What follows belongs to an exercise in optimizing a design on an open flow for small area; a production flow would make more cautious choices.
Only simulation tests tie the RTL to the original design; equivalence was not proved.
Some runs may be left out. An edit can pass the tests and still lose a function that they never use.

===== flow/design.v =====
module usb2_ulpi (
input	wire			reset_n,
output	wire			reset_local,
input	wire			opt_disable_all,
input	wire			opt_enable_hs,
input	wire			opt_ignore_vbus,
output	wire			stat_connected,
output	reg				stat_fs,
output	reg				stat_hs,
input	wire			phy_clk,
input	wire	[7:0]	phy_d_in,
output	wire	[7:0]	phy_d_out_mux,
output	wire			phy_d_oe,
input	wire			phy_dir,
output	wire			phy_stp,
input	wire			phy_nxt,
output	wire			pkt_out_act,
output	wire	[7:0]	pkt_out_byte,
output	wire			pkt_out_latch,
output	wire			pkt_in_cts,
output	wire			pkt_in_nxt,
input	wire	[7:0]	pkt_in_byte,
input	wire			pkt_in_latch,
input	wire			pkt_in_stp,
output	wire			se0_reset,
output	wire	[1:0]	dbg_linestate
);
	reg				reset_1, reset_2;
	reg				reset_ulpi;
	assign			reset_local = reset_n & reset_ulpi;
	reg				opt_enable_hs_1, opt_enable_hs_2;
	reg				opt_ignore_vbus_1, opt_ignore_vbus_2;
	reg				phy_dir_1;
	reg		[7:0]	phy_d_out;
	reg		[7:0]	phy_d_next;
	reg				phy_d_sel;
	assign	phy_d_out_mux 	= phy_d_sel ? pkt_in_byte : phy_d_out;
	assign	phy_d_oe = !phy_dir_1;
	reg				phy_stp_out;
	assign			phy_stp			= phy_stp_out ^ pkt_in_stp;
	reg		[7:0]	in_rx_cmd;
	reg				know_recv_packet;				 
	reg		[1:0]	last_line_state;
	wire	[1:0]	line_state	= in_rx_cmd[1:0];
	wire	[1:0]	vbus_state	= in_rx_cmd[3:2];
	wire	[1:0]	rx_event	= in_rx_cmd[5:4];
	wire			vbus_valid	= (vbus_state == 2'b11);
	reg				vbus_valid_1; 
	assign			stat_connected = vbus_valid;	 
	wire			rx_active	= (rx_event[0]);
	reg		[2:0]	tx_cmd_code;					 
	reg		[7:0]	tx_reg_addr;					 
	reg		[7:0]	tx_reg_data_rd;					 
	reg		[7:0]	tx_reg_data_wr;					 
	reg		[3:0]	tx_pid;							 
	parameter [2:0]	TX_CMD_XMIT_NOPID	= 3'b001,	 
					TX_CMD_XMIT_PID		= 3'b101,	
					TX_CMD_REGWR_IMM	= 3'b010,
					TX_CMD_REGWR_EXT	= 3'b110,
					TX_CMD_REGRD_IMM	= 3'b011,
					TX_CMD_REGRD_EXT	= 3'b111;
	assign	pkt_out_latch 	= pkt_out_act & phy_dir & phy_nxt;
	assign	pkt_out_byte 	= pkt_out_latch ? phy_d_in : 8'h0;
	assign	pkt_out_act 	= (rx_active | know_recv_packet) & phy_dir;
	assign	pkt_in_cts		= ~phy_dir & can_send;
	assign	pkt_in_nxt		= phy_nxt && (state == ST_PKT_1 || state == ST_PKT_2);
	reg				pkt_in_latch_defer;
	reg				can_send;
	reg		[3:0]	can_send_delay;
	reg		[6:0]	state;
	reg		[6:0]	state_next;
	parameter [6:0]	ST_RST_0			= 7'd0,
					ST_RST_1			= 7'd1,
					ST_RST_2			= 7'd2,
					ST_RST_3			= 7'd3,
					ST_RST_4			= 7'd4,
					ST_IDLE				= 7'd10,
					ST_RX_0				= 7'd20,
					ST_TXCMD_0			= 7'd30,
					ST_TXCMD_1			= 7'd31,
					ST_TXCMD_2			= 7'd32,
					ST_TXCMD_3			= 7'd33,
					ST_PKT_0			= 7'd40,
					ST_PKT_1			= 7'd41,
					ST_PKT_2			= 7'd42,
					ST_CHIRP_0			= 7'd50,
					ST_CHIRP_1			= 7'd51,
					ST_CHIRP_2			= 7'd52,
					ST_CHIRP_3			= 7'd53,
					ST_CHIRP_4			= 7'd54,
					ST_CHIRP_5			= 7'd55;
	reg		[7:0]	dc;
	reg		[11:0]	dc_wrap;
	wire			se0_bus_reset 	= (dc_wrap == 710); 
	assign			se0_reset		= se0_bus_reset;
	assign 			dbg_linestate = line_state;
always @(posedge phy_clk) begin
	{reset_2, reset_1} <= {reset_1, reset_n};
	{opt_enable_hs_2, opt_enable_hs_1} <= {opt_enable_hs_1, opt_enable_hs};
	{opt_ignore_vbus_2, opt_ignore_vbus_1} <= {opt_ignore_vbus_1, opt_ignore_vbus};
	vbus_valid_1 <= vbus_valid;
	phy_dir_1 <= phy_dir;
	dc <= dc + 1'b1;
	if(can_send) begin 
		if(can_send_delay < stat_hs ? 4'hF : 4'h0) 
			can_send_delay <= can_send_delay + 1'b1;
	end else begin
		can_send_delay <= 0;
	end
	phy_stp_out <= 1'b0;
	phy_d_out <= phy_d_next;
	if(pkt_in_latch) pkt_in_latch_defer <= 1;
	case(state)
	ST_RST_0: begin
		phy_d_out <= 8'h0;
		phy_d_next <= 8'h0;
		phy_stp_out <= 1'b0;
		phy_dir_1 <= 1'b1;
		stat_fs <= 1'b0;
		stat_hs <= 1'b0;
		can_send <= 1'b0;
		vbus_valid_1 <= 1'b0;
		dc <= 0;
		dc_wrap <= 0;
		pkt_in_latch_defer <= 0;
		if(opt_disable_all) 
			state <= ST_RST_0;
		else
			state <= ST_RST_1;
	end
	ST_RST_1: begin
		reset_ulpi <= 1;
		tx_cmd_code <= 		TX_CMD_REGWR_IMM;
		tx_reg_addr <= 		6'h4;
		tx_reg_data_wr <= {	2'b01, 		 
							1'b1, 		 
							2'b00, 		 
							1'b1,		 
							2'b01		 
		};
		if(dc == 255) dc_wrap <= dc_wrap + 1'b1;
		if(~phy_dir & dc_wrap == 2000) begin
			state <= ST_TXCMD_0;	
			state_next <= ST_RST_2;
		end
	end
	ST_RST_2: begin
		if(dc == 255) state <= ST_RST_0;
		if(phy_dir) state <= ST_RST_3;
	end
	ST_RST_3: begin
		if(phy_dir) state <= ST_RX_0;
		state_next <= ST_RST_4;
	end
	ST_RST_4: begin
		tx_cmd_code <= 		TX_CMD_REGWR_IMM;
		tx_reg_addr <= 		6'hA;
		tx_reg_data_wr <= 	8'h0;
		state <= ST_TXCMD_0;
		state_next <= ST_IDLE;
	end
	ST_IDLE: begin
		if(line_state == 2'b00) begin
			if(dc == 255) dc_wrap <= dc_wrap + 1'b1;
		end else begin
			dc_wrap <= 0;
		end
		know_recv_packet <= 0;
		if(phy_dir & ~phy_dir_1) begin
			can_send <= 0;
			know_recv_packet <= phy_nxt;
			dc <= 0;
			state <= ST_RX_0;
			state_next <= ST_IDLE;
		end else begin
			can_send <= 1;
			if(pkt_in_latch | pkt_in_latch_defer) begin	
				state <= ST_PKT_0;
			end else
			if(se0_bus_reset & opt_enable_hs_2) begin
				state <= ST_CHIRP_0;
			end
		end
	end
	ST_RX_0: begin
		if(~phy_nxt) in_rx_cmd <= phy_d_in;
		if(~phy_dir) begin
			state <= state_next;
		end
	end
	ST_TXCMD_0: begin
		if(~tx_cmd_code[2]) begin
			if(~tx_cmd_code[1]) 
				phy_d_next <= {tx_cmd_code[1:0], 6'b0};					 
			else 				
				phy_d_next <= {tx_cmd_code[1:0], tx_reg_addr[5:0]};		 
		end else begin
			if(~tx_cmd_code[1]) 
				phy_d_next <= {tx_cmd_code[1:0], 2'b0, tx_pid[3:0]};	 
			else 				
				phy_d_next <= {tx_cmd_code[1:0], 6'b101111};			 
		end
		if(phy_nxt) begin
			if(tx_cmd_code[0]) begin
				phy_d_out <= 0;
				state <= ST_TXCMD_2;
			end else begin
				phy_d_out <= tx_reg_data_wr;
				phy_d_next <= 0;
				state <= ST_TXCMD_1;	 
			end
		end
		if(~tx_cmd_code[1]) begin
			state <= state_next;
		end
	end
	ST_TXCMD_1: begin
		phy_stp_out <= 1'b1;
		state <= state_next;
	end
	ST_TXCMD_2: begin
		if(phy_dir) state <= ST_TXCMD_3;
	end 
	ST_TXCMD_3: begin
		tx_reg_data_rd <= phy_d_in;
		state <= state_next;
	end
	ST_PKT_0: begin
		tx_cmd_code <= TX_CMD_XMIT_PID;
		tx_pid <= pkt_in_byte[3:0];
		can_send <= 0;
		state <= ST_TXCMD_0;
		state_next <= ST_PKT_1;
	end
	ST_PKT_1: begin
		if(phy_nxt) begin
			state <= ST_PKT_2;
			phy_d_sel <= 1;
		end
	end
	ST_PKT_2: begin
		if(pkt_in_stp) begin
			phy_d_sel <= 0;
			phy_d_out <= 0;
			phy_d_next <= 0;
			pkt_in_latch_defer <= 0;
			state <= ST_IDLE;
		end
	end
	ST_CHIRP_0: begin
		tx_cmd_code <= 		TX_CMD_REGWR_IMM;
		tx_reg_addr <= 		6'h4;
		tx_reg_data_wr <= {	2'b01, 		 
							1'b0, 		 
							2'b10, 		 
							1'b0,		 
							2'b00		 
		};
		state <= ST_TXCMD_0;	
		state_next <= ST_CHIRP_1;
	end
	ST_CHIRP_1: begin
		tx_cmd_code <= 		TX_CMD_XMIT_NOPID;
		tx_reg_addr <= 		6'h4;
		dc_wrap <= 0;
		state <= ST_TXCMD_0;	
		state_next <= ST_CHIRP_2;
	end
	ST_CHIRP_2: begin
		if(phy_nxt) begin
			phy_d_out <= 8'h0;
			phy_d_next <= 8'h0;
			if(dc == 255) dc_wrap <= dc_wrap + 1'b1;
			if(dc_wrap == 600) begin
				phy_stp_out <= 1'b1;
				state <= ST_CHIRP_3;
			end
		end
	end
	ST_CHIRP_3: begin
		if(phy_dir & ~phy_dir_1) begin
			state <= ST_RX_0;
			state_next <= ST_CHIRP_4;
		end
	end
	ST_CHIRP_4: begin
		tx_cmd_code <= 		TX_CMD_REGWR_IMM;
		tx_reg_addr <= 		6'h4;
		tx_reg_data_wr <= {	2'b01, 		 
							1'b0, 		 
							2'b00, 		 
							1'b0,		 
							2'b00		 
		};
		if(~phy_dir && phy_d_in == 8'h0) state <= ST_TXCMD_0;	
		state_next <= ST_CHIRP_5;
	end
	ST_CHIRP_5: begin
		stat_hs <= 1'b1;
		state <= ST_IDLE;
	end
	default: state <= ST_RST_0;
	endcase
	if(~reset_2) begin
		state <= ST_RST_0;
		reset_ulpi <= 1'b0;
		in_rx_cmd <= 8'h0;
		know_recv_packet <= 1'b0;
		tx_cmd_code <= 3'h0;
		tx_reg_addr <= 8'h0;
		tx_reg_data_rd <= 8'h0;
		tx_reg_data_wr <= 8'h0;
		tx_pid <= 4'h0;
		phy_d_sel <= 1'b0;
		state_next <= ST_RST_0;
		can_send_delay <= 4'h0;
		last_line_state <= 2'b00;
	end
	if(~opt_ignore_vbus_2) begin
		if(~vbus_valid & vbus_valid_1) begin
			reset_ulpi <= 0;
			state <= ST_RST_0;
		end
	end
end
endmodule

===== flow/run.sh =====
#!/bin/bash
# synth_recipe.tcl (not shown) runs the flow's synth.tcl, then flattens the netlist and writes it again
# the make line also repeats each setting of config.mk as NAME=value (left out here)
make -C /OpenROAD-flow-scripts/flow DESIGN_CONFIG=/design/flow/config.mk WORK_HOME=/design/flow/orfs CLKGATE_MAP_FILE= SYNTH_SCRIPT=/design/flow/synth_recipe.tcl finish

===== flow/config.mk =====
export PLATFORM = sky130hd
export DESIGN_NAME = usb2_ulpi
export DESIGN_NICKNAME = usb2_ulpi
export VERILOG_FILES = /design/flow/design.v
export SDC_FILE = /design/flow/constraint.sdc
export NUM_CORES = 4
export LEC_CHECK = 0
export CAP_MARGIN = 20
export CORE_MARGIN = 2
export CORE_UTILIZATION = 40
export PLACE_DENSITY = 0.6
export SLEW_MARGIN = 20

===== flow/constraint.sdc =====
create_clock -name core_clock -period 10.0 [get_ports {phy_clk}]
set_input_delay 2.0000 -clock core_clock [delete_from_list [all_inputs] [get_ports {phy_clk}]]
set_output_delay 2.0000 -clock core_clock [all_outputs]
set_load 0.01 [all_outputs]

Fig. 1: run 1, signal wires on met1
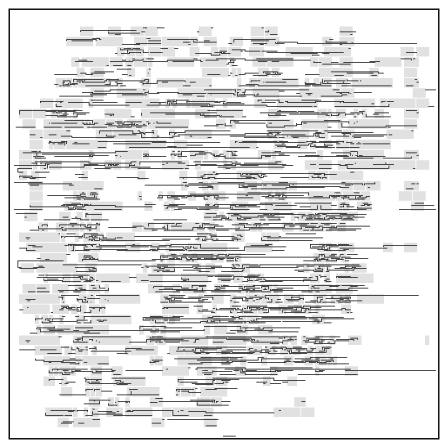
The wires run mostly horizontal. The layer carries 6190 um of wire.
via total after detailed routing: 4300
drt total wl: 14.3 mm

Fig. 2: run 1, M2 wires
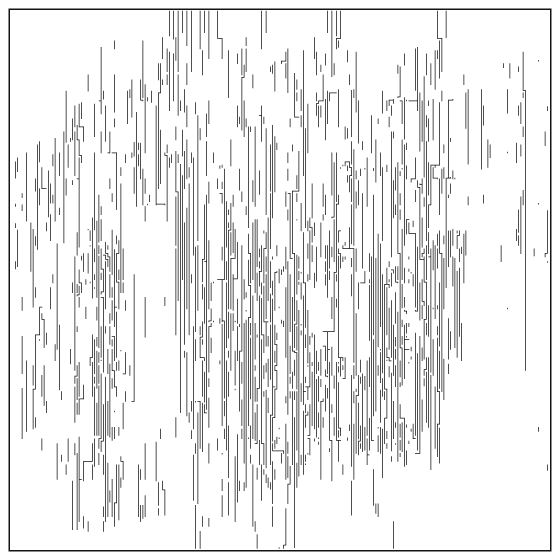
The wires run mostly vertical. 495 nets have wire on it. The layer carries 6460 um of wire. The layer holds 45% of the routed length.
met2 layer usage reported by global route: 35.7%

==> run notes, run 1 <==
- The flow ran to the end and the layout has no timing, DRC or antenna violations.
- The die extent in x is about 110 um.
- Of all flip-flops after synthesis, the portion carrying an async set or reset was 0%.
- The buffer depth of the longest clock path is 2.
- The arrival time of the worst setup path is between 3 and 4 ns.
- Clock latency on the worst-skew pair, taken at its later pin, is approximately 0.35 ns.
- Summing the areas of all xor and xnor instances in the mapped netlist gives 3.31% of the synthesized area.
- Of the cells placed in the final design, the portion with a size suffix greater than 1 is under 10%.
- The final worst slack is 4.23 ns.
- The post-synthesis compound-gate area fraction is between 10% and 20%.
- The worst register-to-register path ends at phy_d_out[4].
- Registers represent a cell area share of roughly 33%.
- The number of top-level pins is between 50 and 60.
- The H-tree generated during clock tree synthesis spans 3 levels.
- The cell count along the critical path is 5.
- Entering global routing, the biggest net connects 32 pins.
- The tree is rooted in a sky130_fd_sc_hd__clkbuf_16.
- The biggest area contributor in the post-synthesis netlist is sky130_fd_sc_hd__dfxtp_1.
- The initial antenna violation count came to 0.
- The length in cells of the worst reg-to-reg path is 5.
- The total setup violations reported at the end of the flow is 0.
- In the finished design, the share of the clock period the worst path needs comes to between 50 and 60%.
- For this run, the number of Yosys warnings is 1.
- The post-layout net count is 588.
- The adder-cell area share of the yosys netlist is about 1.1%.
- The met3 routed wirelength is 1.06 mm.
- The simple-gate share of the synthesized area is ~28%.
- After detailed routing, the met2 layer carries roughly 6.5 mm of wire.
- The main flop type after synthesis is sky130_fd_sc_hd__dfxtp_1.
- At the worst endpoint, the required time is approximately 8.0 ns.
- The initial utilization of the core area, before any placement, comes to between 40 and 50%.
- The instance area after placement is 5300 um2.
- The setup total negative slack is 0 ns.
- Setup slack on the worst reg-to-reg path comes out at about 7.0 ns.
- Hold is met by approximately 0.33 ns.
- The HPWL after detailed placement is 10.1 mm.
- The startpoint of the worst-slack reg-to-reg timing path is state[4].
- The count of endpoints failing hold in the final timing report is 0.
- The final design utilization is between 40% and 50%.
- The critical path in this run is classified as in -> out.
- The number of clock-tree buffers in the layout is 10.
- After detailed routing, the average wire length per cell comes to 20.2 um.
- Dividing the detail-routed via count by the number of cells gives 6.08.
- The relative max-transition margin is 39.3%.
- The total grt overflow is 0.
- Counting every instance in the synthesized netlist gives ~530.
- The class of the tightest hold or removal check is reg -> reg.
- Sequential cells placed in the final layout were counted as just over 80.
- The floorplan step defined a core boundary enclosing ~12000 um2.
- The floorplan die area is ~13000 um2.
- In the layout the commonest cells are sky130_fd_sc_hd__dfxtp_1, sky130_fd_sc_hd__clkdlybuf4s50_1, sky130_fd_sc_hd__nor2_1, sky130_fd_sc_hd__nand2_1, sky130_fd_sc_hd__nand3_1.
- The number of optimization iterations in the first detailed-route pass is 15.
- Averaged over all synthesized cells, the footprint is approximately 9.0 um2.
- The total number of tap cells is approximately 140.
- The beginning of the worst hold path is opt_ignore_vbus_1.
- Post-CTS repair changed the size of 0 cells.
- The post-layout instance count excluding filler cells is approximately 710.
- Clock-pin slew was measured on the worst setup and hold paths at roughly 0.060 ns.
- The cell area that synthesis handed to floorplanning was roughly 4800 um2.
- Buffers inserted during clock tree synthesis total 9.
- In this run the worst setup path begins at phy_dir.
- For this run, design rule violations remaining after detail routing come to 0.
- The most prevalent standard cell on the critical path is sky130_fd_sc_hd__clkdlybuf4s50_1.
- Sequential elements use between 30% and 40% of the synthesized area.
- The number of max-slew violations in the final report is 0.
- Once the clock tree was built, the setup fixing pass inserted 0 buffers.
- The count of max-cap constraint violations is 0.
- In the final layout, multi-input gates take up 47.7% of the cell area.
- Ranked by total cell area, the synthesized netlist is headed by sky130_fd_sc_hd__dfxtp_1, sky130_fd_sc_hd__edfxtp_1, sky130_fd_sc_hd__nor2_1, sky130_fd_sc_hd__nand2_1, sky130_fd_sc_hd__mux2i_1.
- Setup repair after global routing left no endpoint under its margin.
- The die is around 110 um tall.
- After detailed placement, the design holds a cell count of ~700.
- The largest family of logic cells by synthesized area is simple AND/OR/NAND/NOR gates.
- The library cell used most frequently in the layout, excluding fill and tap cells, is sky130_fd_sc_hd__dfxtp_1.
- The fraction of post-synthesis cell area in the top cell type by area is between 20% and 30%.
- The final worst clock skew is between 0.01 and 0.015 ns.
- Before CTS, the worst setup slack after placement is ~4.2 ns.
- Among all cell classes, the greatest summed area belongs to multi-input gates.
Fig. 3: run 1, the metal 3 layer
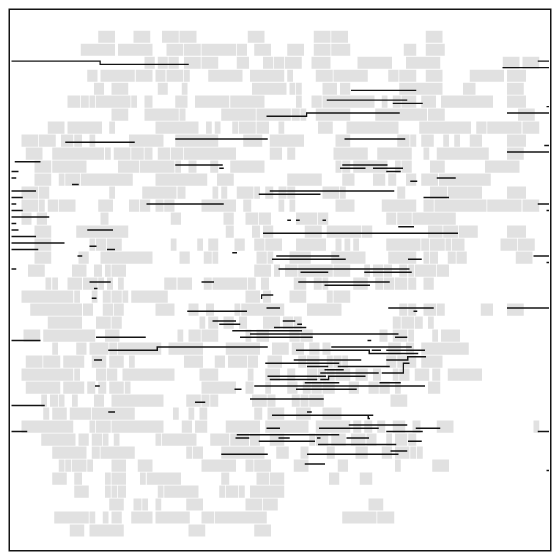
The wires run mostly horizontal. The layer carries 1060 um of wire. The layer holds 7.4% of the routed length. 89 nets have wire on it. The longest straight run is 40.5 um.
met3 routing resource usage after global routing: 5.36%

Fig. 4: run 1, met4 routing
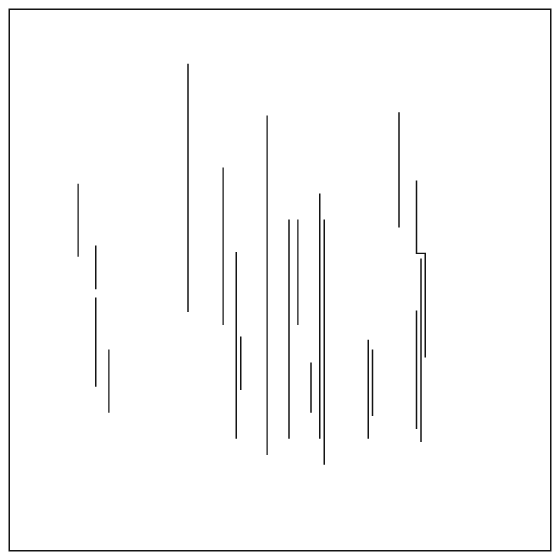
The wires run mostly vertical. 18 nets have wire on it.

## run 1: cells in the mapped netlist (11+ instances only)
| cell | instances |
|---|---|
| sky130_fd_sc_hd__nor3_1 | 20 |
| sky130_fd_sc_hd__nor2b_1 | 15 |
| sky130_fd_sc_hd__inv_1 | 11 |
| sky130_fd_sc_hd__mux2i_1 | 15 |
| sky130_fd_sc_hd__edfxtp_1 | 22 |
| sky130_fd_sc_hd__buf_2 | 13 |
| sky130_fd_sc_hd__a21oi_1 | 12 |
| sky130_fd_sc_hd__dfxtp_1 | 59 |
| sky130_fd_sc_hd__clkbuf_1 | 13 |
| sky130_fd_sc_hd__o21ai_0 | 22 |
| sky130_fd_sc_hd__nand2_1 | 43 |
| sky130_fd_sc_hd__and3_1 | 17 |
| sky130_fd_sc_hd__a21boi_0 | 11 |
| sky130_fd_sc_hd__nor2_1 | 49 |
| sky130_fd_sc_hd__nand3_1 | 25 |
## run 1: state kept, by name, indices dropped and copies added, names as in the netlist, 2 cells and up
signal          flops
tx_pid              4
dc                  8
tx_reg_data_wr      3
phy_d_out           8
phy_d_next          8
dc_wrap            12
state               7
in_rx_cmd           5
state_next          6
tx_cmd_code         3
tx_reg_addr         2
## Run 2: files that changed since run 1, shown whole
==> flow/design.v <==
module usb2_ulpi (
input	wire			reset_n,
output	wire			reset_local,
input	wire			opt_disable_all,
input	wire			opt_enable_hs,
input	wire			opt_ignore_vbus,
output	wire			stat_connected,
output	wire			stat_fs,
output	reg				stat_hs,
input	wire			phy_clk,
input	wire	[7:0]	phy_d_in,
output	wire	[7:0]	phy_d_out_mux,
output	wire			phy_d_oe,
input	wire			phy_dir,
output	wire			phy_stp,
input	wire			phy_nxt,
output	wire			pkt_out_act,
output	wire	[7:0]	pkt_out_byte,
output	wire			pkt_out_latch,
output	wire			pkt_in_cts,
output	wire			pkt_in_nxt,
input	wire	[7:0]	pkt_in_byte,
input	wire			pkt_in_latch,
input	wire			pkt_in_stp,
output	wire			se0_reset,
output	wire	[1:0]	dbg_linestate
);
	localparam		DCW = 8;			 
	localparam		WW = 12;			 
	localparam		N_DEB = 2000;		 
	localparam		N_SE0 = 710;		 
	localparam		N_CHIRP = 600;		 
	localparam [4:0]
		S_RST_0		= 5'd0,
		S_RST_1		= 5'd1,
		S_RST_2		= 5'd2,
		S_RST_3		= 5'd3,
		S_RST_4		= 5'd4,
		S_IDLE		= 5'd5,
		S_PKT_0		= 5'd6,
		S_PKT_1		= 5'd7,
		S_PKT_2		= 5'd8,
		S_CHIRP_0	= 5'd9,
		S_CHIRP_1	= 5'd10,
		S_CHIRP_2	= 5'd11,
		S_CHIRP_3	= 5'd12,
		S_CHIRP_4	= 5'd13,
		S_CHIRP_5	= 5'd14,
		S_X_PID		= 5'd15,	 
		S_X_NOPID	= 5'd16,	 
		S_RX_R4		= 5'd17,	 
		S_RX_I		= 5'd18,	 
		S_RX_C4		= 5'd19,	 
		S_W_RST		= 5'd24,	 
		S_W_A		= 5'd25,	 
		S_W_C0		= 5'd26,	 
		S_W_C4		= 5'd27,	 
		S_S_RST		= 5'd28,	 
		S_S_A		= 5'd29,
		S_S_C0		= 5'd30,
		S_S_C4		= 5'd31;
	localparam [2:0]
		K_00		= 3'd0,
		K_84		= 3'd1,
		K_8A		= 3'd2,
		K_40		= 3'd3,
		K_4P		= 3'd4,
		K_65		= 3'd5,
		K_50		= 3'd6;
	reg				reset_1, reset_2;
	reg				reset_ulpi;
	reg				opt_enable_hs_1, opt_enable_hs_2;
	reg				opt_ignore_vbus_1, opt_ignore_vbus_2;
	reg				phy_dir_1;
	reg		[2:0]	phy_d_k;
	reg				phy_d_f;
	reg				phy_d_sel;
	reg				phy_stp_out;
	reg		[1:0]	line_state;
	reg				vbus_valid;
	reg				rx_active;
	reg				vbus_valid_1;
	reg				know_recv_packet;
	reg		[3:0]	tx_pid;
	reg				pkt_in_latch_defer;
	reg				can_send;
	reg		[4:0]	state;
	reg		[DCW-1:0]	dc;
	reg		[WW-1:0]	dc_wrap;
	wire			dc_max = &dc;
	wire			dir_rise = phy_dir & ~phy_dir_1;
	wire			st_w = (state[4:2] == 3'b110);
	wire			st_s = (state[4:2] == 3'b111);
	wire			st_pkt = (state == S_PKT_1) | (state == S_PKT_2);
	assign	reset_local		= reset_n & reset_ulpi;
	assign	stat_connected	= vbus_valid;
	assign	stat_fs			= 1'b0;
	assign	dbg_linestate	= line_state;
	assign	se0_reset		= (dc_wrap == N_SE0);
	assign	phy_d_oe		= !phy_dir_1;
	assign	phy_stp			= phy_stp_out ^ pkt_in_stp;
	assign	pkt_out_act		= (rx_active | know_recv_packet) & phy_dir;
	assign	pkt_out_latch	= pkt_out_act & phy_nxt;
	assign	pkt_out_byte	= pkt_out_latch ? phy_d_in : 8'h0;
	assign	pkt_in_cts		= ~phy_dir & can_send;
	assign	pkt_in_nxt		= phy_nxt & st_pkt;
	reg		[7:0]	phy_d_out;
	always @(*) begin
		case (phy_d_k)
		K_84:		phy_d_out = 8'h84;
		K_8A:		phy_d_out = 8'h8A;
		K_40:		phy_d_out = 8'h40;
		K_4P:		phy_d_out = {4'h4, tx_pid};
		K_65:		phy_d_out = 8'h65;
		K_50:		phy_d_out = 8'h50;
		default:	phy_d_out = 8'h00;
		endcase
	end
	assign	phy_d_out_mux	= phy_d_sel ? pkt_in_byte : phy_d_out;
	reg		[2:0]	k_next;
	always @(*) begin
		k_next = K_00;
		case (state)
		S_W_RST:	k_next = phy_nxt ? K_65 : phy_d_f ? K_84 : K_00;
		S_W_A:		k_next = phy_nxt ? K_00 : phy_d_f ? K_8A : K_00;
		S_W_C0:		k_next = phy_nxt ? K_50 : phy_d_f ? K_84 : K_00;
		S_W_C4:		k_next = phy_nxt ? K_40 : phy_d_f ? K_84 : K_00;
		S_PKT_1:	k_next = K_4P;
		S_PKT_2:	k_next = pkt_in_stp ? K_00 : K_4P;
		S_CHIRP_2:	k_next = (phy_nxt | phy_d_f) ? K_00 : K_40;
		default:	k_next = K_00;
		endcase
	end
	reg		[4:0]	st_next;
	always @(*) begin
		st_next = state;
		case (state)
		S_RST_0:	st_next = opt_disable_all ? S_RST_0 : S_RST_1;
		S_RST_1:	if (~phy_dir & (dc_wrap == N_DEB)) st_next = S_W_RST;
		S_RST_2:	if (phy_dir) st_next = S_RST_3; else if (dc_max) st_next = S_RST_0;
		S_RST_3:	if (phy_dir) st_next = S_RX_R4;
		S_RST_4:	st_next = S_W_A;
		S_IDLE: begin
			if (dir_rise) st_next = S_RX_I;
			else if (pkt_in_latch | pkt_in_latch_defer) st_next = S_PKT_0;
			else if (se0_reset & opt_enable_hs_2) st_next = S_CHIRP_0;
		end
		S_RX_R4:	if (~phy_dir) st_next = S_RST_4;
		S_RX_I:		if (~phy_dir) st_next = S_IDLE;
		S_RX_C4:	if (~phy_dir) st_next = S_CHIRP_4;
		S_W_RST, S_W_A, S_W_C0, S_W_C4:
					if (phy_nxt) st_next = {3'b111, state[1:0]};
		S_S_RST:	st_next = S_RST_2;
		S_S_A:		st_next = S_IDLE;
		S_S_C0:		st_next = S_CHIRP_1;
		S_S_C4:		st_next = S_CHIRP_5;
		S_PKT_0:	st_next = S_X_PID;
		S_X_PID:	st_next = S_PKT_1;
		S_PKT_1:	if (phy_nxt) st_next = S_PKT_2;
		S_PKT_2:	if (pkt_in_stp) st_next = S_IDLE;
		S_CHIRP_0:	st_next = S_W_C0;
		S_CHIRP_1:	st_next = S_X_NOPID;
		S_X_NOPID:	st_next = S_CHIRP_2;
		S_CHIRP_2:	if (phy_nxt & (dc_wrap == N_CHIRP)) st_next = S_CHIRP_3;
		S_CHIRP_3:	if (dir_rise) st_next = S_RX_C4;
		S_CHIRP_4:	if (~phy_dir & (phy_d_in == 8'h0)) st_next = S_W_C4;
		S_CHIRP_5:	st_next = S_IDLE;
		default:	st_next = S_RST_0;
		endcase
	end
	wire	st_rst0 = (state == S_RST_0);
	wire	st_idle = (state == S_IDLE);
	wire	st_rx = (state == S_RX_R4) | (state == S_RX_I) | (state == S_RX_C4);
	wire	vbus_drop = ~opt_ignore_vbus_2 & ~vbus_valid & vbus_valid_1;
always @(posedge phy_clk) begin
	{reset_2, reset_1} <= {reset_1, reset_n};
	{opt_enable_hs_2, opt_enable_hs_1} <= {opt_enable_hs_1, opt_enable_hs};
	{opt_ignore_vbus_2, opt_ignore_vbus_1} <= {opt_ignore_vbus_1, opt_ignore_vbus};
	vbus_valid_1 <= vbus_valid & ~st_rst0;
	phy_dir_1 <= phy_dir | st_rst0;
	if (st_rst0 | (st_idle & dir_rise))
		dc <= 0;
	else
		dc <= dc + 1'b1;
	phy_stp_out <= st_s | ((state == S_CHIRP_2) & phy_nxt & (dc_wrap == N_CHIRP));
	phy_d_k <= st_rst0 ? K_00 : k_next;
	phy_d_f <= st_w | ((state == S_CHIRP_2) & (phy_d_f | phy_nxt));
	if (st_rst0 | ((state == S_PKT_2) & pkt_in_stp))
		pkt_in_latch_defer <= 1'b0;
	else if (pkt_in_latch)
		pkt_in_latch_defer <= 1'b1;
	if (st_rst0 | (state == S_PKT_0))
		can_send <= 1'b0;
	else if (st_idle)
		can_send <= ~dir_rise;
	if (st_rst0)
		stat_hs <= 1'b0;
	else if (state == S_CHIRP_5)
		stat_hs <= 1'b1;
	if (state == S_PKT_0)
		tx_pid <= pkt_in_byte[3:0];
	if (st_rst0 | (state == S_CHIRP_1) | (st_idle & (line_state != 2'b00)))
		dc_wrap <= 0;
	else if (dc_max & ((state == S_RST_1) | st_idle | ((state == S_CHIRP_2) & phy_nxt)))
		dc_wrap <= dc_wrap + 1'b1;
	state <= st_next;
	if (~reset_2) begin
		state <= S_RST_0;
		reset_ulpi <= 1'b0;
		line_state <= 2'b00;
		vbus_valid <= 1'b0;
		rx_active <= 1'b0;
		know_recv_packet <= 1'b0;
		phy_d_sel <= 1'b0;
	end else begin
		if (state == S_RST_1) reset_ulpi <= 1'b1;
		if (st_rx & ~phy_nxt) begin
			line_state <= phy_d_in[1:0];
			vbus_valid <= &phy_d_in[3:2];
			rx_active <= phy_d_in[4];
		end
		if (st_idle) know_recv_packet <= dir_rise & phy_nxt;
		if ((state == S_PKT_1) & phy_nxt) phy_d_sel <= 1'b1;
		else if ((state == S_PKT_2) & pkt_in_stp) phy_d_sel <= 1'b0;
	end
	if (vbus_drop) begin
		reset_ulpi <= 1'b0;
		state <= S_RST_0;
	end
end
endmodule
Fig. 5: run 2, the metal 3 layer
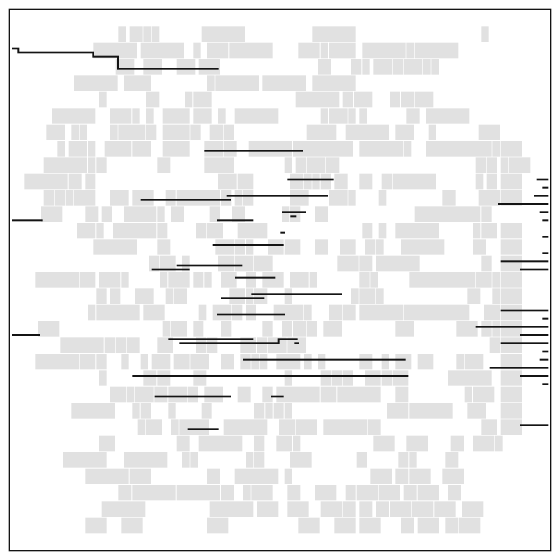
41 nets have wire on it. The longest straight run is 45.5 um.

Fig. 6: run 2, M2 wires
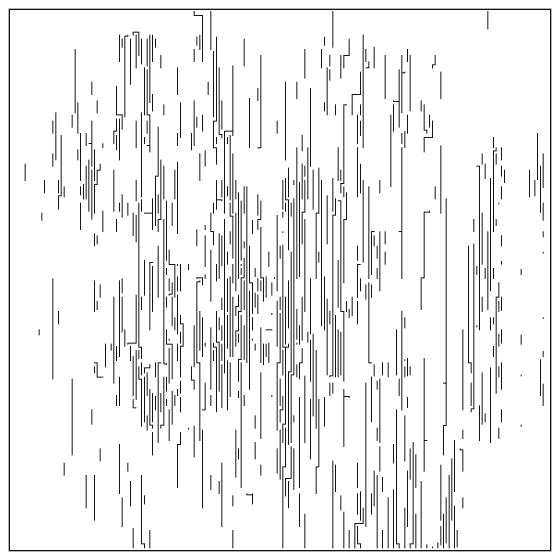
The wires run mostly vertical. 338 nets have wire on it. The layer holds 45% of the routed length.
drt total wl: 7.38 mm
met2 layer usage reported by global route: 29.0%
via total after detailed routing: 2702

Fig. 7: run 2, signal wires on met1
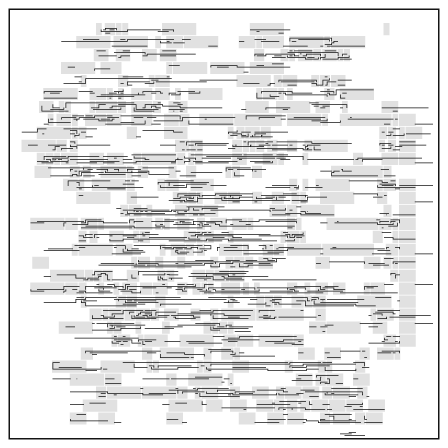
The longest straight run is 34.5 um. 406 nets have wire on it. The wires run mostly horizontal. The layer carries 3560 um of wire.
met1 GRT Util: 27.4%

Fig. 8: run 2, zoomed window
The bar under the picture is 10 um long. Window x 10 to 35, y 10 to 35 um. Cells in grey, sequential cells in the stronger grey; small squares are vias.
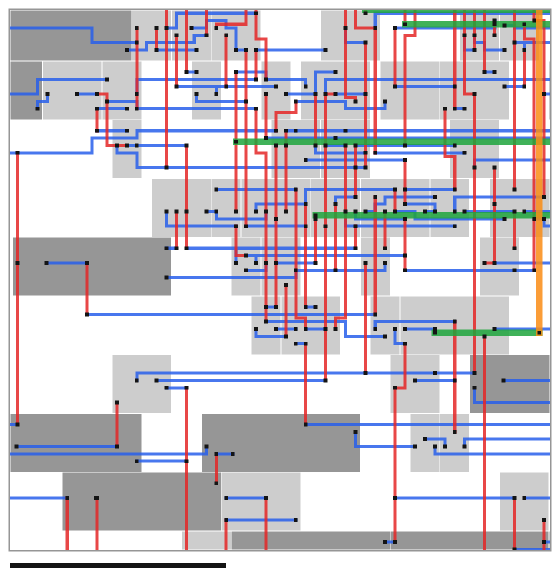
Key: met4 = orange; met3 = green; met1 = blue; met2 = red
Sequential cells in the window: 6. Most frequent: nand2_1 (7), dfxtp_1 (6). 44 logic cells have their middle in the window. Netlist names of flops here include state (2).

==> run notes, run 2 <==
- The flow ran to the end and the layout has no timing, DRC or antenna violations.
- The largest net degree at the start of global routing is 32 (unchanged).
- In the final layout, the registers with the most flip-flops are dc_wrap x12, dc x8, state x5.
- The final worst clock skew is 0.00453 ns (-0.00671 ns).
- The sequential area share after synthesis is 36.8% (-1.9 points).
- By instance count, the leading cell after synthesis is sky130_fd_sc_hd__dfxtp_1.
- The fraction of registers with async set/reset is 0% (unchanged).
- The total setup violations reported at the end of the flow is 0 (unchanged).
- The routed length per instance was 14.6 um (-28%).
- Setup repair after global routing left no endpoint under its margin.
- The final worst slack is 4.18 ns (-0.0431 ns).
- Leaving out fill and tap cells, the most frequent cell in the layout is sky130_fd_sc_hd__clkdlybuf4s50_1.
- The effective utilization at floorplan was 40.9% (-0.37 points).
- The final design utilization came to 50.3% (+1.8 points).
- The count of endpoints failing hold in the final timing report was 0 (unchanged).
- Ranked by total cell area, the synthesized netlist is headed by sky130_fd_sc_hd__dfxtp_1, sky130_fd_sc_hd__nor2_1, sky130_fd_sc_hd__edfxtp_1, sky130_fd_sc_hd__nand2_1, sky130_fd_sc_hd__a21oi_1.
- The clock latency reported for the late side of the worst-skew pair is 0.31 ns (-0.04 ns).
- The detailed-route vias per instance is 5.34 (-12%).
- The height of the chip was 89.7 um (-21%).
- The floorplan die area is 8040 um2 (-37%).
- The relative max-transition margin is 34.4% (-4.8 points).
- The per-instance average area after synthesis is 8.02 um2 (-11%).
- The number of flip-flops and latches came to 52 (-36%).
- The depth of the CTS H-tree is 2 (-1).
- The length in cells of the worst reg-to-reg path is 6 (+1).
- The number of top-level pins is 54 (unchanged).
- The total grt overflow is 0 (unchanged).
- The number of warnings printed during yosys synthesis came to 1 (unchanged).
- In the layout the commonest cells are sky130_fd_sc_hd__clkdlybuf4s50_1, sky130_fd_sc_hd__dfxtp_1, sky130_fd_sc_hd__nor2_1, sky130_fd_sc_hd__nand2_1, sky130_fd_sc_hd__a21oi_1.
- The number of DRC violations after detailed routing is 0 (unchanged).
- The placeable core area is 7180 um2 (-38%).
- The initial antenna violation count is 0 (unchanged).
- The number of flip-flops in the largest register was 12 (unchanged).
- The number of max-slew violations in the final report is 0 (unchanged).
- The worst hold path belongs to the class reg -> reg.
- The buffer depth of the longest clock path is 2 (unchanged).
- The launch point of the critical path is phy_nxt.
- The fraction of post-synthesis cell area in the top cell type by area came to 32.7% (+7.9 points).
- The post-CTS repair timing setup buffer count came to 0 (unchanged).
- The worst-case hold slack is 0.335 ns (+0.00719 ns).
- The post-layout net count came to 435 (-26%).
- The arrival time of the worst setup path is 3.82 ns (+0.05 ns).
- The ratio of final minimum period to clock period is 58.2% (+0.43 points).
- The beginning of the worst hold path is opt_ignore_vbus_1.
- The setup total negative slack is 0 ns (unchanged).
- The number of clock-tree buffers in the layout is 5 (-5).
- The clock edge transition at the registers on the reported setup and hold paths was 0.10 ns (+0.04 ns).
- 0 antenna diodes ended up in the layout.
- The die extent in x was 89.7 um (-21%).
- The cell area after synthesis was 2940 um2 (-38%).
- The kind of critical path is in -> out.
- The half-perimeter wire length of the detailed placement result was 5.44 mm (-46%).
- The worst register-to-register path ends at state[0].
- The number of standard cells after synthesis is 366 (-31%).
- The leading area contributor after synthesis is sky130_fd_sc_hd__dfxtp_1.
- The number of optimization iterations in the first detailed-route pass is 4 (-11).
- The post-cts resize count was 0 (unchanged).
- The post-place setup slack is 4.13 ns (-0.107 ns).
- The main flop type after synthesis is sky130_fd_sc_hd__dfxtp_1.
- The area-dominant cell class after layout is multi-input gates.
- The sequential cell area share came to 29.9% (-3.0 points).
- The total CTS buffers is 5 (-4).
- The proportion of layout cells with a drive suffix above 1 came to 4.18% (-4.9 points).
- Ranked by instance count, the synthesized netlist is headed by sky130_fd_sc_hd__dfxtp_1, sky130_fd_sc_hd__nor2_1, sky130_fd_sc_hd__nand2_1.
## run 2: routing by layer
metal | GRT usage, % | routed length (um) | vias up
met1 | 27.4 | 3560 | 1237
met4 | 5.43 | 92 | 0
met5 | 0 | 0 | -
li1 | - | - | 1386
met3 | 2.74 | 385 | 9
met2 | 29.0 | 3340 | 70
## run 2: critical path, stage by stage
cell,delay (ns)
sky130_fd_sc_hd__clkdlybuf4s50_1,0.95
sky130_fd_sc_hd__a21boi_0,0.29
sky130_fd_sc_hd__clkdlybuf4s50_1,0.57
## run 2: through the flow
| step | cell area, um2 | instances |
|---|---|---|
| global route | 3610 | 506 |
| floorplan | 2940 | 366 |
| global placement | 3510 | 498 |
| finish | 3610 | 506 |
| detailed placement | 3510 | 498 |
| CTS | 3610 | 506 |
## run 2: logic make-up after synthesis
| kind of cell | count (synthesis) | synth area share (%) |
|---|---|---|
| mux | 7 | 2.39 |
| fa+ha+maj | 4 | 1.70 |
| compound gates | 81 | 18.6 |
| xor+xnor | 18 | 5.37 |
| simple gates | 170 | 30.6 |
| other cells | 1 | 0.128 |
| flops | 52 | 36.8 |
| buf+inv | 33 | 4.43 |
--- run 3 (diff from run 2) ---
==> flow/flow/run.sh (new file) <==
#!/bin/bash
# Standard ORFS layout, with buf_1 as the port buffer cell.
set -euo pipefail
bash standard.sh "BUFFER_PORTS_ARGS=-buffer_cell sky130_fd_sc_hd__buf_1" finish > standard_flow.log 2>&1
==> flow/standard.sh (new file) <==
#!/bin/bash
# synth_recipe.tcl (not shown) runs the flow's synth.tcl, then flattens the netlist and writes it again
# the make line also repeats each setting of config.mk as NAME=value (left out here)
make -C /OpenROAD-flow-scripts/flow DESIGN_CONFIG=/design/flow/config.mk WORK_HOME=/design/flow/orfs CLKGATE_MAP_FILE= SYNTH_SCRIPT=/design/flow/synth_recipe.tcl "${@:-finish}"
removed: flow/run.sh
Fig. 9: run 3, the metal 3 layer
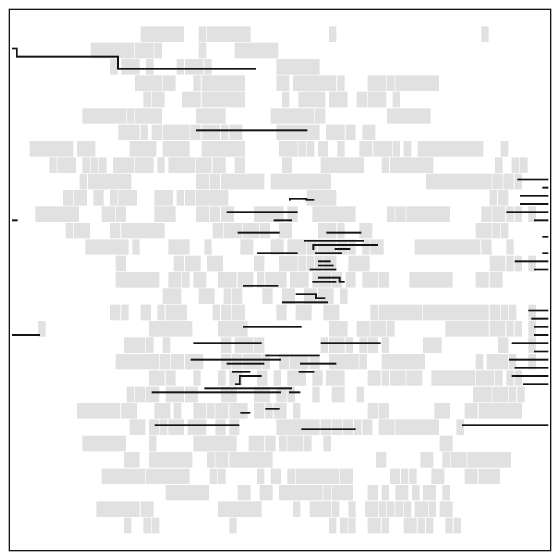
The layer holds 5.4% of the routed length. 48 nets have wire on it. The wires run mostly horizontal. The layer carries 391 um of wire.
met3 routing resource usage after global routing: 3.56%
drt total wl: 7.20 mm

Fig. 10: run 3, signal wires on met1
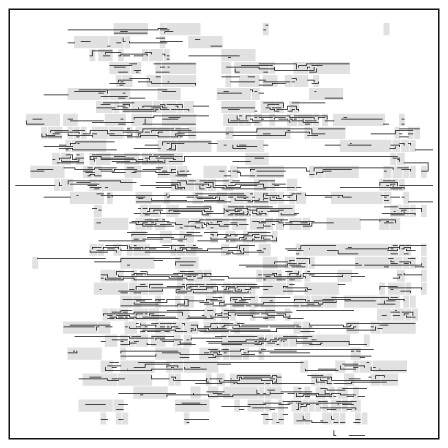
The wires run mostly horizontal. The layer holds 49% of the routed length. 399 nets have wire on it. The layer carries 3510 um of wire.

==> run notes, run 3 <==
- The run finished with no timing, DRC or antenna violations.
- The routed length per instance is 14.1 um (-3.1%).
- Ranked by instance count, the synthesized netlist is headed by sky130_fd_sc_hd__dfxtp_1, sky130_fd_sc_hd__nor2_1, sky130_fd_sc_hd__nand2_1.
- The number of flip-flops in the largest register is 12 (unchanged).
- The largest registers in the layout are dc_wrap x12, dc x8, state x5.
- The sequential area share after synthesis came to 36.8% (unchanged).
- The number of top-level pins is 54 (unchanged).
- The clock edge transition at the registers on the reported setup and hold paths was 0.09 ns (about the same).
- The total CTS buffers is 5 (unchanged).
- The cell count after placement was 500 (+0.40%).
- The ratio of final minimum period to clock period is 50.7% (-7.4 points).
- The worst-case hold slack was 0.328 ns (-0.00719 ns).
- By area the synthesized netlist is led by sky130_fd_sc_hd__dfxtp_1, sky130_fd_sc_hd__nor2_1, sky130_fd_sc_hd__edfxtp_1, sky130_fd_sc_hd__nand2_1, sky130_fd_sc_hd__a21oi_1.
- Among cell families on the critical path, the largest total delay comes from buffers and inverters.
- The half-perimeter wire length of the detailed placement result was 5.15 mm (-5.3%).
- The initial antenna violation count is 0 (unchanged).
- The critical path buffer and inverter count came to 2 (unchanged).
- The relative max-transition margin is 46.5% (+12 points).
- Leaving out fill and tap cells, the most frequent cell in the layout is sky130_fd_sc_hd__buf_1.
- The number of inserted diodes is 0 (unchanged).
- The total length of routed met2 wires came to 3.19 mm (-4.5%).
- The final design utilization is 46.0% (-4.4 points).
- The post-layout instance count excluding filler cells is 509 (+0.59%).
- The number of max-slew violations in the final report is 0 (unchanged).
- The biggest cell delay along the critical path is 0.39 ns (-0.56 ns).
- The number of warnings printed during yosys synthesis is 1 (unchanged).
- Routed signal wires occupy layers up through met4.
- The total setup violations reported at the end of the flow was 0 (unchanged).
- The post-cts resize count is 0 (unchanged).
- The launch point of the critical path is phy_dir.
- The number of standard cells after synthesis is 366 (unchanged).
- The largest net degree at the start of global routing is 32 (unchanged).
- The critical path is of the in -> out type.
- The number of DRC violations after detailed routing is 0 (unchanged).
- The most frequently used cell type in the post-synthesis netlist is sky130_fd_sc_hd__dfxtp_1.
- The fraction of post-synthesis cell area in the top cell type by area is 32.7% (unchanged).
- The final worst slack is 4.93 ns (+0.742 ns).
- The met3 routed wirelength is 390 um (+1.3%).
- The setup total negative slack is 0 ns (unchanged).
- The proportion of layout cells with a drive suffix above 1 was 4.63% (+0.46 points).
- The post-place setup slack came to 4.91 ns (+0.780 ns).
- The signal on the critical path passes through buf_1 -> o21a_1 -> and3_1 -> buf_1.
- The number of synthesized flops with an enable pin is 4.
- The post-layout net count is 438 (+0.69%).
- The critical path's slowest cell is sky130_fd_sc_hd__buf_1.
- The cell area after synthesis is 2940 um2 (unchanged).
- In the layout the commonest cells are sky130_fd_sc_hd__buf_1, sky130_fd_sc_hd__dfxtp_1, sky130_fd_sc_hd__nor2_1, sky130_fd_sc_hd__nand2_1, sky130_fd_sc_hd__a21oi_1.
- The depth of the CTS H-tree is 2 (unchanged).
- The adder-cell area share of the yosys netlist is 1.70% (unchanged).
- The netlist uses between 50 and 60 different library cells.
- The height of the chip is 89.7 um (unchanged).
- The effective utilization at floorplan came to 40.9% (unchanged).
- Setup repair after global routing left no endpoint under its margin.
- The floorplan die area came to 8040 um2 (unchanged).
- Counting stages on the worst path, the most repeated cell is sky130_fd_sc_hd__buf_1.
- The fraction of registers with async set/reset was 0% (unchanged).
- The die extent in x is 89.7 um (unchanged).
- The routed length on met1 is 3.51 mm (-1.3%).
- The class of the tightest hold or removal check is reg -> reg.
- The buffer depth of the longest clock path is 2 (unchanged).
- After synthesis, the largest family of logic cells by area is simple AND/OR/NAND/NOR gates.
- The number of optimization iterations in the first detailed-route pass came to 5 (+1).
- In this run the critical register-to-register path is captured at dc_wrap[1].
- The final instance area was 3300 um2 (-8.7%).
- The leading area contributor after synthesis is sky130_fd_sc_hd__dfxtp_1.
- The length in cells of the worst reg-to-reg path is 5 (-1).
- The total number of vias is 2736 (+1.3%).
- The main flop type after synthesis is sky130_fd_sc_hd__dfxtp_1.
- The cell count along the critical path is 4 (+1).
- The final worst clock skew is 0.0113 ns (+0.00678 ns).
- The detailed-route vias per instance is 5.38 (+0.66%).
- The total grt overflow is 0 (unchanged).
- The placeable core area came to 7180 um2 (unchanged).
- The count of endpoints failing hold in the final timing report is 0 (unchanged).
- The per-instance average area after synthesis is 8.02 um2 (unchanged).
- The simple-gate share of the synthesized area is 30.6% (unchanged).
Fig. 11: run 3, M2 wires
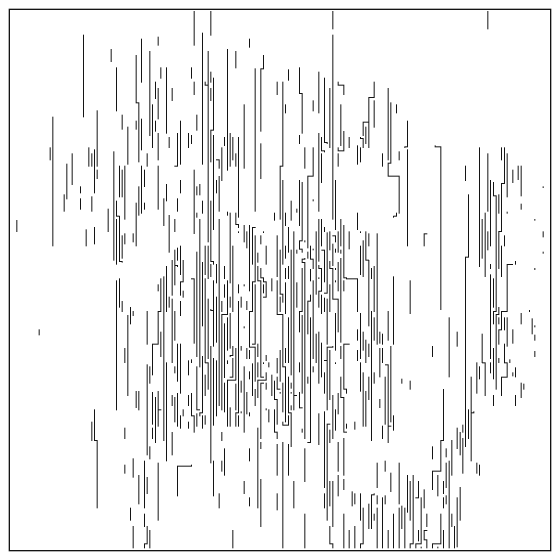
The layer carries 3190 um of wire. The layer holds 44% of the routed length. The longest straight run is 31.6 um. 331 nets have wire on it.

-- run 3: cell counts after synthesis --
No cell type changed its count.
-- run 3: worst min-delay path by stage --
stage	startpoint	to	slack, ns	depth (start not counted)
after global routing	opt_enable_hs_1	opt_enable_hs_2	0.34	0
after detailed placement	opt_enable_hs_1	opt_enable_hs_2	0.32	0
after global placement	reset_1	reset_2	0.31	0
after floorplan	opt_enable_hs_1	opt_enable_hs_2	0.31	0
final	opt_enable_hs_1	opt_enable_hs_2	0.33	0
after CTS	opt_enable_hs_1	opt_enable_hs_2	0.34	0
-- run 3: layout make-up --
type | count | area (um2) | area share, %
multi-input cells | 281 | 1730 | 52.3
flip-flops and latches | 52 | 1080 | 32.8
repair buffers | 58 | 238 | 7.21
well taps | 99 | 124 | 3.76
clock buffers | 6 | 72.6 | 2.20
inverters | 11 | 41.3 | 1.25
clock inverters | 2 | 16.3 | 0.493
-- run 3: routing by layer --
| layer | up-vias | track usage (%) |
|---|---|---|
| met4 | 0 | 5.83 |
| met5 | - | 0 |
| met1 | 1241 | 26.7 |
| met3 | 9 | 3.56 |
| li1 | 1389 | - |
| met2 | 97 | 27.3 |
--- run 4 (diff from run 3) ---
--- a/flow/design.v
+++ b/flow/design.v
@@ -28,2 +28,3 @@
 	localparam		DCW = 8;			 
+	localparam [DCW-1:0] DC_TAPS = 8'b10111000;	 
 	localparam		WW = 12;			 
@@ -89,3 +90,14 @@
 	reg		[WW-1:0]	dc_wrap;
-	wire			dc_max = &dc;
+	wire			dc_z = ~|dc[DCW-2:0];
+	wire			dc_fb = ^(dc & DC_TAPS) ^ dc_z;
+	wire			dc_max = dc[DCW-1] & dc_z;
+	wire	[WW:0]	wr_c;
+	wire			wr_en;
+	assign	wr_c[0] = wr_en;
+	genvar gi;
+	generate
+		for (gi = 0; gi < WW; gi = gi + 1) begin : g_wr
+			assign wr_c[gi+1] = wr_c[gi] & dc_wrap[gi];
+		end
+	endgenerate
 	wire			dir_rise = phy_dir & ~phy_dir_1;
@@ -173,2 +185,3 @@
 	wire	st_rx = (state == S_RX_R4) | (state == S_RX_I) | (state == S_RX_C4);
+	assign	wr_en = dc_max & ((state == S_RST_1) | st_idle | ((state == S_CHIRP_2) & phy_nxt));
 	wire	vbus_drop = ~opt_ignore_vbus_2 & ~vbus_valid & vbus_valid_1;
@@ -183,3 +196,3 @@
 	else
-		dc <= dc + 1'b1;
+		dc <= {dc[DCW-2:0], dc_fb};
 	phy_stp_out <= st_s | ((state == S_CHIRP_2) & phy_nxt & (dc_wrap == N_CHIRP));
@@ -203,4 +216,4 @@
 		dc_wrap <= 0;
-	else if (dc_max & ((state == S_RST_1) | st_idle | ((state == S_CHIRP_2) & phy_nxt)))
-		dc_wrap <= dc_wrap + 1'b1;
+	else
+		dc_wrap <= dc_wrap ^ wr_c[WW-1:0];
 	state <= st_next;
--- a/flow/config.mk
+++ b/flow/config.mk
@@ -10,2 +10,3 @@
 export CORE_UTILIZATION = 40
+export CTS_BUF_LIST = sky130_fd_sc_hd__clkbuf_8
 export PLACE_DENSITY = 0.6
Fig. 12: run 4, signal wires on met1
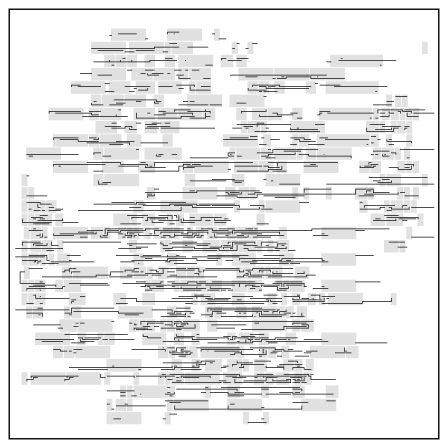
364 nets have wire on it. The wires run mostly horizontal. The layer carries 3000 um of wire. The layer holds 46% of the routed length.
via total after detailed routing: 2480
drt total wl: 6.48 mm
met1 GRT Util: 24.3%

Fig. 13: run 4, zoomed window
The bar under the picture is 10 um long. Window x 10 to 35, y 10 to 35 um. Cells in grey, sequential cells in the stronger grey; small squares are vias.
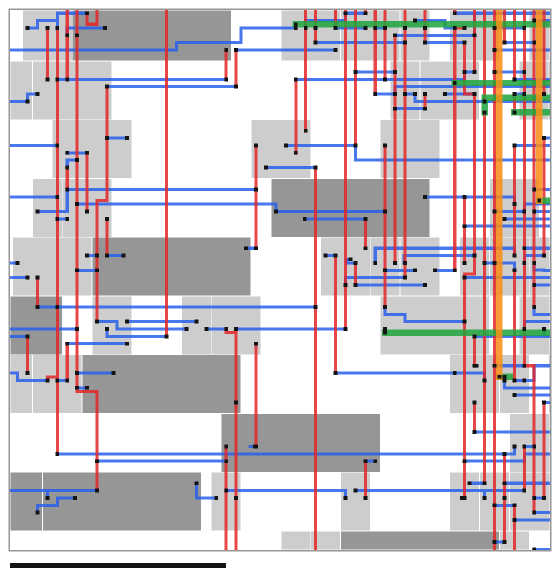
Key: met4 = orange; met3 = green; met1 = blue; met2 = red
Sequential cells in the window: 6. Most frequent: nor2_1 (6), dfxtp_1 (6), nand2_1 (5). 43 logic cells have their middle in the window.

==> run notes, run 4 <==
- The number of flip-flops and latches came to 52 (unchanged).
- The number of synthesized flops with an enable pin was 4 (unchanged).
- The area share of buffers outside the clock network is 7.09% (-0.12 points).
- The setup total negative slack came to 0 ns (unchanged).
- The sequential cell area is 1080 um2 (unchanged).
- The sequential area share after synthesis came to 38.3% (+1.5 points).
- Buffers added to address setup during post-CTS repair amount to 0.
- The most prevalent standard cell on the critical path is sky130_fd_sc_hd__buf_1.
- The cell area after synthesis is 2820 um2 (-3.8%).
- The depth of the CTS H-tree was 2 (unchanged).
- The post-place setup slack is 4.91 ns (+0.00610 ns).
- The non-clock inverter count in the final layout came to 6 (-5).
- The number of max-slew violations in the final report is 0 (unchanged).
- By count the netlist is led by sky130_fd_sc_hd__dfxtp_1, sky130_fd_sc_hd__nand2_1, sky130_fd_sc_hd__nor2_1.
- The uppermost layer routed is met4.
- The total setup violations reported at the end of the flow is 0 (unchanged).
- The length in cells of the worst reg-to-reg path was 14 (+9).
- The final worst clock skew is 0.00800 ns (-0.00332 ns).
- The number of clock-tree buffers in the layout is 6 (unchanged).
- The number of standard cells after synthesis is 328 (-10%).
- The number of top-level pins is 54 (unchanged).
- The number of optimization iterations in the first detailed-route pass was 4 (-1).
- The final instance area is 3180 um2 (-3.7%).
- The die extent in x is 88.0 um (-1.8%).
- Ranked by total cell area, the synthesized netlist is headed by sky130_fd_sc_hd__dfxtp_1, sky130_fd_sc_hd__ha_1, sky130_fd_sc_hd__nor2b_1, sky130_fd_sc_hd__edfxtp_1, sky130_fd_sc_hd__nand2_1.
- The area occupied by multi-input gates is 1630 um2 (-5.6%).
- The post-layout net count is 408 (-6.8%).
- The cell count after placement is 460 (-8.0%).
- The simple-gate share of the synthesized area is 31.6% (+1.0 points).
- The routed length on met1 was 3.00 mm (-14%).
- The half-perimeter wire length of the detailed placement result is 4.75 mm (-7.7%).
- The launch point of the critical path is phy_nxt.
- The clock edge transition at the registers on the reported setup and hold paths is 0.09 ns (about the same).
- The detailed-route vias per instance is 5.30 (-1.4%).
- The fraction of area in multi-input gates is 51.3% (-1.0 points).
- The adder-cell area share of the yosys netlist came to 5.32% (+3.6 points).
- The most frequent standard cell in the layout excluding fill and tap cells is sky130_fd_sc_hd__buf_1.
- The placeable core area came to 6830 um2 (-4.8%).
- The kind of critical path is in -> out.
- The final worst slack is 4.99 ns (+0.0619 ns).
- The flow ran to the end and the layout has no timing, DRC or antenna violations.
- The buffer depth of the longest clock path was 2 (unchanged).
- The routed length per instance is 13.8 um (-2.1%).
- The post-layout instance count excluding filler cells came to 468 (-8.1%).
- The initial antenna violation count is 0 (unchanged).
- The gate family responsible for the most delay along the worst path is buffers and inverters.
- The effective utilization at floorplan came to 41.3% (+0.41 points).
- The floorplan die area is 7750 um2 (-3.7%).
- The number of inserted diodes was 0 (unchanged).
- met2 is the most crowded layer.
- The top cell types in the final layout, fill and taps aside, are sky130_fd_sc_hd__buf_1, sky130_fd_sc_hd__dfxtp_1, sky130_fd_sc_hd__nor2_1, sky130_fd_sc_hd__nand2_1, sky130_fd_sc_hd__nor2b_1.
- The clock network contribution to total cell area is 3.07% (+0.38 points).
- The fraction of post-synthesis cell area in the top cell type by area is 34.0% (+1.3 points).
- The critical path's slowest cell is sky130_fd_sc_hd__buf_1.
- The signal on the critical path passes through buf_1 -> nor3b_1 -> buf_1.
- The multi-input gate count came to 250 (-11%).
- In the global route stage, overall resource usage came out at 17.9%.
- The total length of routed met2 wires is 2.91 mm (-8.9%).
- Setup repair after global routing left no endpoint under its margin.
- The final design utilization is 46.5% (+0.52 points).
- The cell count along the critical path is 3 (-1).
- Derived from the worst setup path, the maximum achievable clock frequency is about 0.20 GHz.
- The buffer type at the clock tree root is sky130_fd_sc_hd__clkbuf_8.
- The endpoint of the worst-slack reg-to-reg timing path is dc_wrap[10].
- The number of distinct library cells after synthesis is 61 (+7.0%).
- The number of warnings printed during yosys synthesis is 1 (unchanged).
- The count of endpoints failing hold in the final timing report is 0 (unchanged).
- The critical path buffer and inverter count is 2 (unchanged).
- The relative max-transition margin was 45.6% (-0.94 points).
- The total CTS buffers is 5 (unchanged).
- The met2 track demand over resource is 28.2% (+0.90 points).
- The per-instance average area after synthesis is 8.61 um2 (+7.3%).
- The sequential cell area share came to 34.0% (+1.3 points).
- The main flop type after synthesis is sky130_fd_sc_hd__dfxtp_1.
- The number of DRC violations after detailed routing is 0 (unchanged).
- The total grt overflow was 0 (unchanged).
- The number of buffers outside the clock class in the layout was 56 (-3.4%).
- The met3 routed wirelength is 419 um (+7.4%).
- The fraction of registers with async set/reset came to 0% (unchanged).
- The largest registers in the layout are dc_wrap x12, dc x8, state x5.
- The biggest cell delay along the critical path is 0.56 ns (+0.17 ns).
- The post-cts resize count was 0 (unchanged).
- The largest net degree at the start of global routing is 28 (-13%).
- The worst-case hold slack is 0.334 ns (+0.00570 ns).
Fig. 14: run 4, the metal 3 layer
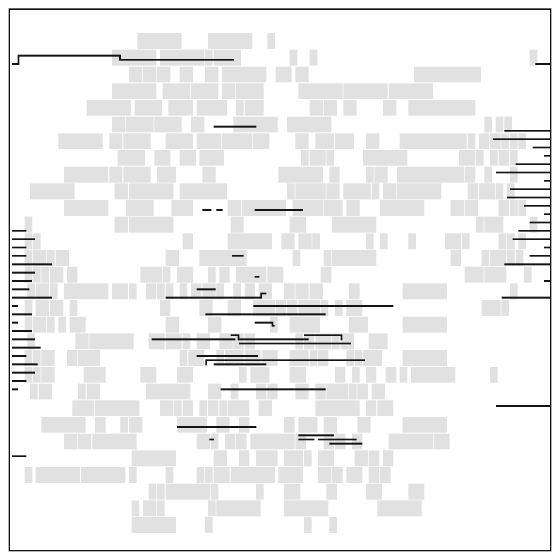
The wires run mostly horizontal. The layer holds 6.5% of the routed length. 59 nets have wire on it. The layer carries 420 um of wire. The longest straight run is 25.8 um.
met3 routing resource usage after global routing: 3.20%

Fig. 15: run 4, M2 wires
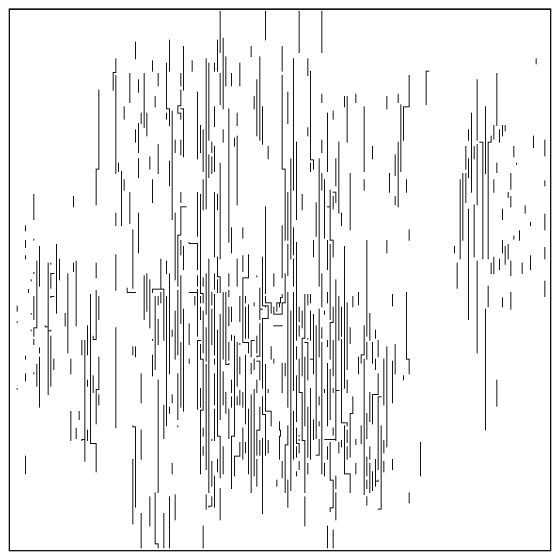
327 nets have wire on it. The longest straight run is 38.1 um. The wires run mostly vertical. The layer holds 45% of the routed length.

[run 4: cell count changes after synthesis, moves of 5 or more]
| cell | change |
|---|---|
| sky130_fd_sc_hd__nor2_1 | -18 |
| sky130_fd_sc_hd__xor2_1 | -7 |
| sky130_fd_sc_hd__and2_1 | +8 |
| sky130_fd_sc_hd__ha_1 | +8 |
| sky130_fd_sc_hd__a21oi_1 | -8 |
| sky130_fd_sc_hd__nor4_1 | +5 |
| sky130_fd_sc_hd__nand4_1 | -8 |
| sky130_fd_sc_hd__inv_1 | -6 |
| sky130_fd_sc_hd__nor2b_1 | +12 |
[run 4: worst min path at each step]
stage,cells after the start,to,from,slack [ns]
3_3_place_gp,0,opt_enable_hs_2,opt_enable_hs_1,0.31
4_1_cts,0,opt_ignore_vbus_2,opt_ignore_vbus_1,0.33
5_1_grt,0,opt_enable_hs_2,opt_enable_hs_1,0.34
2_1_floorplan,0,opt_enable_hs_2,opt_enable_hs_1,0.31
6_report,0,opt_ignore_vbus_2,opt_ignore_vbus_1,0.33
3_5_place_dp,0,opt_ignore_vbus_2,opt_ignore_vbus_1,0.31
--- run 5 (diff from run 4) ---
==> flow/flow/run.sh (replaced) <==
#!/bin/bash
# Standard ORFS layout (standard.sh), with two changes:
#  - port buffers use the smallest buffer cell (buf_1),
#  - CTS does not add dummy load cells.
set -euo pipefail
bash standard.sh \
  "BUFFER_PORTS_ARGS=-buffer_cell sky130_fd_sc_hd__buf_1" \
  "CTS_ARGS=-sink_clustering_enable -repair_clock_nets -dont_use_dummy_load" \
  finish > standard_flow.log 2>&1
--- a/flow/config.mk
+++ b/flow/config.mk
@@ -10,3 +10,2 @@
 export CORE_UTILIZATION = 40
-export CTS_BUF_LIST = sky130_fd_sc_hd__clkbuf_8
 export PLACE_DENSITY = 0.6
==> run notes, run 5 <==
- The floorplan die area is 7750 um2 (unchanged).
- The routed length per instance is 13.9 um (+0.30%).
- The clock network contribution to total cell area is 2.19% (-0.89 points).
- The clock edge transition at the registers on the reported setup and hold paths was 0.07 ns (-0.02 ns).
- The number of distinct library cells after synthesis is 61 (unchanged).
- The library cell used most frequently in the layout, excluding fill and tap cells, is sky130_fd_sc_hd__buf_1.
- The post-cts resize count is 0 (unchanged).
- The relative max-transition margin is 44.3% (-1.3 points).
- The per-instance average area after synthesis is 8.61 um2 (unchanged).
- By count the netlist is led by sky130_fd_sc_hd__dfxtp_1, sky130_fd_sc_hd__nand2_1, sky130_fd_sc_hd__nor2_1.
- The multi-input gate count was 250 (unchanged).
- The non-clock inverter count in the final layout is 6 (unchanged).
- The fraction of post-synthesis cell area in the top cell type by area is 34.0% (unchanged).
- The post-layout net count came to 408 (unchanged).
- The total grt overflow is 0 (unchanged).
- The final worst clock skew came to 0.0154 ns (+0.00743 ns).
- The total CTS buffers was 5 (unchanged).
- The routing usage on met1 is 24.4% (+0.12 points).
- The post-layout instance count excluding filler cells is 465 (-0.64%).
- The setup total negative slack was 0 ns (unchanged).
- The total setup violations reported at the end of the flow is 0 (unchanged).
- The sequential area share after synthesis is 38.3% (unchanged).
- The number of inserted diodes is 0 (unchanged).
- The layer with the highest usage is met2.
- The die extent in x is 88.0 um (unchanged).
- The worst-case hold slack came to 0.330 ns (-0.00346 ns).
- The initial antenna violation count is 0 (unchanged).
- The number of clock-tree buffers in the layout is 5 (-1).
- The number of flip-flops and latches is 52 (unchanged).
- The placeable core area is 6830 um2 (unchanged).
- The setup path with the least slack is of type in -> out.
- The number of optimization iterations in the first detailed-route pass is 4 (unchanged).
- The instance count along the most critical hold path was 0 (unchanged).
- The number of synthesized flops with an enable pin came to 4 (unchanged).
- The largest net degree at the start of global routing is 28 (unchanged).
- The flow ran to the end and the layout has no timing, DRC or antenna violations.
- On the critical path the largest part of the delay comes from buffers and inverters.
- Sorting the synthesized cells by area gives the leading types as sky130_fd_sc_hd__dfxtp_1, sky130_fd_sc_hd__ha_1, sky130_fd_sc_hd__nor2b_1, sky130_fd_sc_hd__edfxtp_1, sky130_fd_sc_hd__nand2_1.
- The sequential cell area share is 34.4% (+0.31 points).
- The area occupied by multi-input gates was 1630 um2 (unchanged).
- In the layout the commonest cells are sky130_fd_sc_hd__buf_1, sky130_fd_sc_hd__dfxtp_1, sky130_fd_sc_hd__nor2_1, sky130_fd_sc_hd__nand2_1, sky130_fd_sc_hd__nor2b_1.
- The number of DRC violations after detailed routing was 0 (unchanged).
- The main flop type after synthesis is sky130_fd_sc_hd__dfxtp_1.
- The fraction of area in multi-input gates is 51.8% (+0.47 points).
- The sequential cell area is 1080 um2 (unchanged).
- The buffer depth of the longest clock path was 2 (unchanged).
- On the critical path, the stage with the largest delay is an instance of sky130_fd_sc_hd__buf_1.
- The post-place setup slack is 4.91 ns (unchanged).
- The effective utilization at floorplan is 41.3% (unchanged).
- The length in cells of the worst reg-to-reg path is 16 (+2).
- The beginning of the worst hold path is opt_ignore_vbus_1.
- The detailed-route vias per instance is 5.31 (+0.20%).
- The endpoint of the worst-slack reg-to-reg timing path is dc_wrap[10].
- The largest registers in the layout are dc_wrap x12, dc x8, state x5.
-- run 5: cell types whose count changed in the layout (fill, tap and decap cells not counted) --
cell,change
sky130_fd_sc_hd__clkbuf_8,-1
sky130_fd_sc_hd__clkinvlp_4,-2
-- run 5: cell families after synthesis --
kind of cell             synth area share [%]
AND/OR/NAND/NOR                          31.6
AO/OA/AOI/OAI                            16.3
flip-flops                               38.3
buffers and inverters                    4.03
adder cells (fa/ha/maj)                  5.32
XOR/XNOR                                 2.17
multiplexers                             2.17
other                                   0.133
-- run 5: worst max-delay path by stage --
stage / from / cells after the start / slack (ns) / to
floorplan: phy_nxt / 3 / 5.20 / pkt_in_nxt
global placement: phy_nxt / 16 / 4.97 / dc_wrap[10]
detailed placement: phy_nxt / 16 / 4.91 / dc_wrap[10]
CTS: phy_nxt / 3 / 4.98 / pkt_in_nxt
global route: phy_nxt / 3 / 4.90 / pkt_out_byte[7]
finish: phy_nxt / 3 / 4.98 / pkt_in_nxt
-- run 5: routing by layer --
layer  up-vias  share of wire [%]
li1       1241                  -
met1      1114                 47
met2       103                 44
met3        11                7.2
met4         0                2.0
met5         -                  0
Fig. 16: run 5, M2 wires
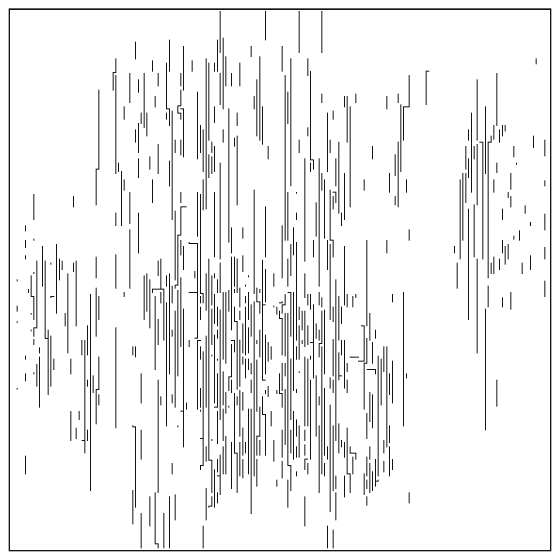
The layer holds 44% of the routed length. The longest straight run is 32.8 um. The layer carries 2850 um of wire. The wires run mostly vertical.

Fig. 17: run 5, the metal 3 layer
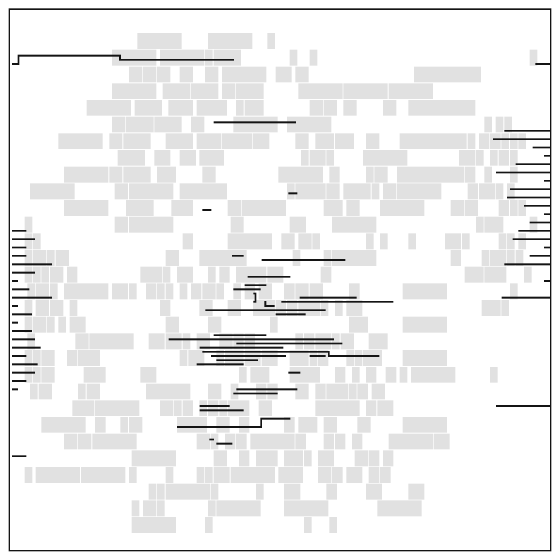
The wires run mostly horizontal. The layer holds 7.2% of the routed length.
via total after detailed routing: 2469
met3 routing resource usage after global routing: 3.11%
drt total wl: 6.46 mm

Fig. 18: run 5, signal wires on met1
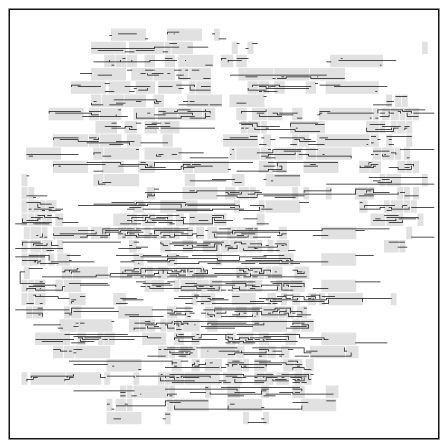
The longest straight run is 26.7 um. The layer holds 47% of the routed length. The wires run mostly horizontal. The layer carries 3020 um of wire. 365 nets have wire on it.

--- run 6 (diff from run 5) ---
--- a/flow/design.v
+++ b/flow/design.v
@@ -35,10 +35,10 @@
 		S_RST_0		= 5'd0,
-		S_RST_1		= 5'd1,
+		S_RST_1		= 5'd18,
 		S_RST_2		= 5'd2,
-		S_RST_3		= 5'd3,
-		S_RST_4		= 5'd4,
-		S_IDLE		= 5'd5,
-		S_PKT_0		= 5'd6,
-		S_PKT_1		= 5'd7,
-		S_PKT_2		= 5'd8,
+		S_RST_3		= 5'd5,
+		S_RST_4		= 5'd12,
+		S_IDLE		= 5'd3,
+		S_PKT_0		= 5'd19,
+		S_PKT_1		= 5'd14,
+		S_PKT_2		= 5'd17,
 		S_CHIRP_0	= 5'd9,
@@ -46,10 +46,10 @@
 		S_CHIRP_2	= 5'd11,
-		S_CHIRP_3	= 5'd12,
+		S_CHIRP_3	= 5'd4,
 		S_CHIRP_4	= 5'd13,
-		S_CHIRP_5	= 5'd14,
+		S_CHIRP_5	= 5'd7,
 		S_X_PID		= 5'd15,	 
 		S_X_NOPID	= 5'd16,	 
-		S_RX_R4		= 5'd17,	 
-		S_RX_I		= 5'd18,	 
-		S_RX_C4		= 5'd19,	 
+		S_RX_R4		= 5'd8,	 
+		S_RX_I		= 5'd1,	 
+		S_RX_C4		= 5'd6,	 
 		S_W_RST		= 5'd24,	 
@@ -65,6 +65,6 @@
 		K_84		= 3'd1,
-		K_8A		= 3'd2,
+		K_8A		= 3'd5,
 		K_40		= 3'd3,
 		K_4P		= 3'd4,
-		K_65		= 3'd5,
+		K_65		= 3'd2,
 		K_50		= 3'd6;
@@ -103,4 +103,4 @@
 	wire			dir_rise = phy_dir & ~phy_dir_1;
-	wire			st_w = (state[4:2] == 3'b110);
-	wire			st_s = (state[4:2] == 3'b111);
+	wire			st_w = (state == S_W_RST) | (state == S_W_A) | (state == S_W_C0) | (state == S_W_C4);
+	wire			st_s = (state == S_S_RST) | (state == S_S_A) | (state == S_S_C0) | (state == S_S_C4);
 	wire			st_pkt = (state == S_PKT_1) | (state == S_PKT_2);
@@ -162,4 +162,6 @@
 		S_RX_C4:	if (~phy_dir) st_next = S_CHIRP_4;
-		S_W_RST, S_W_A, S_W_C0, S_W_C4:
-					if (phy_nxt) st_next = {3'b111, state[1:0]};
+		S_W_RST:	if (phy_nxt) st_next = S_S_RST;
+		S_W_A:		if (phy_nxt) st_next = S_S_A;
+		S_W_C0:		if (phy_nxt) st_next = S_S_C0;
+		S_W_C4:		if (phy_nxt) st_next = S_S_C4;
 		S_S_RST:	st_next = S_RST_2;
==> flow/flow/run.sh (replaced) <==
#!/bin/bash
# Own layout flow:
#  1. the standard synthesis, unchanged (standard.sh synth).
#  2. The combinational logic of that netlist is re-mapped by ABC with an
#     area-oriented script (flow/reabc.abc); the flip-flops are kept as
#     black boxes, so every register keeps its name and cell type.
#  3. The rest of the standard ORFS flow (standard.sh finish), with port
#     buffers of the smallest buffer cell (buf_1) and no CTS dummy loads.
# Each tool's output goes to a log file of its own in this folder.
set -euo pipefail
W=$(pwd)
R=$W/orfs/results/$FLOW_PLATFORM/usb2_ulpi/base
LIB=$FLOW_HOME/platforms/$FLOW_PLATFORM/lib/sky130_fd_sc_hd__tt_025C_1v80.lib
YOSYS=$FLOW_HOME/../tools/install/yosys/bin/yosys
[[ -x $YOSYS ]] || YOSYS=yosys
DONT_USE="sky130_fd_sc_hd__lpflow_bleeder_1 sky130_fd_sc_hd__lpflow_clkbufkapwr_1 sky130_fd_sc_hd__lpflow_clkbufkapwr_16 sky130_fd_sc_hd__lpflow_clkbufkapwr_2 sky130_fd_sc_hd__lpflow_clkbufkapwr_4 sky130_fd_sc_hd__lpflow_clkbufkapwr_8 sky130_fd_sc_hd__lpflow_clkinvkapwr_1 sky130_fd_sc_hd__lpflow_clkinvkapwr_16 sky130_fd_sc_hd__lpflow_clkinvkapwr_2 sky130_fd_sc_hd__lpflow_clkinvkapwr_4 sky130_fd_sc_hd__lpflow_clkinvkapwr_8 sky130_fd_sc_hd__lpflow_decapkapwr_12 sky130_fd_sc_hd__lpflow_decapkapwr_3 sky130_fd_sc_hd__lpflow_decapkapwr_4 sky130_fd_sc_hd__lpflow_decapkapwr_6 sky130_fd_sc_hd__lpflow_decapkapwr_8 sky130_fd_sc_hd__lpflow_inputiso0n_1 sky130_fd_sc_hd__lpflow_inputiso0p_1 sky130_fd_sc_hd__lpflow_inputiso1n_1 sky130_fd_sc_hd__lpflow_inputiso1p_1 sky130_fd_sc_hd__lpflow_inputisolatch_1 sky130_fd_sc_hd__lpflow_isobufsrc_1 sky130_fd_sc_hd__lpflow_isobufsrc_16 sky130_fd_sc_hd__lpflow_isobufsrc_2 sky130_fd_sc_hd__lpflow_isobufsrc_4 sky130_fd_sc_hd__lpflow_isobufsrc_8 sky130_fd_sc_hd__lpflow_isobufsrckapwr_16 sky130_fd_sc_hd__lpflow_lsbuf_lh_hl_isowell_tap_1 sky130_fd_sc_hd__lpflow_lsbuf_lh_hl_isowell_tap_2 sky130_fd_sc_hd__lpflow_lsbuf_lh_hl_isowell_tap_4 sky130_fd_sc_hd__lpflow_lsbuf_lh_isowell_4 sky130_fd_sc_hd__lpflow_lsbuf_lh_isowell_tap_1 sky130_fd_sc_hd__lpflow_lsbuf_lh_isowell_tap_2 sky130_fd_sc_hd__lpflow_lsbuf_lh_isowell_tap_4 sky130_fd_sc_hd__probe_p_8 sky130_fd_sc_hd__probec_p_8 "
DU_ARGS=""
for c in $DONT_USE; do DU_ARGS="$DU_ARGS -dont_use $c"; done

bash standard.sh synth > standard_synth.log 2>&1
cp $R/1_2_yosys.v $W/1_2_yosys_standard.v

$YOSYS -p "read_liberty -ignore_miss_func $LIB; read_verilog $W/1_2_yosys_standard.v; hierarchy -top $FLOW_TOP; blackbox sky130_fd_sc_hd__*df* sky130_fd_sc_hd__*dl* sky130_fd_sc_hd__*sdf*; flatten; opt -purge; abc -liberty $LIB $DU_ARGS -script $W/flow/reabc.abc; hilomap -singleton -hicell sky130_fd_sc_hd__conb_1 HI -locell sky130_fd_sc_hd__conb_1 LO; opt_clean -purge; stat -liberty $LIB; write_verilog -noattr $W/1_2_yosys_reabc.v" > reabc_yosys.log 2>&1
cp $W/1_2_yosys_reabc.v $R/1_2_yosys.v
touch $R/1_2_yosys.v

bash standard.sh \
  "BUFFER_PORTS_ARGS=-buffer_cell sky130_fd_sc_hd__buf_1" \
  "CTS_ARGS=-sink_clustering_enable -repair_clock_nets -dont_use_dummy_load" \
  finish > standard_finish.log 2>&1
==> flow/flow/reabc.abc (new file) <==
strash
&get -n
&deepsyn -T 20
&put
map -a
topo
==> run notes, run 6 <==
- The total number of tap cells is 75.
- The clock network contribution to total cell area is 2.49% (+0.31 points).
- The number of top-level pins is between 50 and 60.
- The clock net in this run drives a total of between 50 and 60 sinks.
- The relative max-transition margin is 33.0% (-11 points).
- The total grt overflow was 0 (unchanged).
- The floorplan die area came to 6640 um2 (-14%).
- The area occupied by multi-input gates is 1030 um2 (-36%).
- At the end of the flow the core is filled with cells to roughly 47%.
- The sequential cell area came to 1080 um2 (unchanged).
- The number of clock-tree buffers in the layout is 5 (unchanged).
- The routed length per instance is 12.3 um (-12%).
- The total CTS buffers came to 5 (unchanged).
- The layout has between 50 and 60 buffers outside the clock class.
- The register with the most flip-flops in the layout has 12 of them.
- The total setup violations reported at the end of the flow was 0 (unchanged).
- More flip-flops sit in one register than any other, and that register is dc_wrap.
- In this run, post-CTS hold repair placed 0 buffers.
- The non-clock inverter count in the final layout is 76 (+70).
- The count of endpoints failing hold in the final timing report came to 0.
- The detailed-route vias per instance is 4.87 (-8.2%).
- The number of flip-flops and latches is 52 (unchanged).
- The area growth from synthesis to layout is 14.9%.
- Buffers added to address setup during post-CTS repair amount to 0.
- The most frequent standard cell in the layout excluding fill and tap cells is sky130_fd_sc_hd__clkinv_1.
- The effective utilization at floorplan was 41.0% (-0.30 points).
- The number of optimization iterations in the first detailed-route pass came to 4 (unchanged).
- The initial antenna violation count is 0 (unchanged).
- In this run the worst path has a maximum fanout of 9.
- The count of max-cap constraint violations is 0.
- The per-instance average area after synthesis is 6.90 um2 (-20%).
- The library cells used most frequently in the layout, excluding fill and tap cells, are sky130_fd_sc_hd__clkinv_1, sky130_fd_sc_hd__nor2_1, sky130_fd_sc_hd__buf_1, sky130_fd_sc_hd__dfxtp_1, sky130_fd_sc_hd__nand2_1.
- The most critical setup path has its endpoint at pkt_out_byte[2].
- Tracing the worst setup path back leads to its startpoint at phy_dir.
- The largest registers in the layout are dc_wrap x12, dc x8, state x5.
- The post-layout instance count excluding filler cells is 480 (+3.2%).
- The number of inserted diodes is 0 (unchanged).
- The worst register-to-register path ends at dc_wrap[11].
- The post-place setup slack is 4.83 ns (-0.0871 ns).
- The placeable core area is 5850 um2 (-14%).
- The area-dominant cell class after layout is sequential cells.
- The flow ran to the end and the layout has no timing, DRC or antenna violations.
- The kind of critical path is in -> out.
- The arrival time of the worst setup path is approximately 3.2 ns.
- The die extent in x is 81.5 um (-7.4%).
- The largest net degree at the start of global routing was 16 (-43%).
- The final worst clock skew is 0.0188 ns (+0.00337 ns).
- The multi-input gate count was 220 (-12%).
- The first-pass GRT wire length is 9.60 mm.
- The nature of the critical path startpoint is an input port.
- The buffer depth of the longest clock path came to 2 (unchanged).
- The sequential cell area share is 39.2% (+4.8 points).
- The length in cells of the worst reg-to-reg path is 21 (+5).
- The post-cts resize count is 0 (unchanged).
- The area share of buffers outside the clock network is a little over 7%.
- The fraction of area in multi-input gates is 37.5% (-14 points).
- Input and output buffers added on the ports amount to 52.
- The min-delay analysis places its worst path in the category reg -> reg.
- For the worst-skew pair, the clock arrives at the later sink with an insertion delay of 0.30 ns.
- The clock edge transition at the registers on the reported setup and hold paths was 0.09 ns (+0.02 ns).
- The setup total negative slack was 0 ns (unchanged).
- The post-layout net count is 432 (+5.9%).
- The number of DRC violations after detailed routing is 0 (unchanged).
- The highest clock frequency the design can meet is about 0.19 GHz.
[run 6: per-stage QoR]
stage / instance area, um2 / hold WS, ns
after global placement: 2690 / 0.311
after detailed placement: 2690 / 0.318
after floorplan: 2400 / 0.310
final: 2760 / 0.330
after global routing: 2760 / 0.345
after CTS: 2760 / 0.341
[run 6: critical path: stages]
cell and delay [ns]:
sky130_fd_sc_hd__buf_1 0.20, sky130_fd_sc_hd__clkinv_1 0.25, sky130_fd_sc_hd__nor2_1 0.18, sky130_fd_sc_hd__nand2_1 0.20, sky130_fd_sc_hd__nor2_1 0.16, sky130_fd_sc_hd__buf_1 0.17
[run 6: how the worst min path moves through the flow]
stage | startpoint | to | cells past startpoint
finish | opt_ignore_vbus_1 | opt_ignore_vbus_2 | 0
global route | reset_1 | reset_2 | 0
CTS | opt_ignore_vbus_1 | opt_ignore_vbus_2 | 0
detailed placement | reset_1 | reset_2 | 0
global placement | opt_ignore_vbus_1 | opt_ignore_vbus_2 | 0
floorplan | opt_enable_hs_1 | opt_enable_hs_2 | 0
[run 6: layer usage]
layer	track usage (%)	share of wire, %	vias up
met5	0	0	-
met4	6.10	1.4	0
met3	3.96	4.0	9
met2	31.1	49	44
met1	24.2	46	1035
li1	-	-	1251
Fig. 19: run 6, signal wires on met1
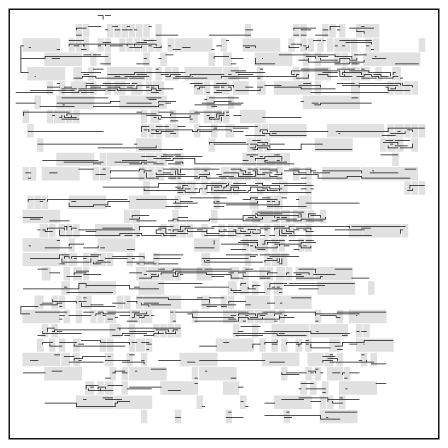
The wires run mostly horizontal. The layer holds 46% of the routed length. The layer carries 2710 um of wire. 400 nets have wire on it. The longest straight run is 18.9 um.
drt total wl: 5.90 mm
met1 GRT Util: 24.2%
via total after detailed routing: 2339

Fig. 20: run 6, M2 wires
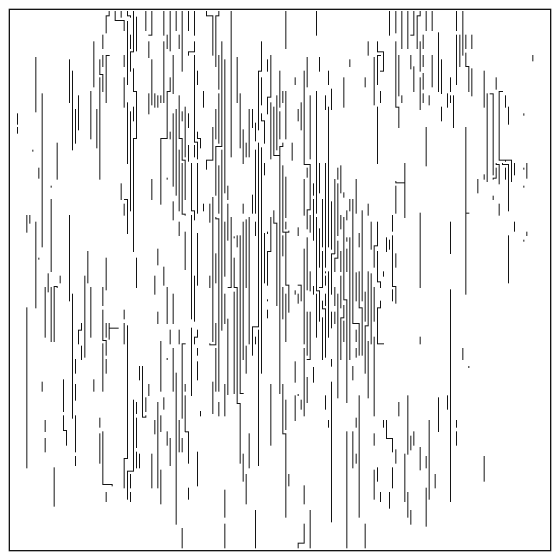
344 nets have wire on it. The wires run mostly vertical. The longest straight run is 37.2 um. The layer carries 2860 um of wire.

Fig. 21: run 6, zoomed window
The bar under the picture is 10 um long. Window x 8 to 33, y 8 to 33 um. Cells in grey, sequential cells in the stronger grey; small squares are vias.
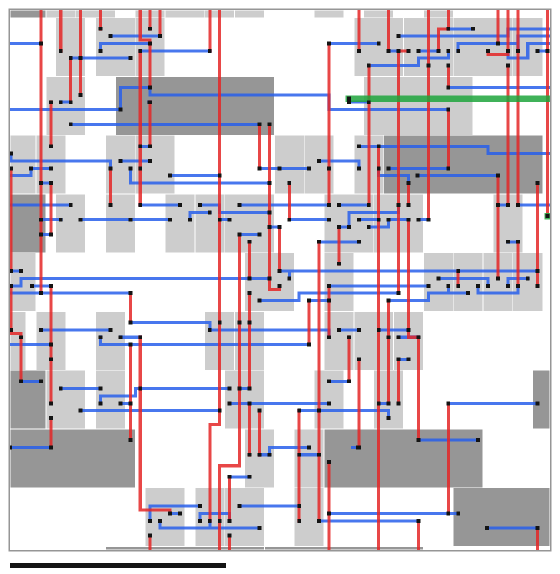
Key: met2 = red; met1 = blue; met3 = green
55 logic cells have their middle in the window. Netlist names of flops here include dc_wrap (4), opt_enable_hs_1 (1). Sequential cells in the window: 5. Most frequent: clkinv_1 (15), nor2_1 (12).

Fig. 22: run 6, the metal 3 layer
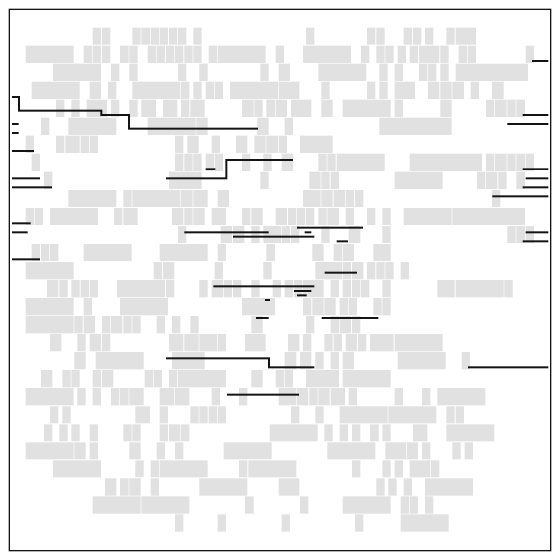
The wires run mostly horizontal. The layer carries 239 um of wire.
met3 routing resource usage after global routing: 3.96%

--- run 7 (diff from run 6) ---
==> flow/flow/reabc.abc (replaced) <==
strash
&get -n
&deepsyn -T 90
&put
dch
amap
topo
Fig. 23: run 7, the metal 3 layer
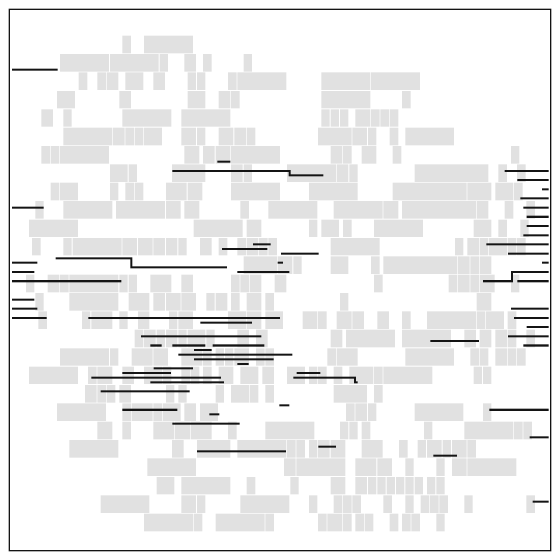
The layer holds 7.4% of the routed length. The longest straight run is 28.1 um.

Fig. 24: run 7, signal wires on met1
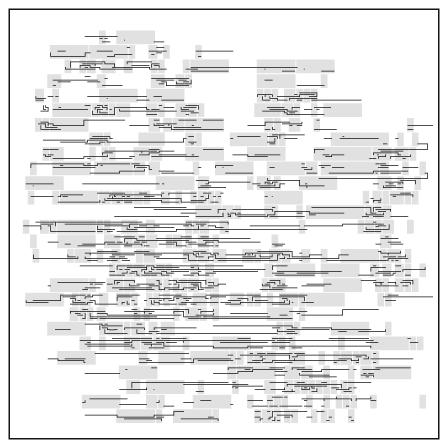
343 nets have wire on it. The layer carries 2740 um of wire. The longest straight run is 26.7 um. The layer holds 49% of the routed length.

Fig. 25: run 7, zoomed window
The bar under the picture is 10 um long. Window x 7 to 32, y 7 to 32 um. Cells in grey, sequential cells in the stronger grey; small squares are vias.
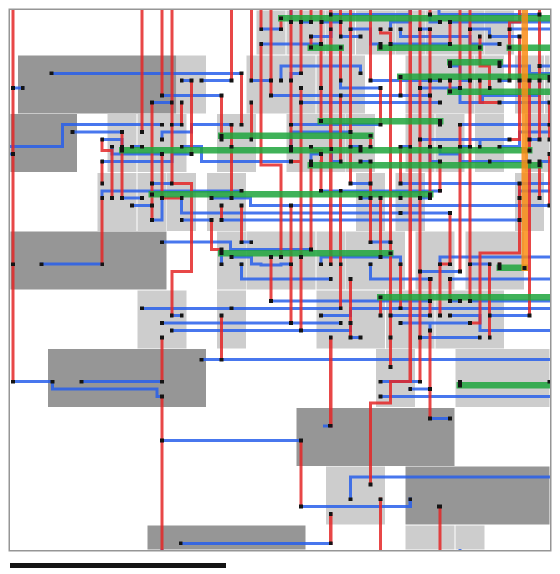
Key: met4 = orange; met1 = blue; met3 = green; met2 = red
Most frequent: nor2_1 (13), dfxtp_1 (5), clkinv_1 (4). Sequential cells in the window: 5. 48 logic cells have their middle in the window. Netlist names of flops here include state (4), reset_2 (1).

Fig. 26: run 7, M2 wires
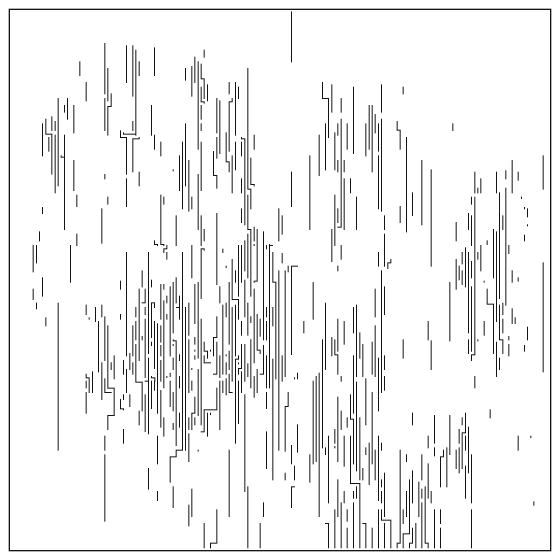
The wires run mostly vertical. The longest straight run is 29.2 um. 321 nets have wire on it. The layer holds 42% of the routed length. The layer carries 2390 um of wire.
drt total wl: 5.65 mm
met2 layer usage reported by global route: 28.2%

==> run notes, run 7 <==
- The run finished with no timing, DRC or antenna violations.
- The biggest cell delay along the critical path is 0.26 ns (about the same).
- The number of optimization iterations in the first detailed-route pass is 7 (+3).
- The count of max-cap constraint violations is 0 (unchanged).
- The worst hold path terminates at opt_ignore_vbus_2.
- The worst register-to-register path ends at dc_wrap[11].
- The detailed-route vias per instance is 5.31 (+9.0%).
- The transition time at the pin with the least slew margin is 0.963 ns.
- The length in cells of the worst reg-to-reg path came to 18 (-14%).
- The relative max-transition margin was 35.0% (+2.0 points).
- The routing usage on met1 is 26.8% (+2.6 points).
- The final design utilization is 48.1% (+0.97 points).
- The arrival time of the worst setup path is 3.16 ns (about the same).
- The floorplan die area is 6380 um2 (-3.8%).
- The number of top-level pins is 54 (unchanged).
- Among all stages on the critical path, the largest delay is contributed by sky130_fd_sc_hd__clkinv_1.
- The total grt overflow is 0 (unchanged).
- The fraction of met3 tracks used by global routing came to 5.43% (+1.5 points).
- The effective utilization at floorplan is 41.6% (+0.56 points).
- The kind of critical path is in -> out.
- The area occupied by multi-input gates is 1040 um2 (+0.85%).
- The highest clock frequency the design can meet is 0.194 GHz (+0.26%).
- The layer with the highest usage is met2.
- The clock latency reported for the late side of the worst-skew pair was 0.30 ns (about the same).
- The largest fanout on the critical path is 8 (-1).
- The post-cts resize count is 0 (unchanged).
- In the final layout, the registers with the most flip-flops are dc_wrap x12, dc x8, state x5.
- The clock edge transition at the registers on the reported setup and hold paths was 0.07 ns (-0.02 ns).
- The number of DRC violations after detailed routing came to 0 (unchanged).
- The count of input and output buffers is 52 (unchanged).
- Walking the worst path, the cells encountered are buf_1 -> clkinv_1 -> nor2_1 -> clkinv_1 -> nor2_1 -> buf_1.
- The total CTS buffers was 5 (unchanged).
- The number of flip-flops in the largest register came to 12 (unchanged).
- The post-layout net count is 381 (-12%).
- The post-CTS repair timing setup buffer count is 0 (unchanged).
- The area overhead of the layout relative to synthesis is 15.7%.
- The largest net degree at the start of global routing came to 16 (unchanged).
- The total number of vias is 2262 (-3.3%).
- The routed length per instance is 13.3 um (+8.1%).
- The sequential cell area came to 1080 um2 (unchanged).
- TritonCTS built the clock tree.
- Leaving out fill and tap cells, the most frequent cell in the layout is sky130_fd_sc_hd__nor2_1.
- The number of inserted diodes is 0 (unchanged).
- In this run the worst setup path terminates at pkt_out_byte[4].
- The initial antenna violation count is 0 (unchanged).
- More flip-flops sit in one register than any other, and that register is dc_wrap.
- The buffer depth of the longest clock path is 2 (unchanged).
- The placeable core area was 5540 um2 (-5.3%).
- In the layout the commonest cells are sky130_fd_sc_hd__nor2_1, sky130_fd_sc_hd__buf_1, sky130_fd_sc_hd__clkinv_1, sky130_fd_sc_hd__dfxtp_1, sky130_fd_sc_hd__o21ai_0.
- The total setup violations reported at the end of the flow is 0 (unchanged).
- The final worst clock skew is 0.0158 ns (-0.00301 ns).
- The nature of the critical path startpoint is an input port.
- The first-pass GRT wire length is 9.59 mm (about the same).
- The clock net sink count is 52 (unchanged).
- The instance count along the most critical hold path came to 0 (unchanged).
- The launch point of the critical path is phy_nxt.
- The per-instance average area after synthesis is 7.79 um2 (+13%).
- The beginning of the worst hold path is opt_ignore_vbus_1.
- The setup total negative slack is 0 ns (unchanged).
- The count of endpoints failing hold in the final timing report is 0 (unchanged).
run 7: area by class of cell:
class                   instances  area share [%]
well taps                      72            3.38
repair buffers                 53            7.60
inverters                      48            6.76
clock buffers                   5            2.58
flip-flops and latches         52            40.5
multi-input cells             196            39.1
run 7: metrics by stage:
step	worst slack, ns	hold WS, ns	cell area [um2]	cells
detailed placement	4.85	0.314	2600	421
CTS	4.85	0.336	2670	426
floorplan	5.23	0.310	2300	296
finish	4.84	0.331	2670	426
global route	4.72	0.339	2670	426
global placement	4.92	0.310	2600	421
run 7: critical path, delay by kind of cell:
family / cells / cell delay, ns
buffers and inverters: 4 / 0.80
AND/OR/NAND/NOR: 2 / 0.35
run 7: routing by layer:
layer	vias up	wire length [um]
met3	8	421
met2	92	2390
li1	1154	-
met5	-	0
met4	0	97
met1	1008	2740
--- run 8 (diff from run 7) ---
--- a/flow/flow/run.sh
+++ b/flow/flow/run.sh
@@ -3,5 +3,7 @@
 #  1. the standard synthesis, unchanged (standard.sh synth).
-#  2. The combinational logic of that netlist is re-mapped by ABC with an
-#     area-oriented script (flow/reabc.abc); the flip-flops are kept as
-#     black boxes, so every register keeps its name and cell type.
+#  2. The combinational logic of that netlist is re-synthesized by ABC for
+#     area (flow/reabc.abc: &deepsyn, then dch + amap), from NRUNS random
+#     seeds in parallel; the smallest result is kept. The flip-flops are
+#     black boxes during this step, so every register keeps its name and
+#     cell type.
 #  3. The rest of the standard ORFS flow (standard.sh finish), with port
@@ -18,2 +20,4 @@
 for c in $DONT_USE; do DU_ARGS="$DU_ARGS -dont_use $c"; done
+NRUNS=4
+DEEPSYN_T=120
 
@@ -22,5 +26,18 @@
 
-$YOSYS -p "read_liberty -ignore_miss_func $LIB; read_verilog $W/1_2_yosys_standard.v; hierarchy -top $FLOW_TOP; blackbox sky130_fd_sc_hd__*df* sky130_fd_sc_hd__*dl* sky130_fd_sc_hd__*sdf*; flatten; opt -purge; abc -liberty $LIB $DU_ARGS -script $W/flow/reabc.abc; hilomap -singleton -hicell sky130_fd_sc_hd__conb_1 HI -locell sky130_fd_sc_hd__conb_1 LO; opt_clean -purge; stat -liberty $LIB; write_verilog -noattr $W/1_2_yosys_reabc.v" > reabc_yosys.log 2>&1
-cp $W/1_2_yosys_reabc.v $R/1_2_yosys.v
-touch $R/1_2_yosys.v
+for s in $(seq 1 $NRUNS); do
+  sed -e "s/@SEED@/$s/" -e "s/@T@/$DEEPSYN_T/" $W/flow/reabc.abc > $W/reabc_$s.abc
+  $YOSYS -p "read_liberty -ignore_miss_func $LIB; read_verilog $W/1_2_yosys_standard.v; hierarchy -top $FLOW_TOP; blackbox sky130_fd_sc_hd__*df* sky130_fd_sc_hd__*dl* sky130_fd_sc_hd__*sdf*; flatten; opt -purge; abc -liberty $LIB $DU_ARGS -script $W/reabc_$s.abc; hilomap -singleton -hicell sky130_fd_sc_hd__conb_1 HI -locell sky130_fd_sc_hd__conb_1 LO; opt_clean -purge; tee -o $W/reabc_stat_$s.txt stat -liberty $LIB; write_verilog -noattr $W/1_2_yosys_reabc_$s.v" > reabc_yosys_$s.log 2>&1 &
+done
+wait
+best=""; best_a=""
+for s in $(seq 1 $NRUNS); do
+  a=$(awk '/Chip area/ {print $NF}' $W/reabc_stat_$s.txt 2>/dev/null || true)
+  [[ -n "$a" && -s $W/1_2_yosys_reabc_$s.v ]] || continue
+  if [[ -z "$best_a" ]] || awk -v a=$a -v b=$best_a 'BEGIN{exit !(a<b)}'; then best=$s; best_a=$a; fi
+done
+echo "reabc: seed $best, area $best_a" > reabc_choice.log
+if [[ -n "$best" ]]; then
+  cp $W/1_2_yosys_reabc_$best.v $R/1_2_yosys.v
+  touch $R/1_2_yosys.v
+fi
 
==> flow/flow/reabc.abc (replaced) <==
strash
&get -n
&deepsyn -S @SEED@ -T @T@
&put
dch
amap
topo
Fig. 27: run 8, signal wires on met1
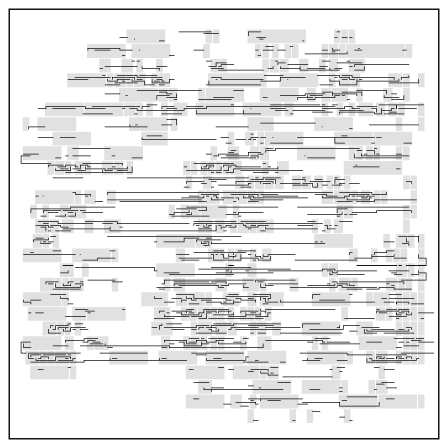
343 nets have wire on it. The wires run mostly horizontal. The layer holds 46% of the routed length.
met1 GRT Util: 23.8%
via total after detailed routing: 2218

Fig. 28: run 8, the metal 3 layer
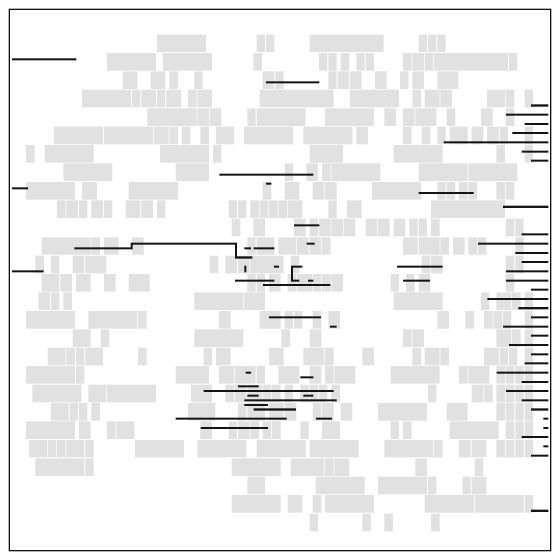
The layer carries 344 um of wire. The wires run mostly horizontal. 59 nets have wire on it. The layer holds 6.1% of the routed length.

==> run notes, run 8 <==
- The register with the highest flop count is dc_wrap.
- The detailed-route vias per instance is 5.17 (-2.6%).
- The count of max-cap constraint violations came to 0 (unchanged).
- The transition time at the pin with the least slew margin is 0.550 ns (-0.413 ns).
- Walking the worst path, the cells encountered are buf_1 -> clkinv_1 -> nor2_1 -> clkinv_1 -> nor2_1 -> buf_1.
- The post-layout net count was 384 (+0.79%).
- The post-layout instance count excluding filler cells is 429 (+0.70%).
- The biggest cell delay along the critical path came to 0.32 ns (+0.06 ns).
- The number of DRC violations after detailed routing is 0 (unchanged).
- The length in cells of the worst reg-to-reg path is 17 (-1).
- In this run the critical register-to-register path is captured at dc_wrap[11].
- The final instance area came to 2660 um2 (-0.42%).
- The slowest stage of the critical path is the sky130_fd_sc_hd__clkinv_1 cell.
- The instance count along the most critical hold path is 0 (unchanged).
- The clock edge transition at the registers on the reported setup and hold paths came to 0.07 ns (about the same).
- The count of endpoints failing hold in the final timing report is 0 (unchanged).
- The post-place setup slack was 4.74 ns (-0.116 ns).
- The number of top-level pins is 54 (unchanged).
- The placeable core area was 5510 um2 (-0.61%).
- The relative max-transition margin was 63.2% (+28 points).
- The number of optimization iterations in the first detailed-route pass is 5 (-2).
- The highest clock frequency the design can meet is 0.189 GHz (-2.7%).
- The nature of the critical path startpoint is an input port.
- The initial antenna violation count is 0 (unchanged).
- The destination of the critical timing path is pkt_out_byte[4].
- The largest registers in the layout are dc_wrap x12, dc x8, state x5.
- The layer with the highest usage is met2.
- The cell count after placement was 424 (+0.71%).
- The area overhead of the layout relative to synthesis is 15.8% (about the same).
- The post-cts resize count is 0 (unchanged).
- The effective utilization at floorplan is 41.6% (+0.051 points).
- The total CTS buffers is 5 (unchanged).
- In the layout the commonest cells are sky130_fd_sc_hd__nor2_1, sky130_fd_sc_hd__buf_1, sky130_fd_sc_hd__clkinv_1, sky130_fd_sc_hd__dfxtp_1, sky130_fd_sc_hd__o21ai_0.
- The final worst clock skew is 0.00817 ns (-0.00762 ns).
- The routed length per instance is 13.2 um (-0.19%).
- The total length of routed met2 wires is 2.58 mm (+7.6%).
- The critical path buffer and inverter count was 4 (unchanged).
- The worst-case hold slack is 0.331 ns (+0.000815 ns).
- The total grt overflow is 0 (unchanged).
- The total setup violations reported at the end of the flow is 0 (unchanged).
- The routed length on met1 is 2.63 mm (-4.2%).
- The cell count along the critical path was 6 (unchanged).
- The gate family responsible for the most delay along the worst path is buffers and inverters.
- The number of inserted diodes is 0 (unchanged).
- The instance area after placement came to 2590 um2 (-0.43%).
- The run finished with no timing, DRC or antenna violations.
- The per-instance average area after synthesis is 7.67 um2 (-1.5%).
- Routed signal wires occupy layers up through met4.
- The largest net degree at the start of global routing is 15 (-1).
- The floorplan die area was 6360 um2 (-0.46%).
Fig. 29: run 8, M2 wires
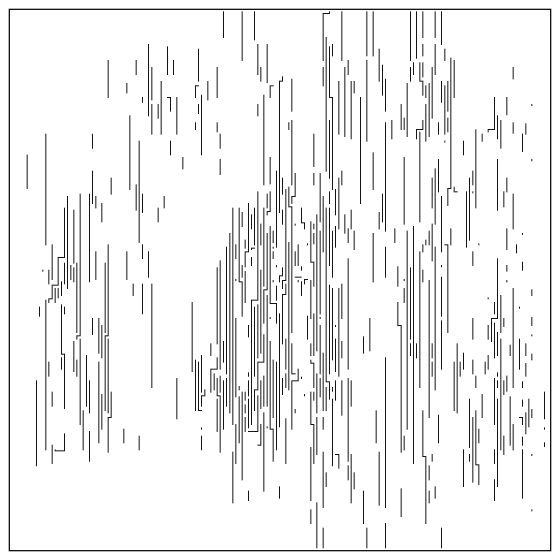
The layer carries 2580 um of wire. 321 nets have wire on it. The longest straight run is 35.0 um. The wires run mostly vertical.
drt total wl: 5.68 mm
met2 layer usage reported by global route: 31.1%

[run 8: cell types whose count changed in the layout (fill, tap and decap cells not counted), sizes merged, moves of 3 or more]
| cell | delta |
|---|---|
| a21oi | +3 |
| a22oi | -3 |
| nor3b | +3 |
| nand2 | +6 |
| or2 | -4 |
| nor3 | +3 |
| nand3 | +3 |
[run 8: worst min path at each step]
| stage | slack [ns] | end |
|---|---|---|
| 2_1_floorplan | 0.31 | opt_enable_hs_2 |
| 3_3_place_gp | 0.31 | opt_ignore_vbus_2 |
| 3_5_place_dp | 0.32 | opt_ignore_vbus_2 |
| 4_1_cts | 0.33 | opt_ignore_vbus_2 |
| 5_1_grt | 0.34 | opt_enable_hs_2 |
| 6_report | 0.33 | opt_ignore_vbus_2 |
[run 8: cell type report]
cell class	count	area, um2	area share [%]
clock buffers	5	68.8	2.59
repair buffers	53	203	7.63
inverters	49	184	6.93
flip-flops and latches	52	1080	40.7
well taps	72	90.1	3.39
multi-input cells	198	1030	38.7
--- run 9 (diff from run 8) ---
--- a/flow/flow/run.sh
+++ b/flow/flow/run.sh
@@ -4,4 +4,5 @@
 #  2. The combinational logic of that netlist is re-synthesized by ABC for
-#     area (flow/reabc.abc: &deepsyn, then dch + amap), from NRUNS random
-#     seeds in parallel; the smallest result is kept. The flip-flops are
+#     area (flow/reabc_*.abc: &deepsyn, then dch + amap), with several
+#     random seeds and mapper settings, 4 runs at a time; the smallest
+#     result is kept. The flip-flops are
 #     black boxes during this step, so every register keeps its name and
@@ -20,4 +21,4 @@
 for c in $DONT_USE; do DU_ARGS="$DU_ARGS -dont_use $c"; done
-NRUNS=4
-DEEPSYN_T=120
+DEEPSYN_T=60
+RUNS="1:a 2:a 3:a 4:a 1:m 2:m 3:m 4:m"
 
@@ -26,5 +27,12 @@
 
-for s in $(seq 1 $NRUNS); do
-  sed -e "s/@SEED@/$s/" -e "s/@T@/$DEEPSYN_T/" $W/flow/reabc.abc > $W/reabc_$s.abc
-  $YOSYS -p "read_liberty -ignore_miss_func $LIB; read_verilog $W/1_2_yosys_standard.v; hierarchy -top $FLOW_TOP; blackbox sky130_fd_sc_hd__*df* sky130_fd_sc_hd__*dl* sky130_fd_sc_hd__*sdf*; flatten; opt -purge; abc -liberty $LIB $DU_ARGS -script $W/reabc_$s.abc; hilomap -singleton -hicell sky130_fd_sc_hd__conb_1 HI -locell sky130_fd_sc_hd__conb_1 LO; opt_clean -purge; tee -o $W/reabc_stat_$s.txt stat -liberty $LIB; write_verilog -noattr $W/1_2_yosys_reabc_$s.v" > reabc_yosys_$s.log 2>&1 &
+run_one() {
+  local id=$1 seed=${1%%:*} map=${1##*:}
+  local tag=${seed}_${map}
+  sed -e "s/@SEED@/$seed/" -e "s/@T@/$DEEPSYN_T/" $W/flow/reabc_$map.abc > $W/reabc_$tag.abc
+  $YOSYS -p "read_liberty -ignore_miss_func $LIB; read_verilog $W/1_2_yosys_standard.v; hierarchy -top $FLOW_TOP; blackbox sky130_fd_sc_hd__*df* sky130_fd_sc_hd__*dl* sky130_fd_sc_hd__*sdf*; flatten; opt -purge; abc -liberty $LIB $DU_ARGS -script $W/reabc_$tag.abc; hilomap -singleton -hicell sky130_fd_sc_hd__conb_1 HI -locell sky130_fd_sc_hd__conb_1 LO; opt_clean -purge; tee -o $W/reabc_stat_$tag.txt stat -liberty $LIB; write_verilog -noattr $W/1_2_yosys_reabc_$tag.v" > reabc_yosys_$tag.log 2>&1 || true
+}
+n=0
+for r in $RUNS; do
+  run_one $r &
+  n=$((n+1)); if [[ $n -eq 4 ]]; then wait; n=0; fi
 done
@@ -32,6 +40,7 @@
 best=""; best_a=""
-for s in $(seq 1 $NRUNS); do
-  a=$(awk '/Chip area/ {print $NF}' $W/reabc_stat_$s.txt 2>/dev/null || true)
-  [[ -n "$a" && -s $W/1_2_yosys_reabc_$s.v ]] || continue
-  if [[ -z "$best_a" ]] || awk -v a=$a -v b=$best_a 'BEGIN{exit !(a<b)}'; then best=$s; best_a=$a; fi
+for r in $RUNS; do
+  tag=${r%%:*}_${r##*:}
+  a=$(awk '/Chip area/ {print $NF}' $W/reabc_stat_$tag.txt 2>/dev/null || true)
+  [[ -n "$a" && -s $W/1_2_yosys_reabc_$tag.v ]] || continue
+  if [[ -z "$best_a" ]] || awk -v a=$a -v b=$best_a 'BEGIN{exit !(a<b)}'; then best=$tag; best_a=$a; fi
 done
==> flow/flow/reabc_a.abc (new file) <==
strash
&get -n
&deepsyn -S @SEED@ -T @T@
&put
dch
amap
topo
==> flow/flow/reabc_m.abc (new file) <==
strash
&get -n
&deepsyn -S @SEED@ -T @T@
&put
dch
amap -m
topo
removed: flow/flow/reabc.abc
Fig. 30: run 9, the metal 3 layer
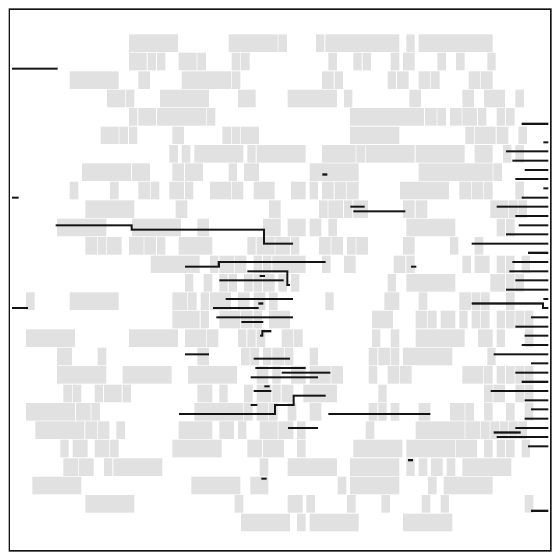
The layer carries 370 um of wire. 60 nets have wire on it. The wires run mostly horizontal. The longest straight run is 19.5 um.
met3 routing resource usage after global routing: 4.41%
via total after detailed routing: 2228
drt total wl: 5.45 mm

Fig. 31: run 9, signal wires on met1
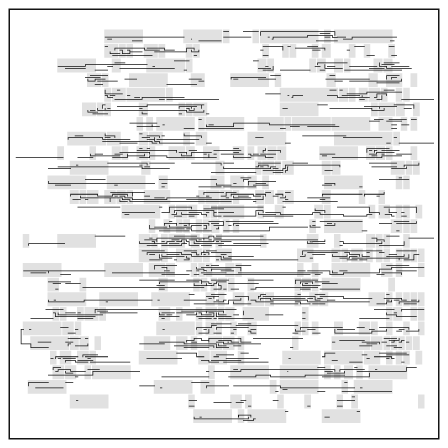
344 nets have wire on it. The longest straight run is 26.2 um.
met1 GRT Util: 22.4%

==> run notes, run 9 <==
- The flow ran to the end and the layout has no timing, DRC or antenna violations.
- The cell area after synthesis is 2290 um2.
- The cell count after placement is 424 (unchanged).
- The worst register-to-register path ends at dc_wrap[11].
- The length in cells of the worst reg-to-reg path is 17 (unchanged).
- In the layout the commonest cells are sky130_fd_sc_hd__nor2_1, sky130_fd_sc_hd__buf_1, sky130_fd_sc_hd__clkinv_1, sky130_fd_sc_hd__dfxtp_1, sky130_fd_sc_hd__o21ai_0.
- The number of DRC violations after detailed routing was 0 (unchanged).
- The sequential cell area came to 1080 um2 (unchanged).
- The gate family responsible for the most delay along the worst path is buffers and inverters.
- The routed length per instance is 12.7 um (-4.1%).
- Setup repair after global routing left no endpoint under its margin.
- The placeable core area is 5510 um2 (unchanged).
- The critical path buffer and inverter count is 4 (unchanged).
- The final instance area is 2650 um2 (about the same).
- The final worst clock skew is 0.00622 ns (-0.00195 ns).
- The post-place setup slack is 4.76 ns (+0.0219 ns).
- The effective utilization at floorplan is 41.6% (about the same).
- The post-layout instance count excluding filler cells came to 429 (unchanged).
- The largest net degree at the start of global routing is 15 (unchanged).
- Ranked by flip-flop count, first place goes to dc_wrap.
- The final design utilization is 48.2%.
- The clock edge transition at the registers on the reported setup and hold paths was 0.08 ns (about the same).
- The per-instance average area after synthesis came to 7.67 um2 (about the same).
- The detailed-route vias per instance was 5.19 (+0.45%).
- The floorplan die area came to 6350 um2 (about the same).
- The highest clock frequency the design can meet is 0.190 GHz (+0.88%).
- The instance area after placement came to 2580 um2 (about the same).
- The relative max-transition margin is 51.0% (-12 points).
- The number of inserted diodes came to 0 (unchanged).
- The initial antenna violation count is 0 (unchanged).
- The worst hold path endpoint is reset_2.
- The total CTS buffers came to 5 (unchanged).
- The area occupied by multi-input gates is 1020 um2 (-0.49%).
- The number of optimization iterations in the first detailed-route pass is 4 (-1).
- The count of endpoints failing hold in the final timing report came to 0 (unchanged).
- The signal on the critical path passes through buf_1 -> clkinv_1 -> nor2_1 -> clkinv_1 -> nor2_1 -> buf_1.
- The biggest cell delay along the critical path is 0.29 ns (-0.03 ns).
- The critical path's slowest cell is sky130_fd_sc_hd__buf_1.
- The final period demand of the worst path is roughly 5.3 ns.
- The worst-case hold slack is 0.337 ns (+0.00568 ns).
- The post-cts resize count is 0 (unchanged).
- The total setup violations reported at the end of the flow came to 0 (unchanged).
- The count of max-cap constraint violations is 0 (unchanged).
- The largest registers in the layout are dc_wrap x12, dc x8, state x5.
- The total grt overflow was 0 (unchanged).
- The instance count along the most critical hold path is 0 (unchanged).
- The transition time at the pin with the least slew margin is 0.733 ns (+0.183 ns).
- The area overhead of the layout relative to synthesis is 15.8% (about the same).
- The worst setup path is launched from an input port.
- The post-layout net count is 384 (unchanged).
- The number of top-level pins is 54 (unchanged).
Fig. 32: run 9, M2 wires
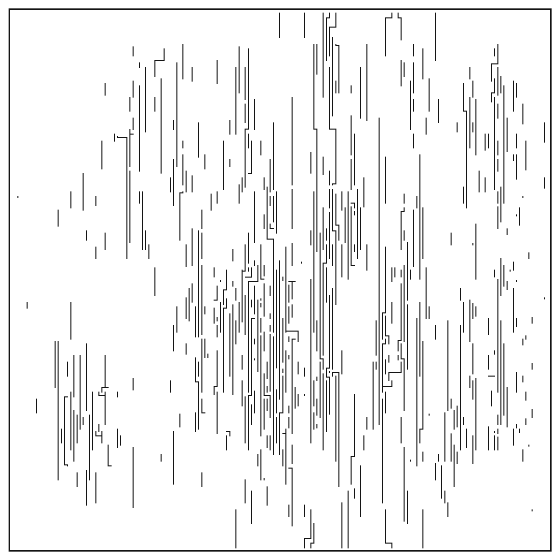
The layer holds 43% of the routed length. The longest straight run is 45.2 um. The wires run mostly vertical. 318 nets have wire on it.

==> run 9: how the worst max path moves through the flow <==
stage	startpoint	slack, ns	to	depth (start not counted)
after floorplan	phy_nxt	5.24	pkt_out_byte[0]	4
after global placement	phy_nxt	4.80	pkt_out_byte[1]	6
after detailed placement	phy_nxt	4.76	pkt_out_byte[2]	6
after CTS	phy_nxt	4.76	pkt_out_byte[2]	6
after global routing	phy_nxt	4.51	pkt_out_byte[3]	6
final	phy_nxt	4.75	pkt_out_byte[2]	6
==> run 9: area by class of cell <==
type,count,area share (%)
inverter,50,7.07
tap,72,3.39
clock buffer,5,2.59
sequential,52,40.7
multi-input combinational,197,38.6
timing repair buffer,53,7.64
==> run 9: metal layers <==
metal / vias to the layer above / global-route usage [%] / wire (um)
li1: 1154 / - / -
met1: 972 / 22.4 / 2620
met2: 87 / 27.7 / 2320
met3: 15 / 4.41 / 370
met4: 0 / 7.93 / 133
met5: - / 0 / 0
--- run 10 (diff from run 9) ---
--- a/flow/design.v
+++ b/flow/design.v
@@ -35,3 +35,3 @@
 		S_RST_0		= 5'd0,
-		S_RST_1		= 5'd18,
+		S_RST_1		= 5'd8,
 		S_RST_2		= 5'd2,
@@ -51,3 +51,3 @@
 		S_X_NOPID	= 5'd16,	 
-		S_RX_R4		= 5'd8,	 
+		S_RX_R4		= 5'd18,	 
 		S_RX_I		= 5'd1,	 
--- a/flow/flow/run.sh
+++ b/flow/flow/run.sh
@@ -4,7 +4,6 @@
 #  2. The combinational logic of that netlist is re-synthesized by ABC for
-#     area (flow/reabc_*.abc: &deepsyn, then dch + amap), with several
-#     random seeds and mapper settings, 4 runs at a time; the smallest
-#     result is kept. The flip-flops are
-#     black boxes during this step, so every register keeps its name and
-#     cell type.
+#     area (flow/reabc_a.abc: &deepsyn, then dch + amap), with several
+#     random seeds, 4 runs at a time; the smallest result is kept. The
+#     flip-flops are black boxes during this step, so every register keeps
+#     its name and cell type.
 #  3. The rest of the standard ORFS flow (standard.sh finish), with port
@@ -22,3 +21,3 @@
 DEEPSYN_T=60
-RUNS="1:a 2:a 3:a 4:a 1:m 2:m 3:m 4:m"
+RUNS="1:a 2:a 3:a 4:a 5:a 6:a 7:a 8:a 9:a 10:a 11:a 12:a"
 
removed: flow/flow/reabc_m.abc
==> run notes, run 10 <==
- The clock edge transition at the registers on the reported setup and hold paths came to 0.08 ns (about the same).
- The largest net degree at the start of global routing is 16 (+1).
- The initial antenna violation count is 0 (unchanged).
- The worst-case hold slack was 0.334 ns (-0.00348 ns).
- Walking the worst path, the cells encountered are buf_1 -> clkinv_1 -> nor2_1 -> clkinv_1 -> nor2_1 -> buf_1.
- The highest clock frequency the design can meet was 0.191 GHz (+0.54%).
- The transition time at the pin with the least slew margin is 0.763 ns (+0.0301 ns).
- The effective utilization at floorplan is 41.5% (-0.16 points).
- For hold timing, the worst endpoint is opt_enable_hs_2.
- The count of endpoints failing hold in the final timing report was 0 (unchanged).
- The post-place setup slack is 4.74 ns (-0.0154 ns).
- The number of inserted diodes came to 0 (unchanged).
- The total CTS buffers came to 5 (unchanged).
- The final design utilization came to 48.0% (-0.16 points).
- The instance count along the most critical hold path is 0 (unchanged).
- The number of top-level pins is 54 (unchanged).
- Setup repair after global routing left no endpoint under its margin.
- The largest individual stage delay along the critical path comes from the cell sky130_fd_sc_hd__buf_1.
- The final worst clock skew is 0.0149 ns (+0.00869 ns).
- The relative max-transition margin is 48.8% (-2.2 points).
- The post-layout net count is 381 (-0.78%).
- The final instance area is 2650 um2 (-0.33%).
- The total setup violations reported at the end of the flow is 0 (unchanged).
- The met2 track demand over resource is 31.8% (+4.1 points).
- The cell count after placement is 421 (-0.71%).
- The final period demand of the worst path is 5.23 ns (-0.0280 ns).
- The detailed-route vias per instance is 5.36 (+3.2%).
- The routed length per instance was 13.5 um (+6.6%).
- The largest registers in the layout are dc_wrap x12, dc x8, state x5.
- The total grt overflow is 0 (unchanged).
- The post-cts resize count is 0 (unchanged).
- The biggest cell delay along the critical path is 0.33 ns (+0.04 ns).
- The placeable core area is 5510 um2 (unchanged).
- dc_wrap holds more flip-flops than any other register.
- The number of optimization iterations in the first detailed-route pass came to 6 (+2).
- The run finished with no timing, DRC or antenna violations.
- The instance area after placement is 2580 um2 (-0.34%).
- The per-instance average area after synthesis is 7.71 um2 (+0.63%).
- The endpoint identified for the worst register-to-register timing path is dc_wrap[11].
- The area overhead of the layout relative to synthesis was 15.8% (about the same).
run 10: worst max-delay path by stage:
stage                       to
3_5_place_dp   pkt_out_byte[4]
2_1_floorplan  pkt_out_byte[0]
6_report       pkt_out_byte[4]
4_1_cts        pkt_out_byte[4]
3_3_place_gp   pkt_out_byte[2]
5_1_grt        pkt_out_byte[1]
run 10: worst max-delay path: cells and delay by family:
kind	cells	cell delay, ns
buf+inv	4	0.92
simple gates	2	0.31
run 10: layout make-up:
type                       count  area [um2]  area share, %
sequential                    52        1080           40.9
multi-input combinational    198        1030           38.9
timing repair buffer          53         203           7.66
inverter                      46         173           6.53
tap                           72        90.1           3.41
clock buffer                   5        68.8           2.60
run 10: routing by layer:
metal,vias to the layer above,part of all wire (%),wire length (um)
li1,1153,-,-
met1,1007,45,2610
met2,114,46,2640
met3,9,7.1,412
met4,0,1.7,100
met5,-,0,0
Fig. 33: run 10, signal wires on met1
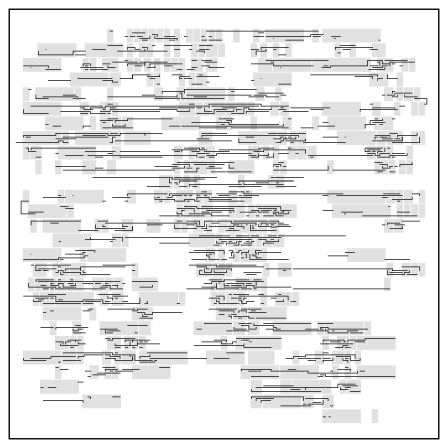
The wires run mostly horizontal. The longest straight run is 29.0 um.
met1 GRT Util: 23.9%
drt total wl: 5.77 mm
via total after detailed routing: 2283

Fig. 34: run 10, M2 wires
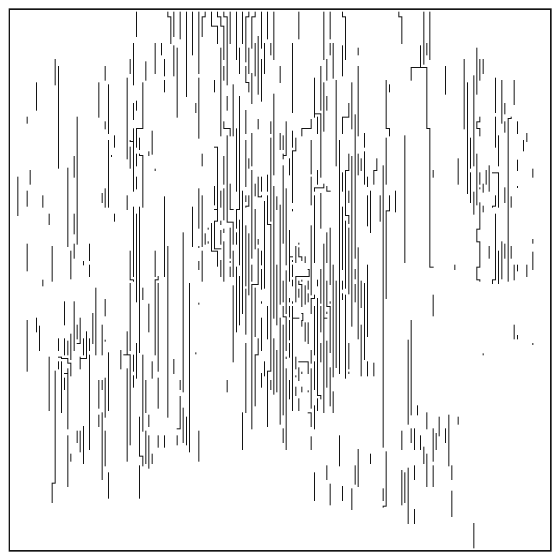
324 nets have wire on it. The longest straight run is 41.5 um. The wires run mostly vertical. The layer holds 46% of the routed length. The layer carries 2640 um of wire.

Fig. 35: run 10, the metal 3 layer
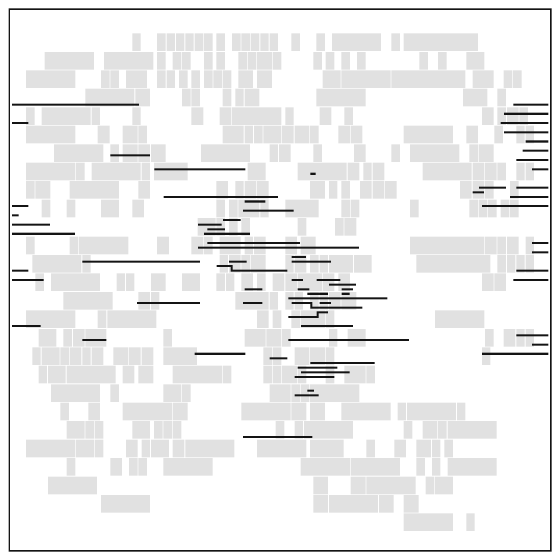
The wires run mostly horizontal. 60 nets have wire on it. The layer holds 7.1% of the routed length. The longest straight run is 23.5 um. The layer carries 412 um of wire.
met3 routing resource usage after global routing: 3.73%

Fig. 36: run 10, zoomed window
The bar under the picture is 10 um long. Window x 7 to 32, y 7 to 32 um. Cells in grey, sequential cells in the stronger grey; small squares are vias.
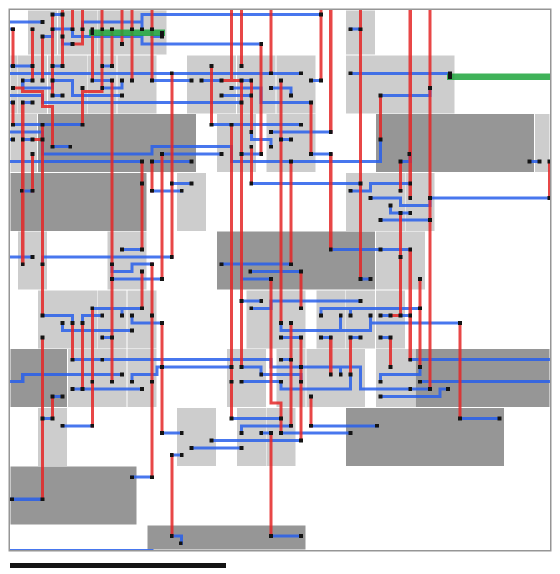
Key: met2 = red; met1 = blue; met3 = green
45 logic cells have their middle in the window. Most frequent: nor2_1 (9), nor3_1 (7), dfxtp_1 (7). Sequential cells in the window: 7. Netlist names of flops here include dc_wrap (7).

[port drivers added, routing unchanged]
The flow's constraints put no driver on any port. The routed layouts listed below were extracted and timed again, unchanged, in two steps.
Step 1 assumes that a clkbuf_16 drives the clock port and a buf_2 every other input.
Step 2, shift: input delay + t, output delay - t, t = (earliest + latest rising clock arrival at the registers) / 2. This alone moves slack from input paths to output paths.
a / b / c = ideal ports / drivers / drivers and shift; a / b = the first two.
run | shift t [ns] | setup WS [ns] | worst hold slack (ns) | worst setup path at the end | clock arrival spread, ns
run 1 | 0.387 | 4.226 / 4.203 / 4.203 | 0.328 / 0.328 / 0.328 | input to output | 0.012 / 0.011
run 2 | 0.341 | 4.183 / 4.157 / 4.157 | 0.335 / 0.335 / 0.335 | input to output | 0.004 / 0.005
run 3 | 0.337 | 4.925 / 4.899 / 4.899 | 0.328 / 0.328 / 0.328 | input to output | 0.012 / 0.012
run 4 | 0.334 | 4.987 / 4.963 / 4.929 | 0.334 / 0.334 / 0.334 | input to register | 0.008 / 0.008
run 5 | 0.332 | 4.984 / 4.960 / 4.922 | 0.330 / 0.330 / 0.330 | input to register | 0.015 / 0.016
run 6 | 0.327 | 4.829 / 4.808 / 4.808 | 0.330 / 0.330 / 0.330 | input to output | 0.019 / 0.019
run 7 | 0.325 | 4.843 / 4.820 / 4.820 | 0.331 / 0.331 / 0.331 | input to output | 0.016 / 0.016
run 8 | 0.320 | 4.699 / 4.674 / 4.674 | 0.331 / 0.331 / 0.331 | input to output | 0.008 / 0.008
run 9 | 0.325 | 4.745 / 4.720 / 4.720 | 0.337 / 0.337 / 0.337 | input to output | 0.006 / 0.006
run 10 | 0.326 | 4.773 / 4.749 / 4.749 | 0.334 / 0.334 / 0.334 | input to output | 0.015 / 0.015
After both steps every run listed still meets setup and hold. The setup slack of run 5, which loses most, moves by -0.024 ns with the drivers and by -0.062 ns with both steps.
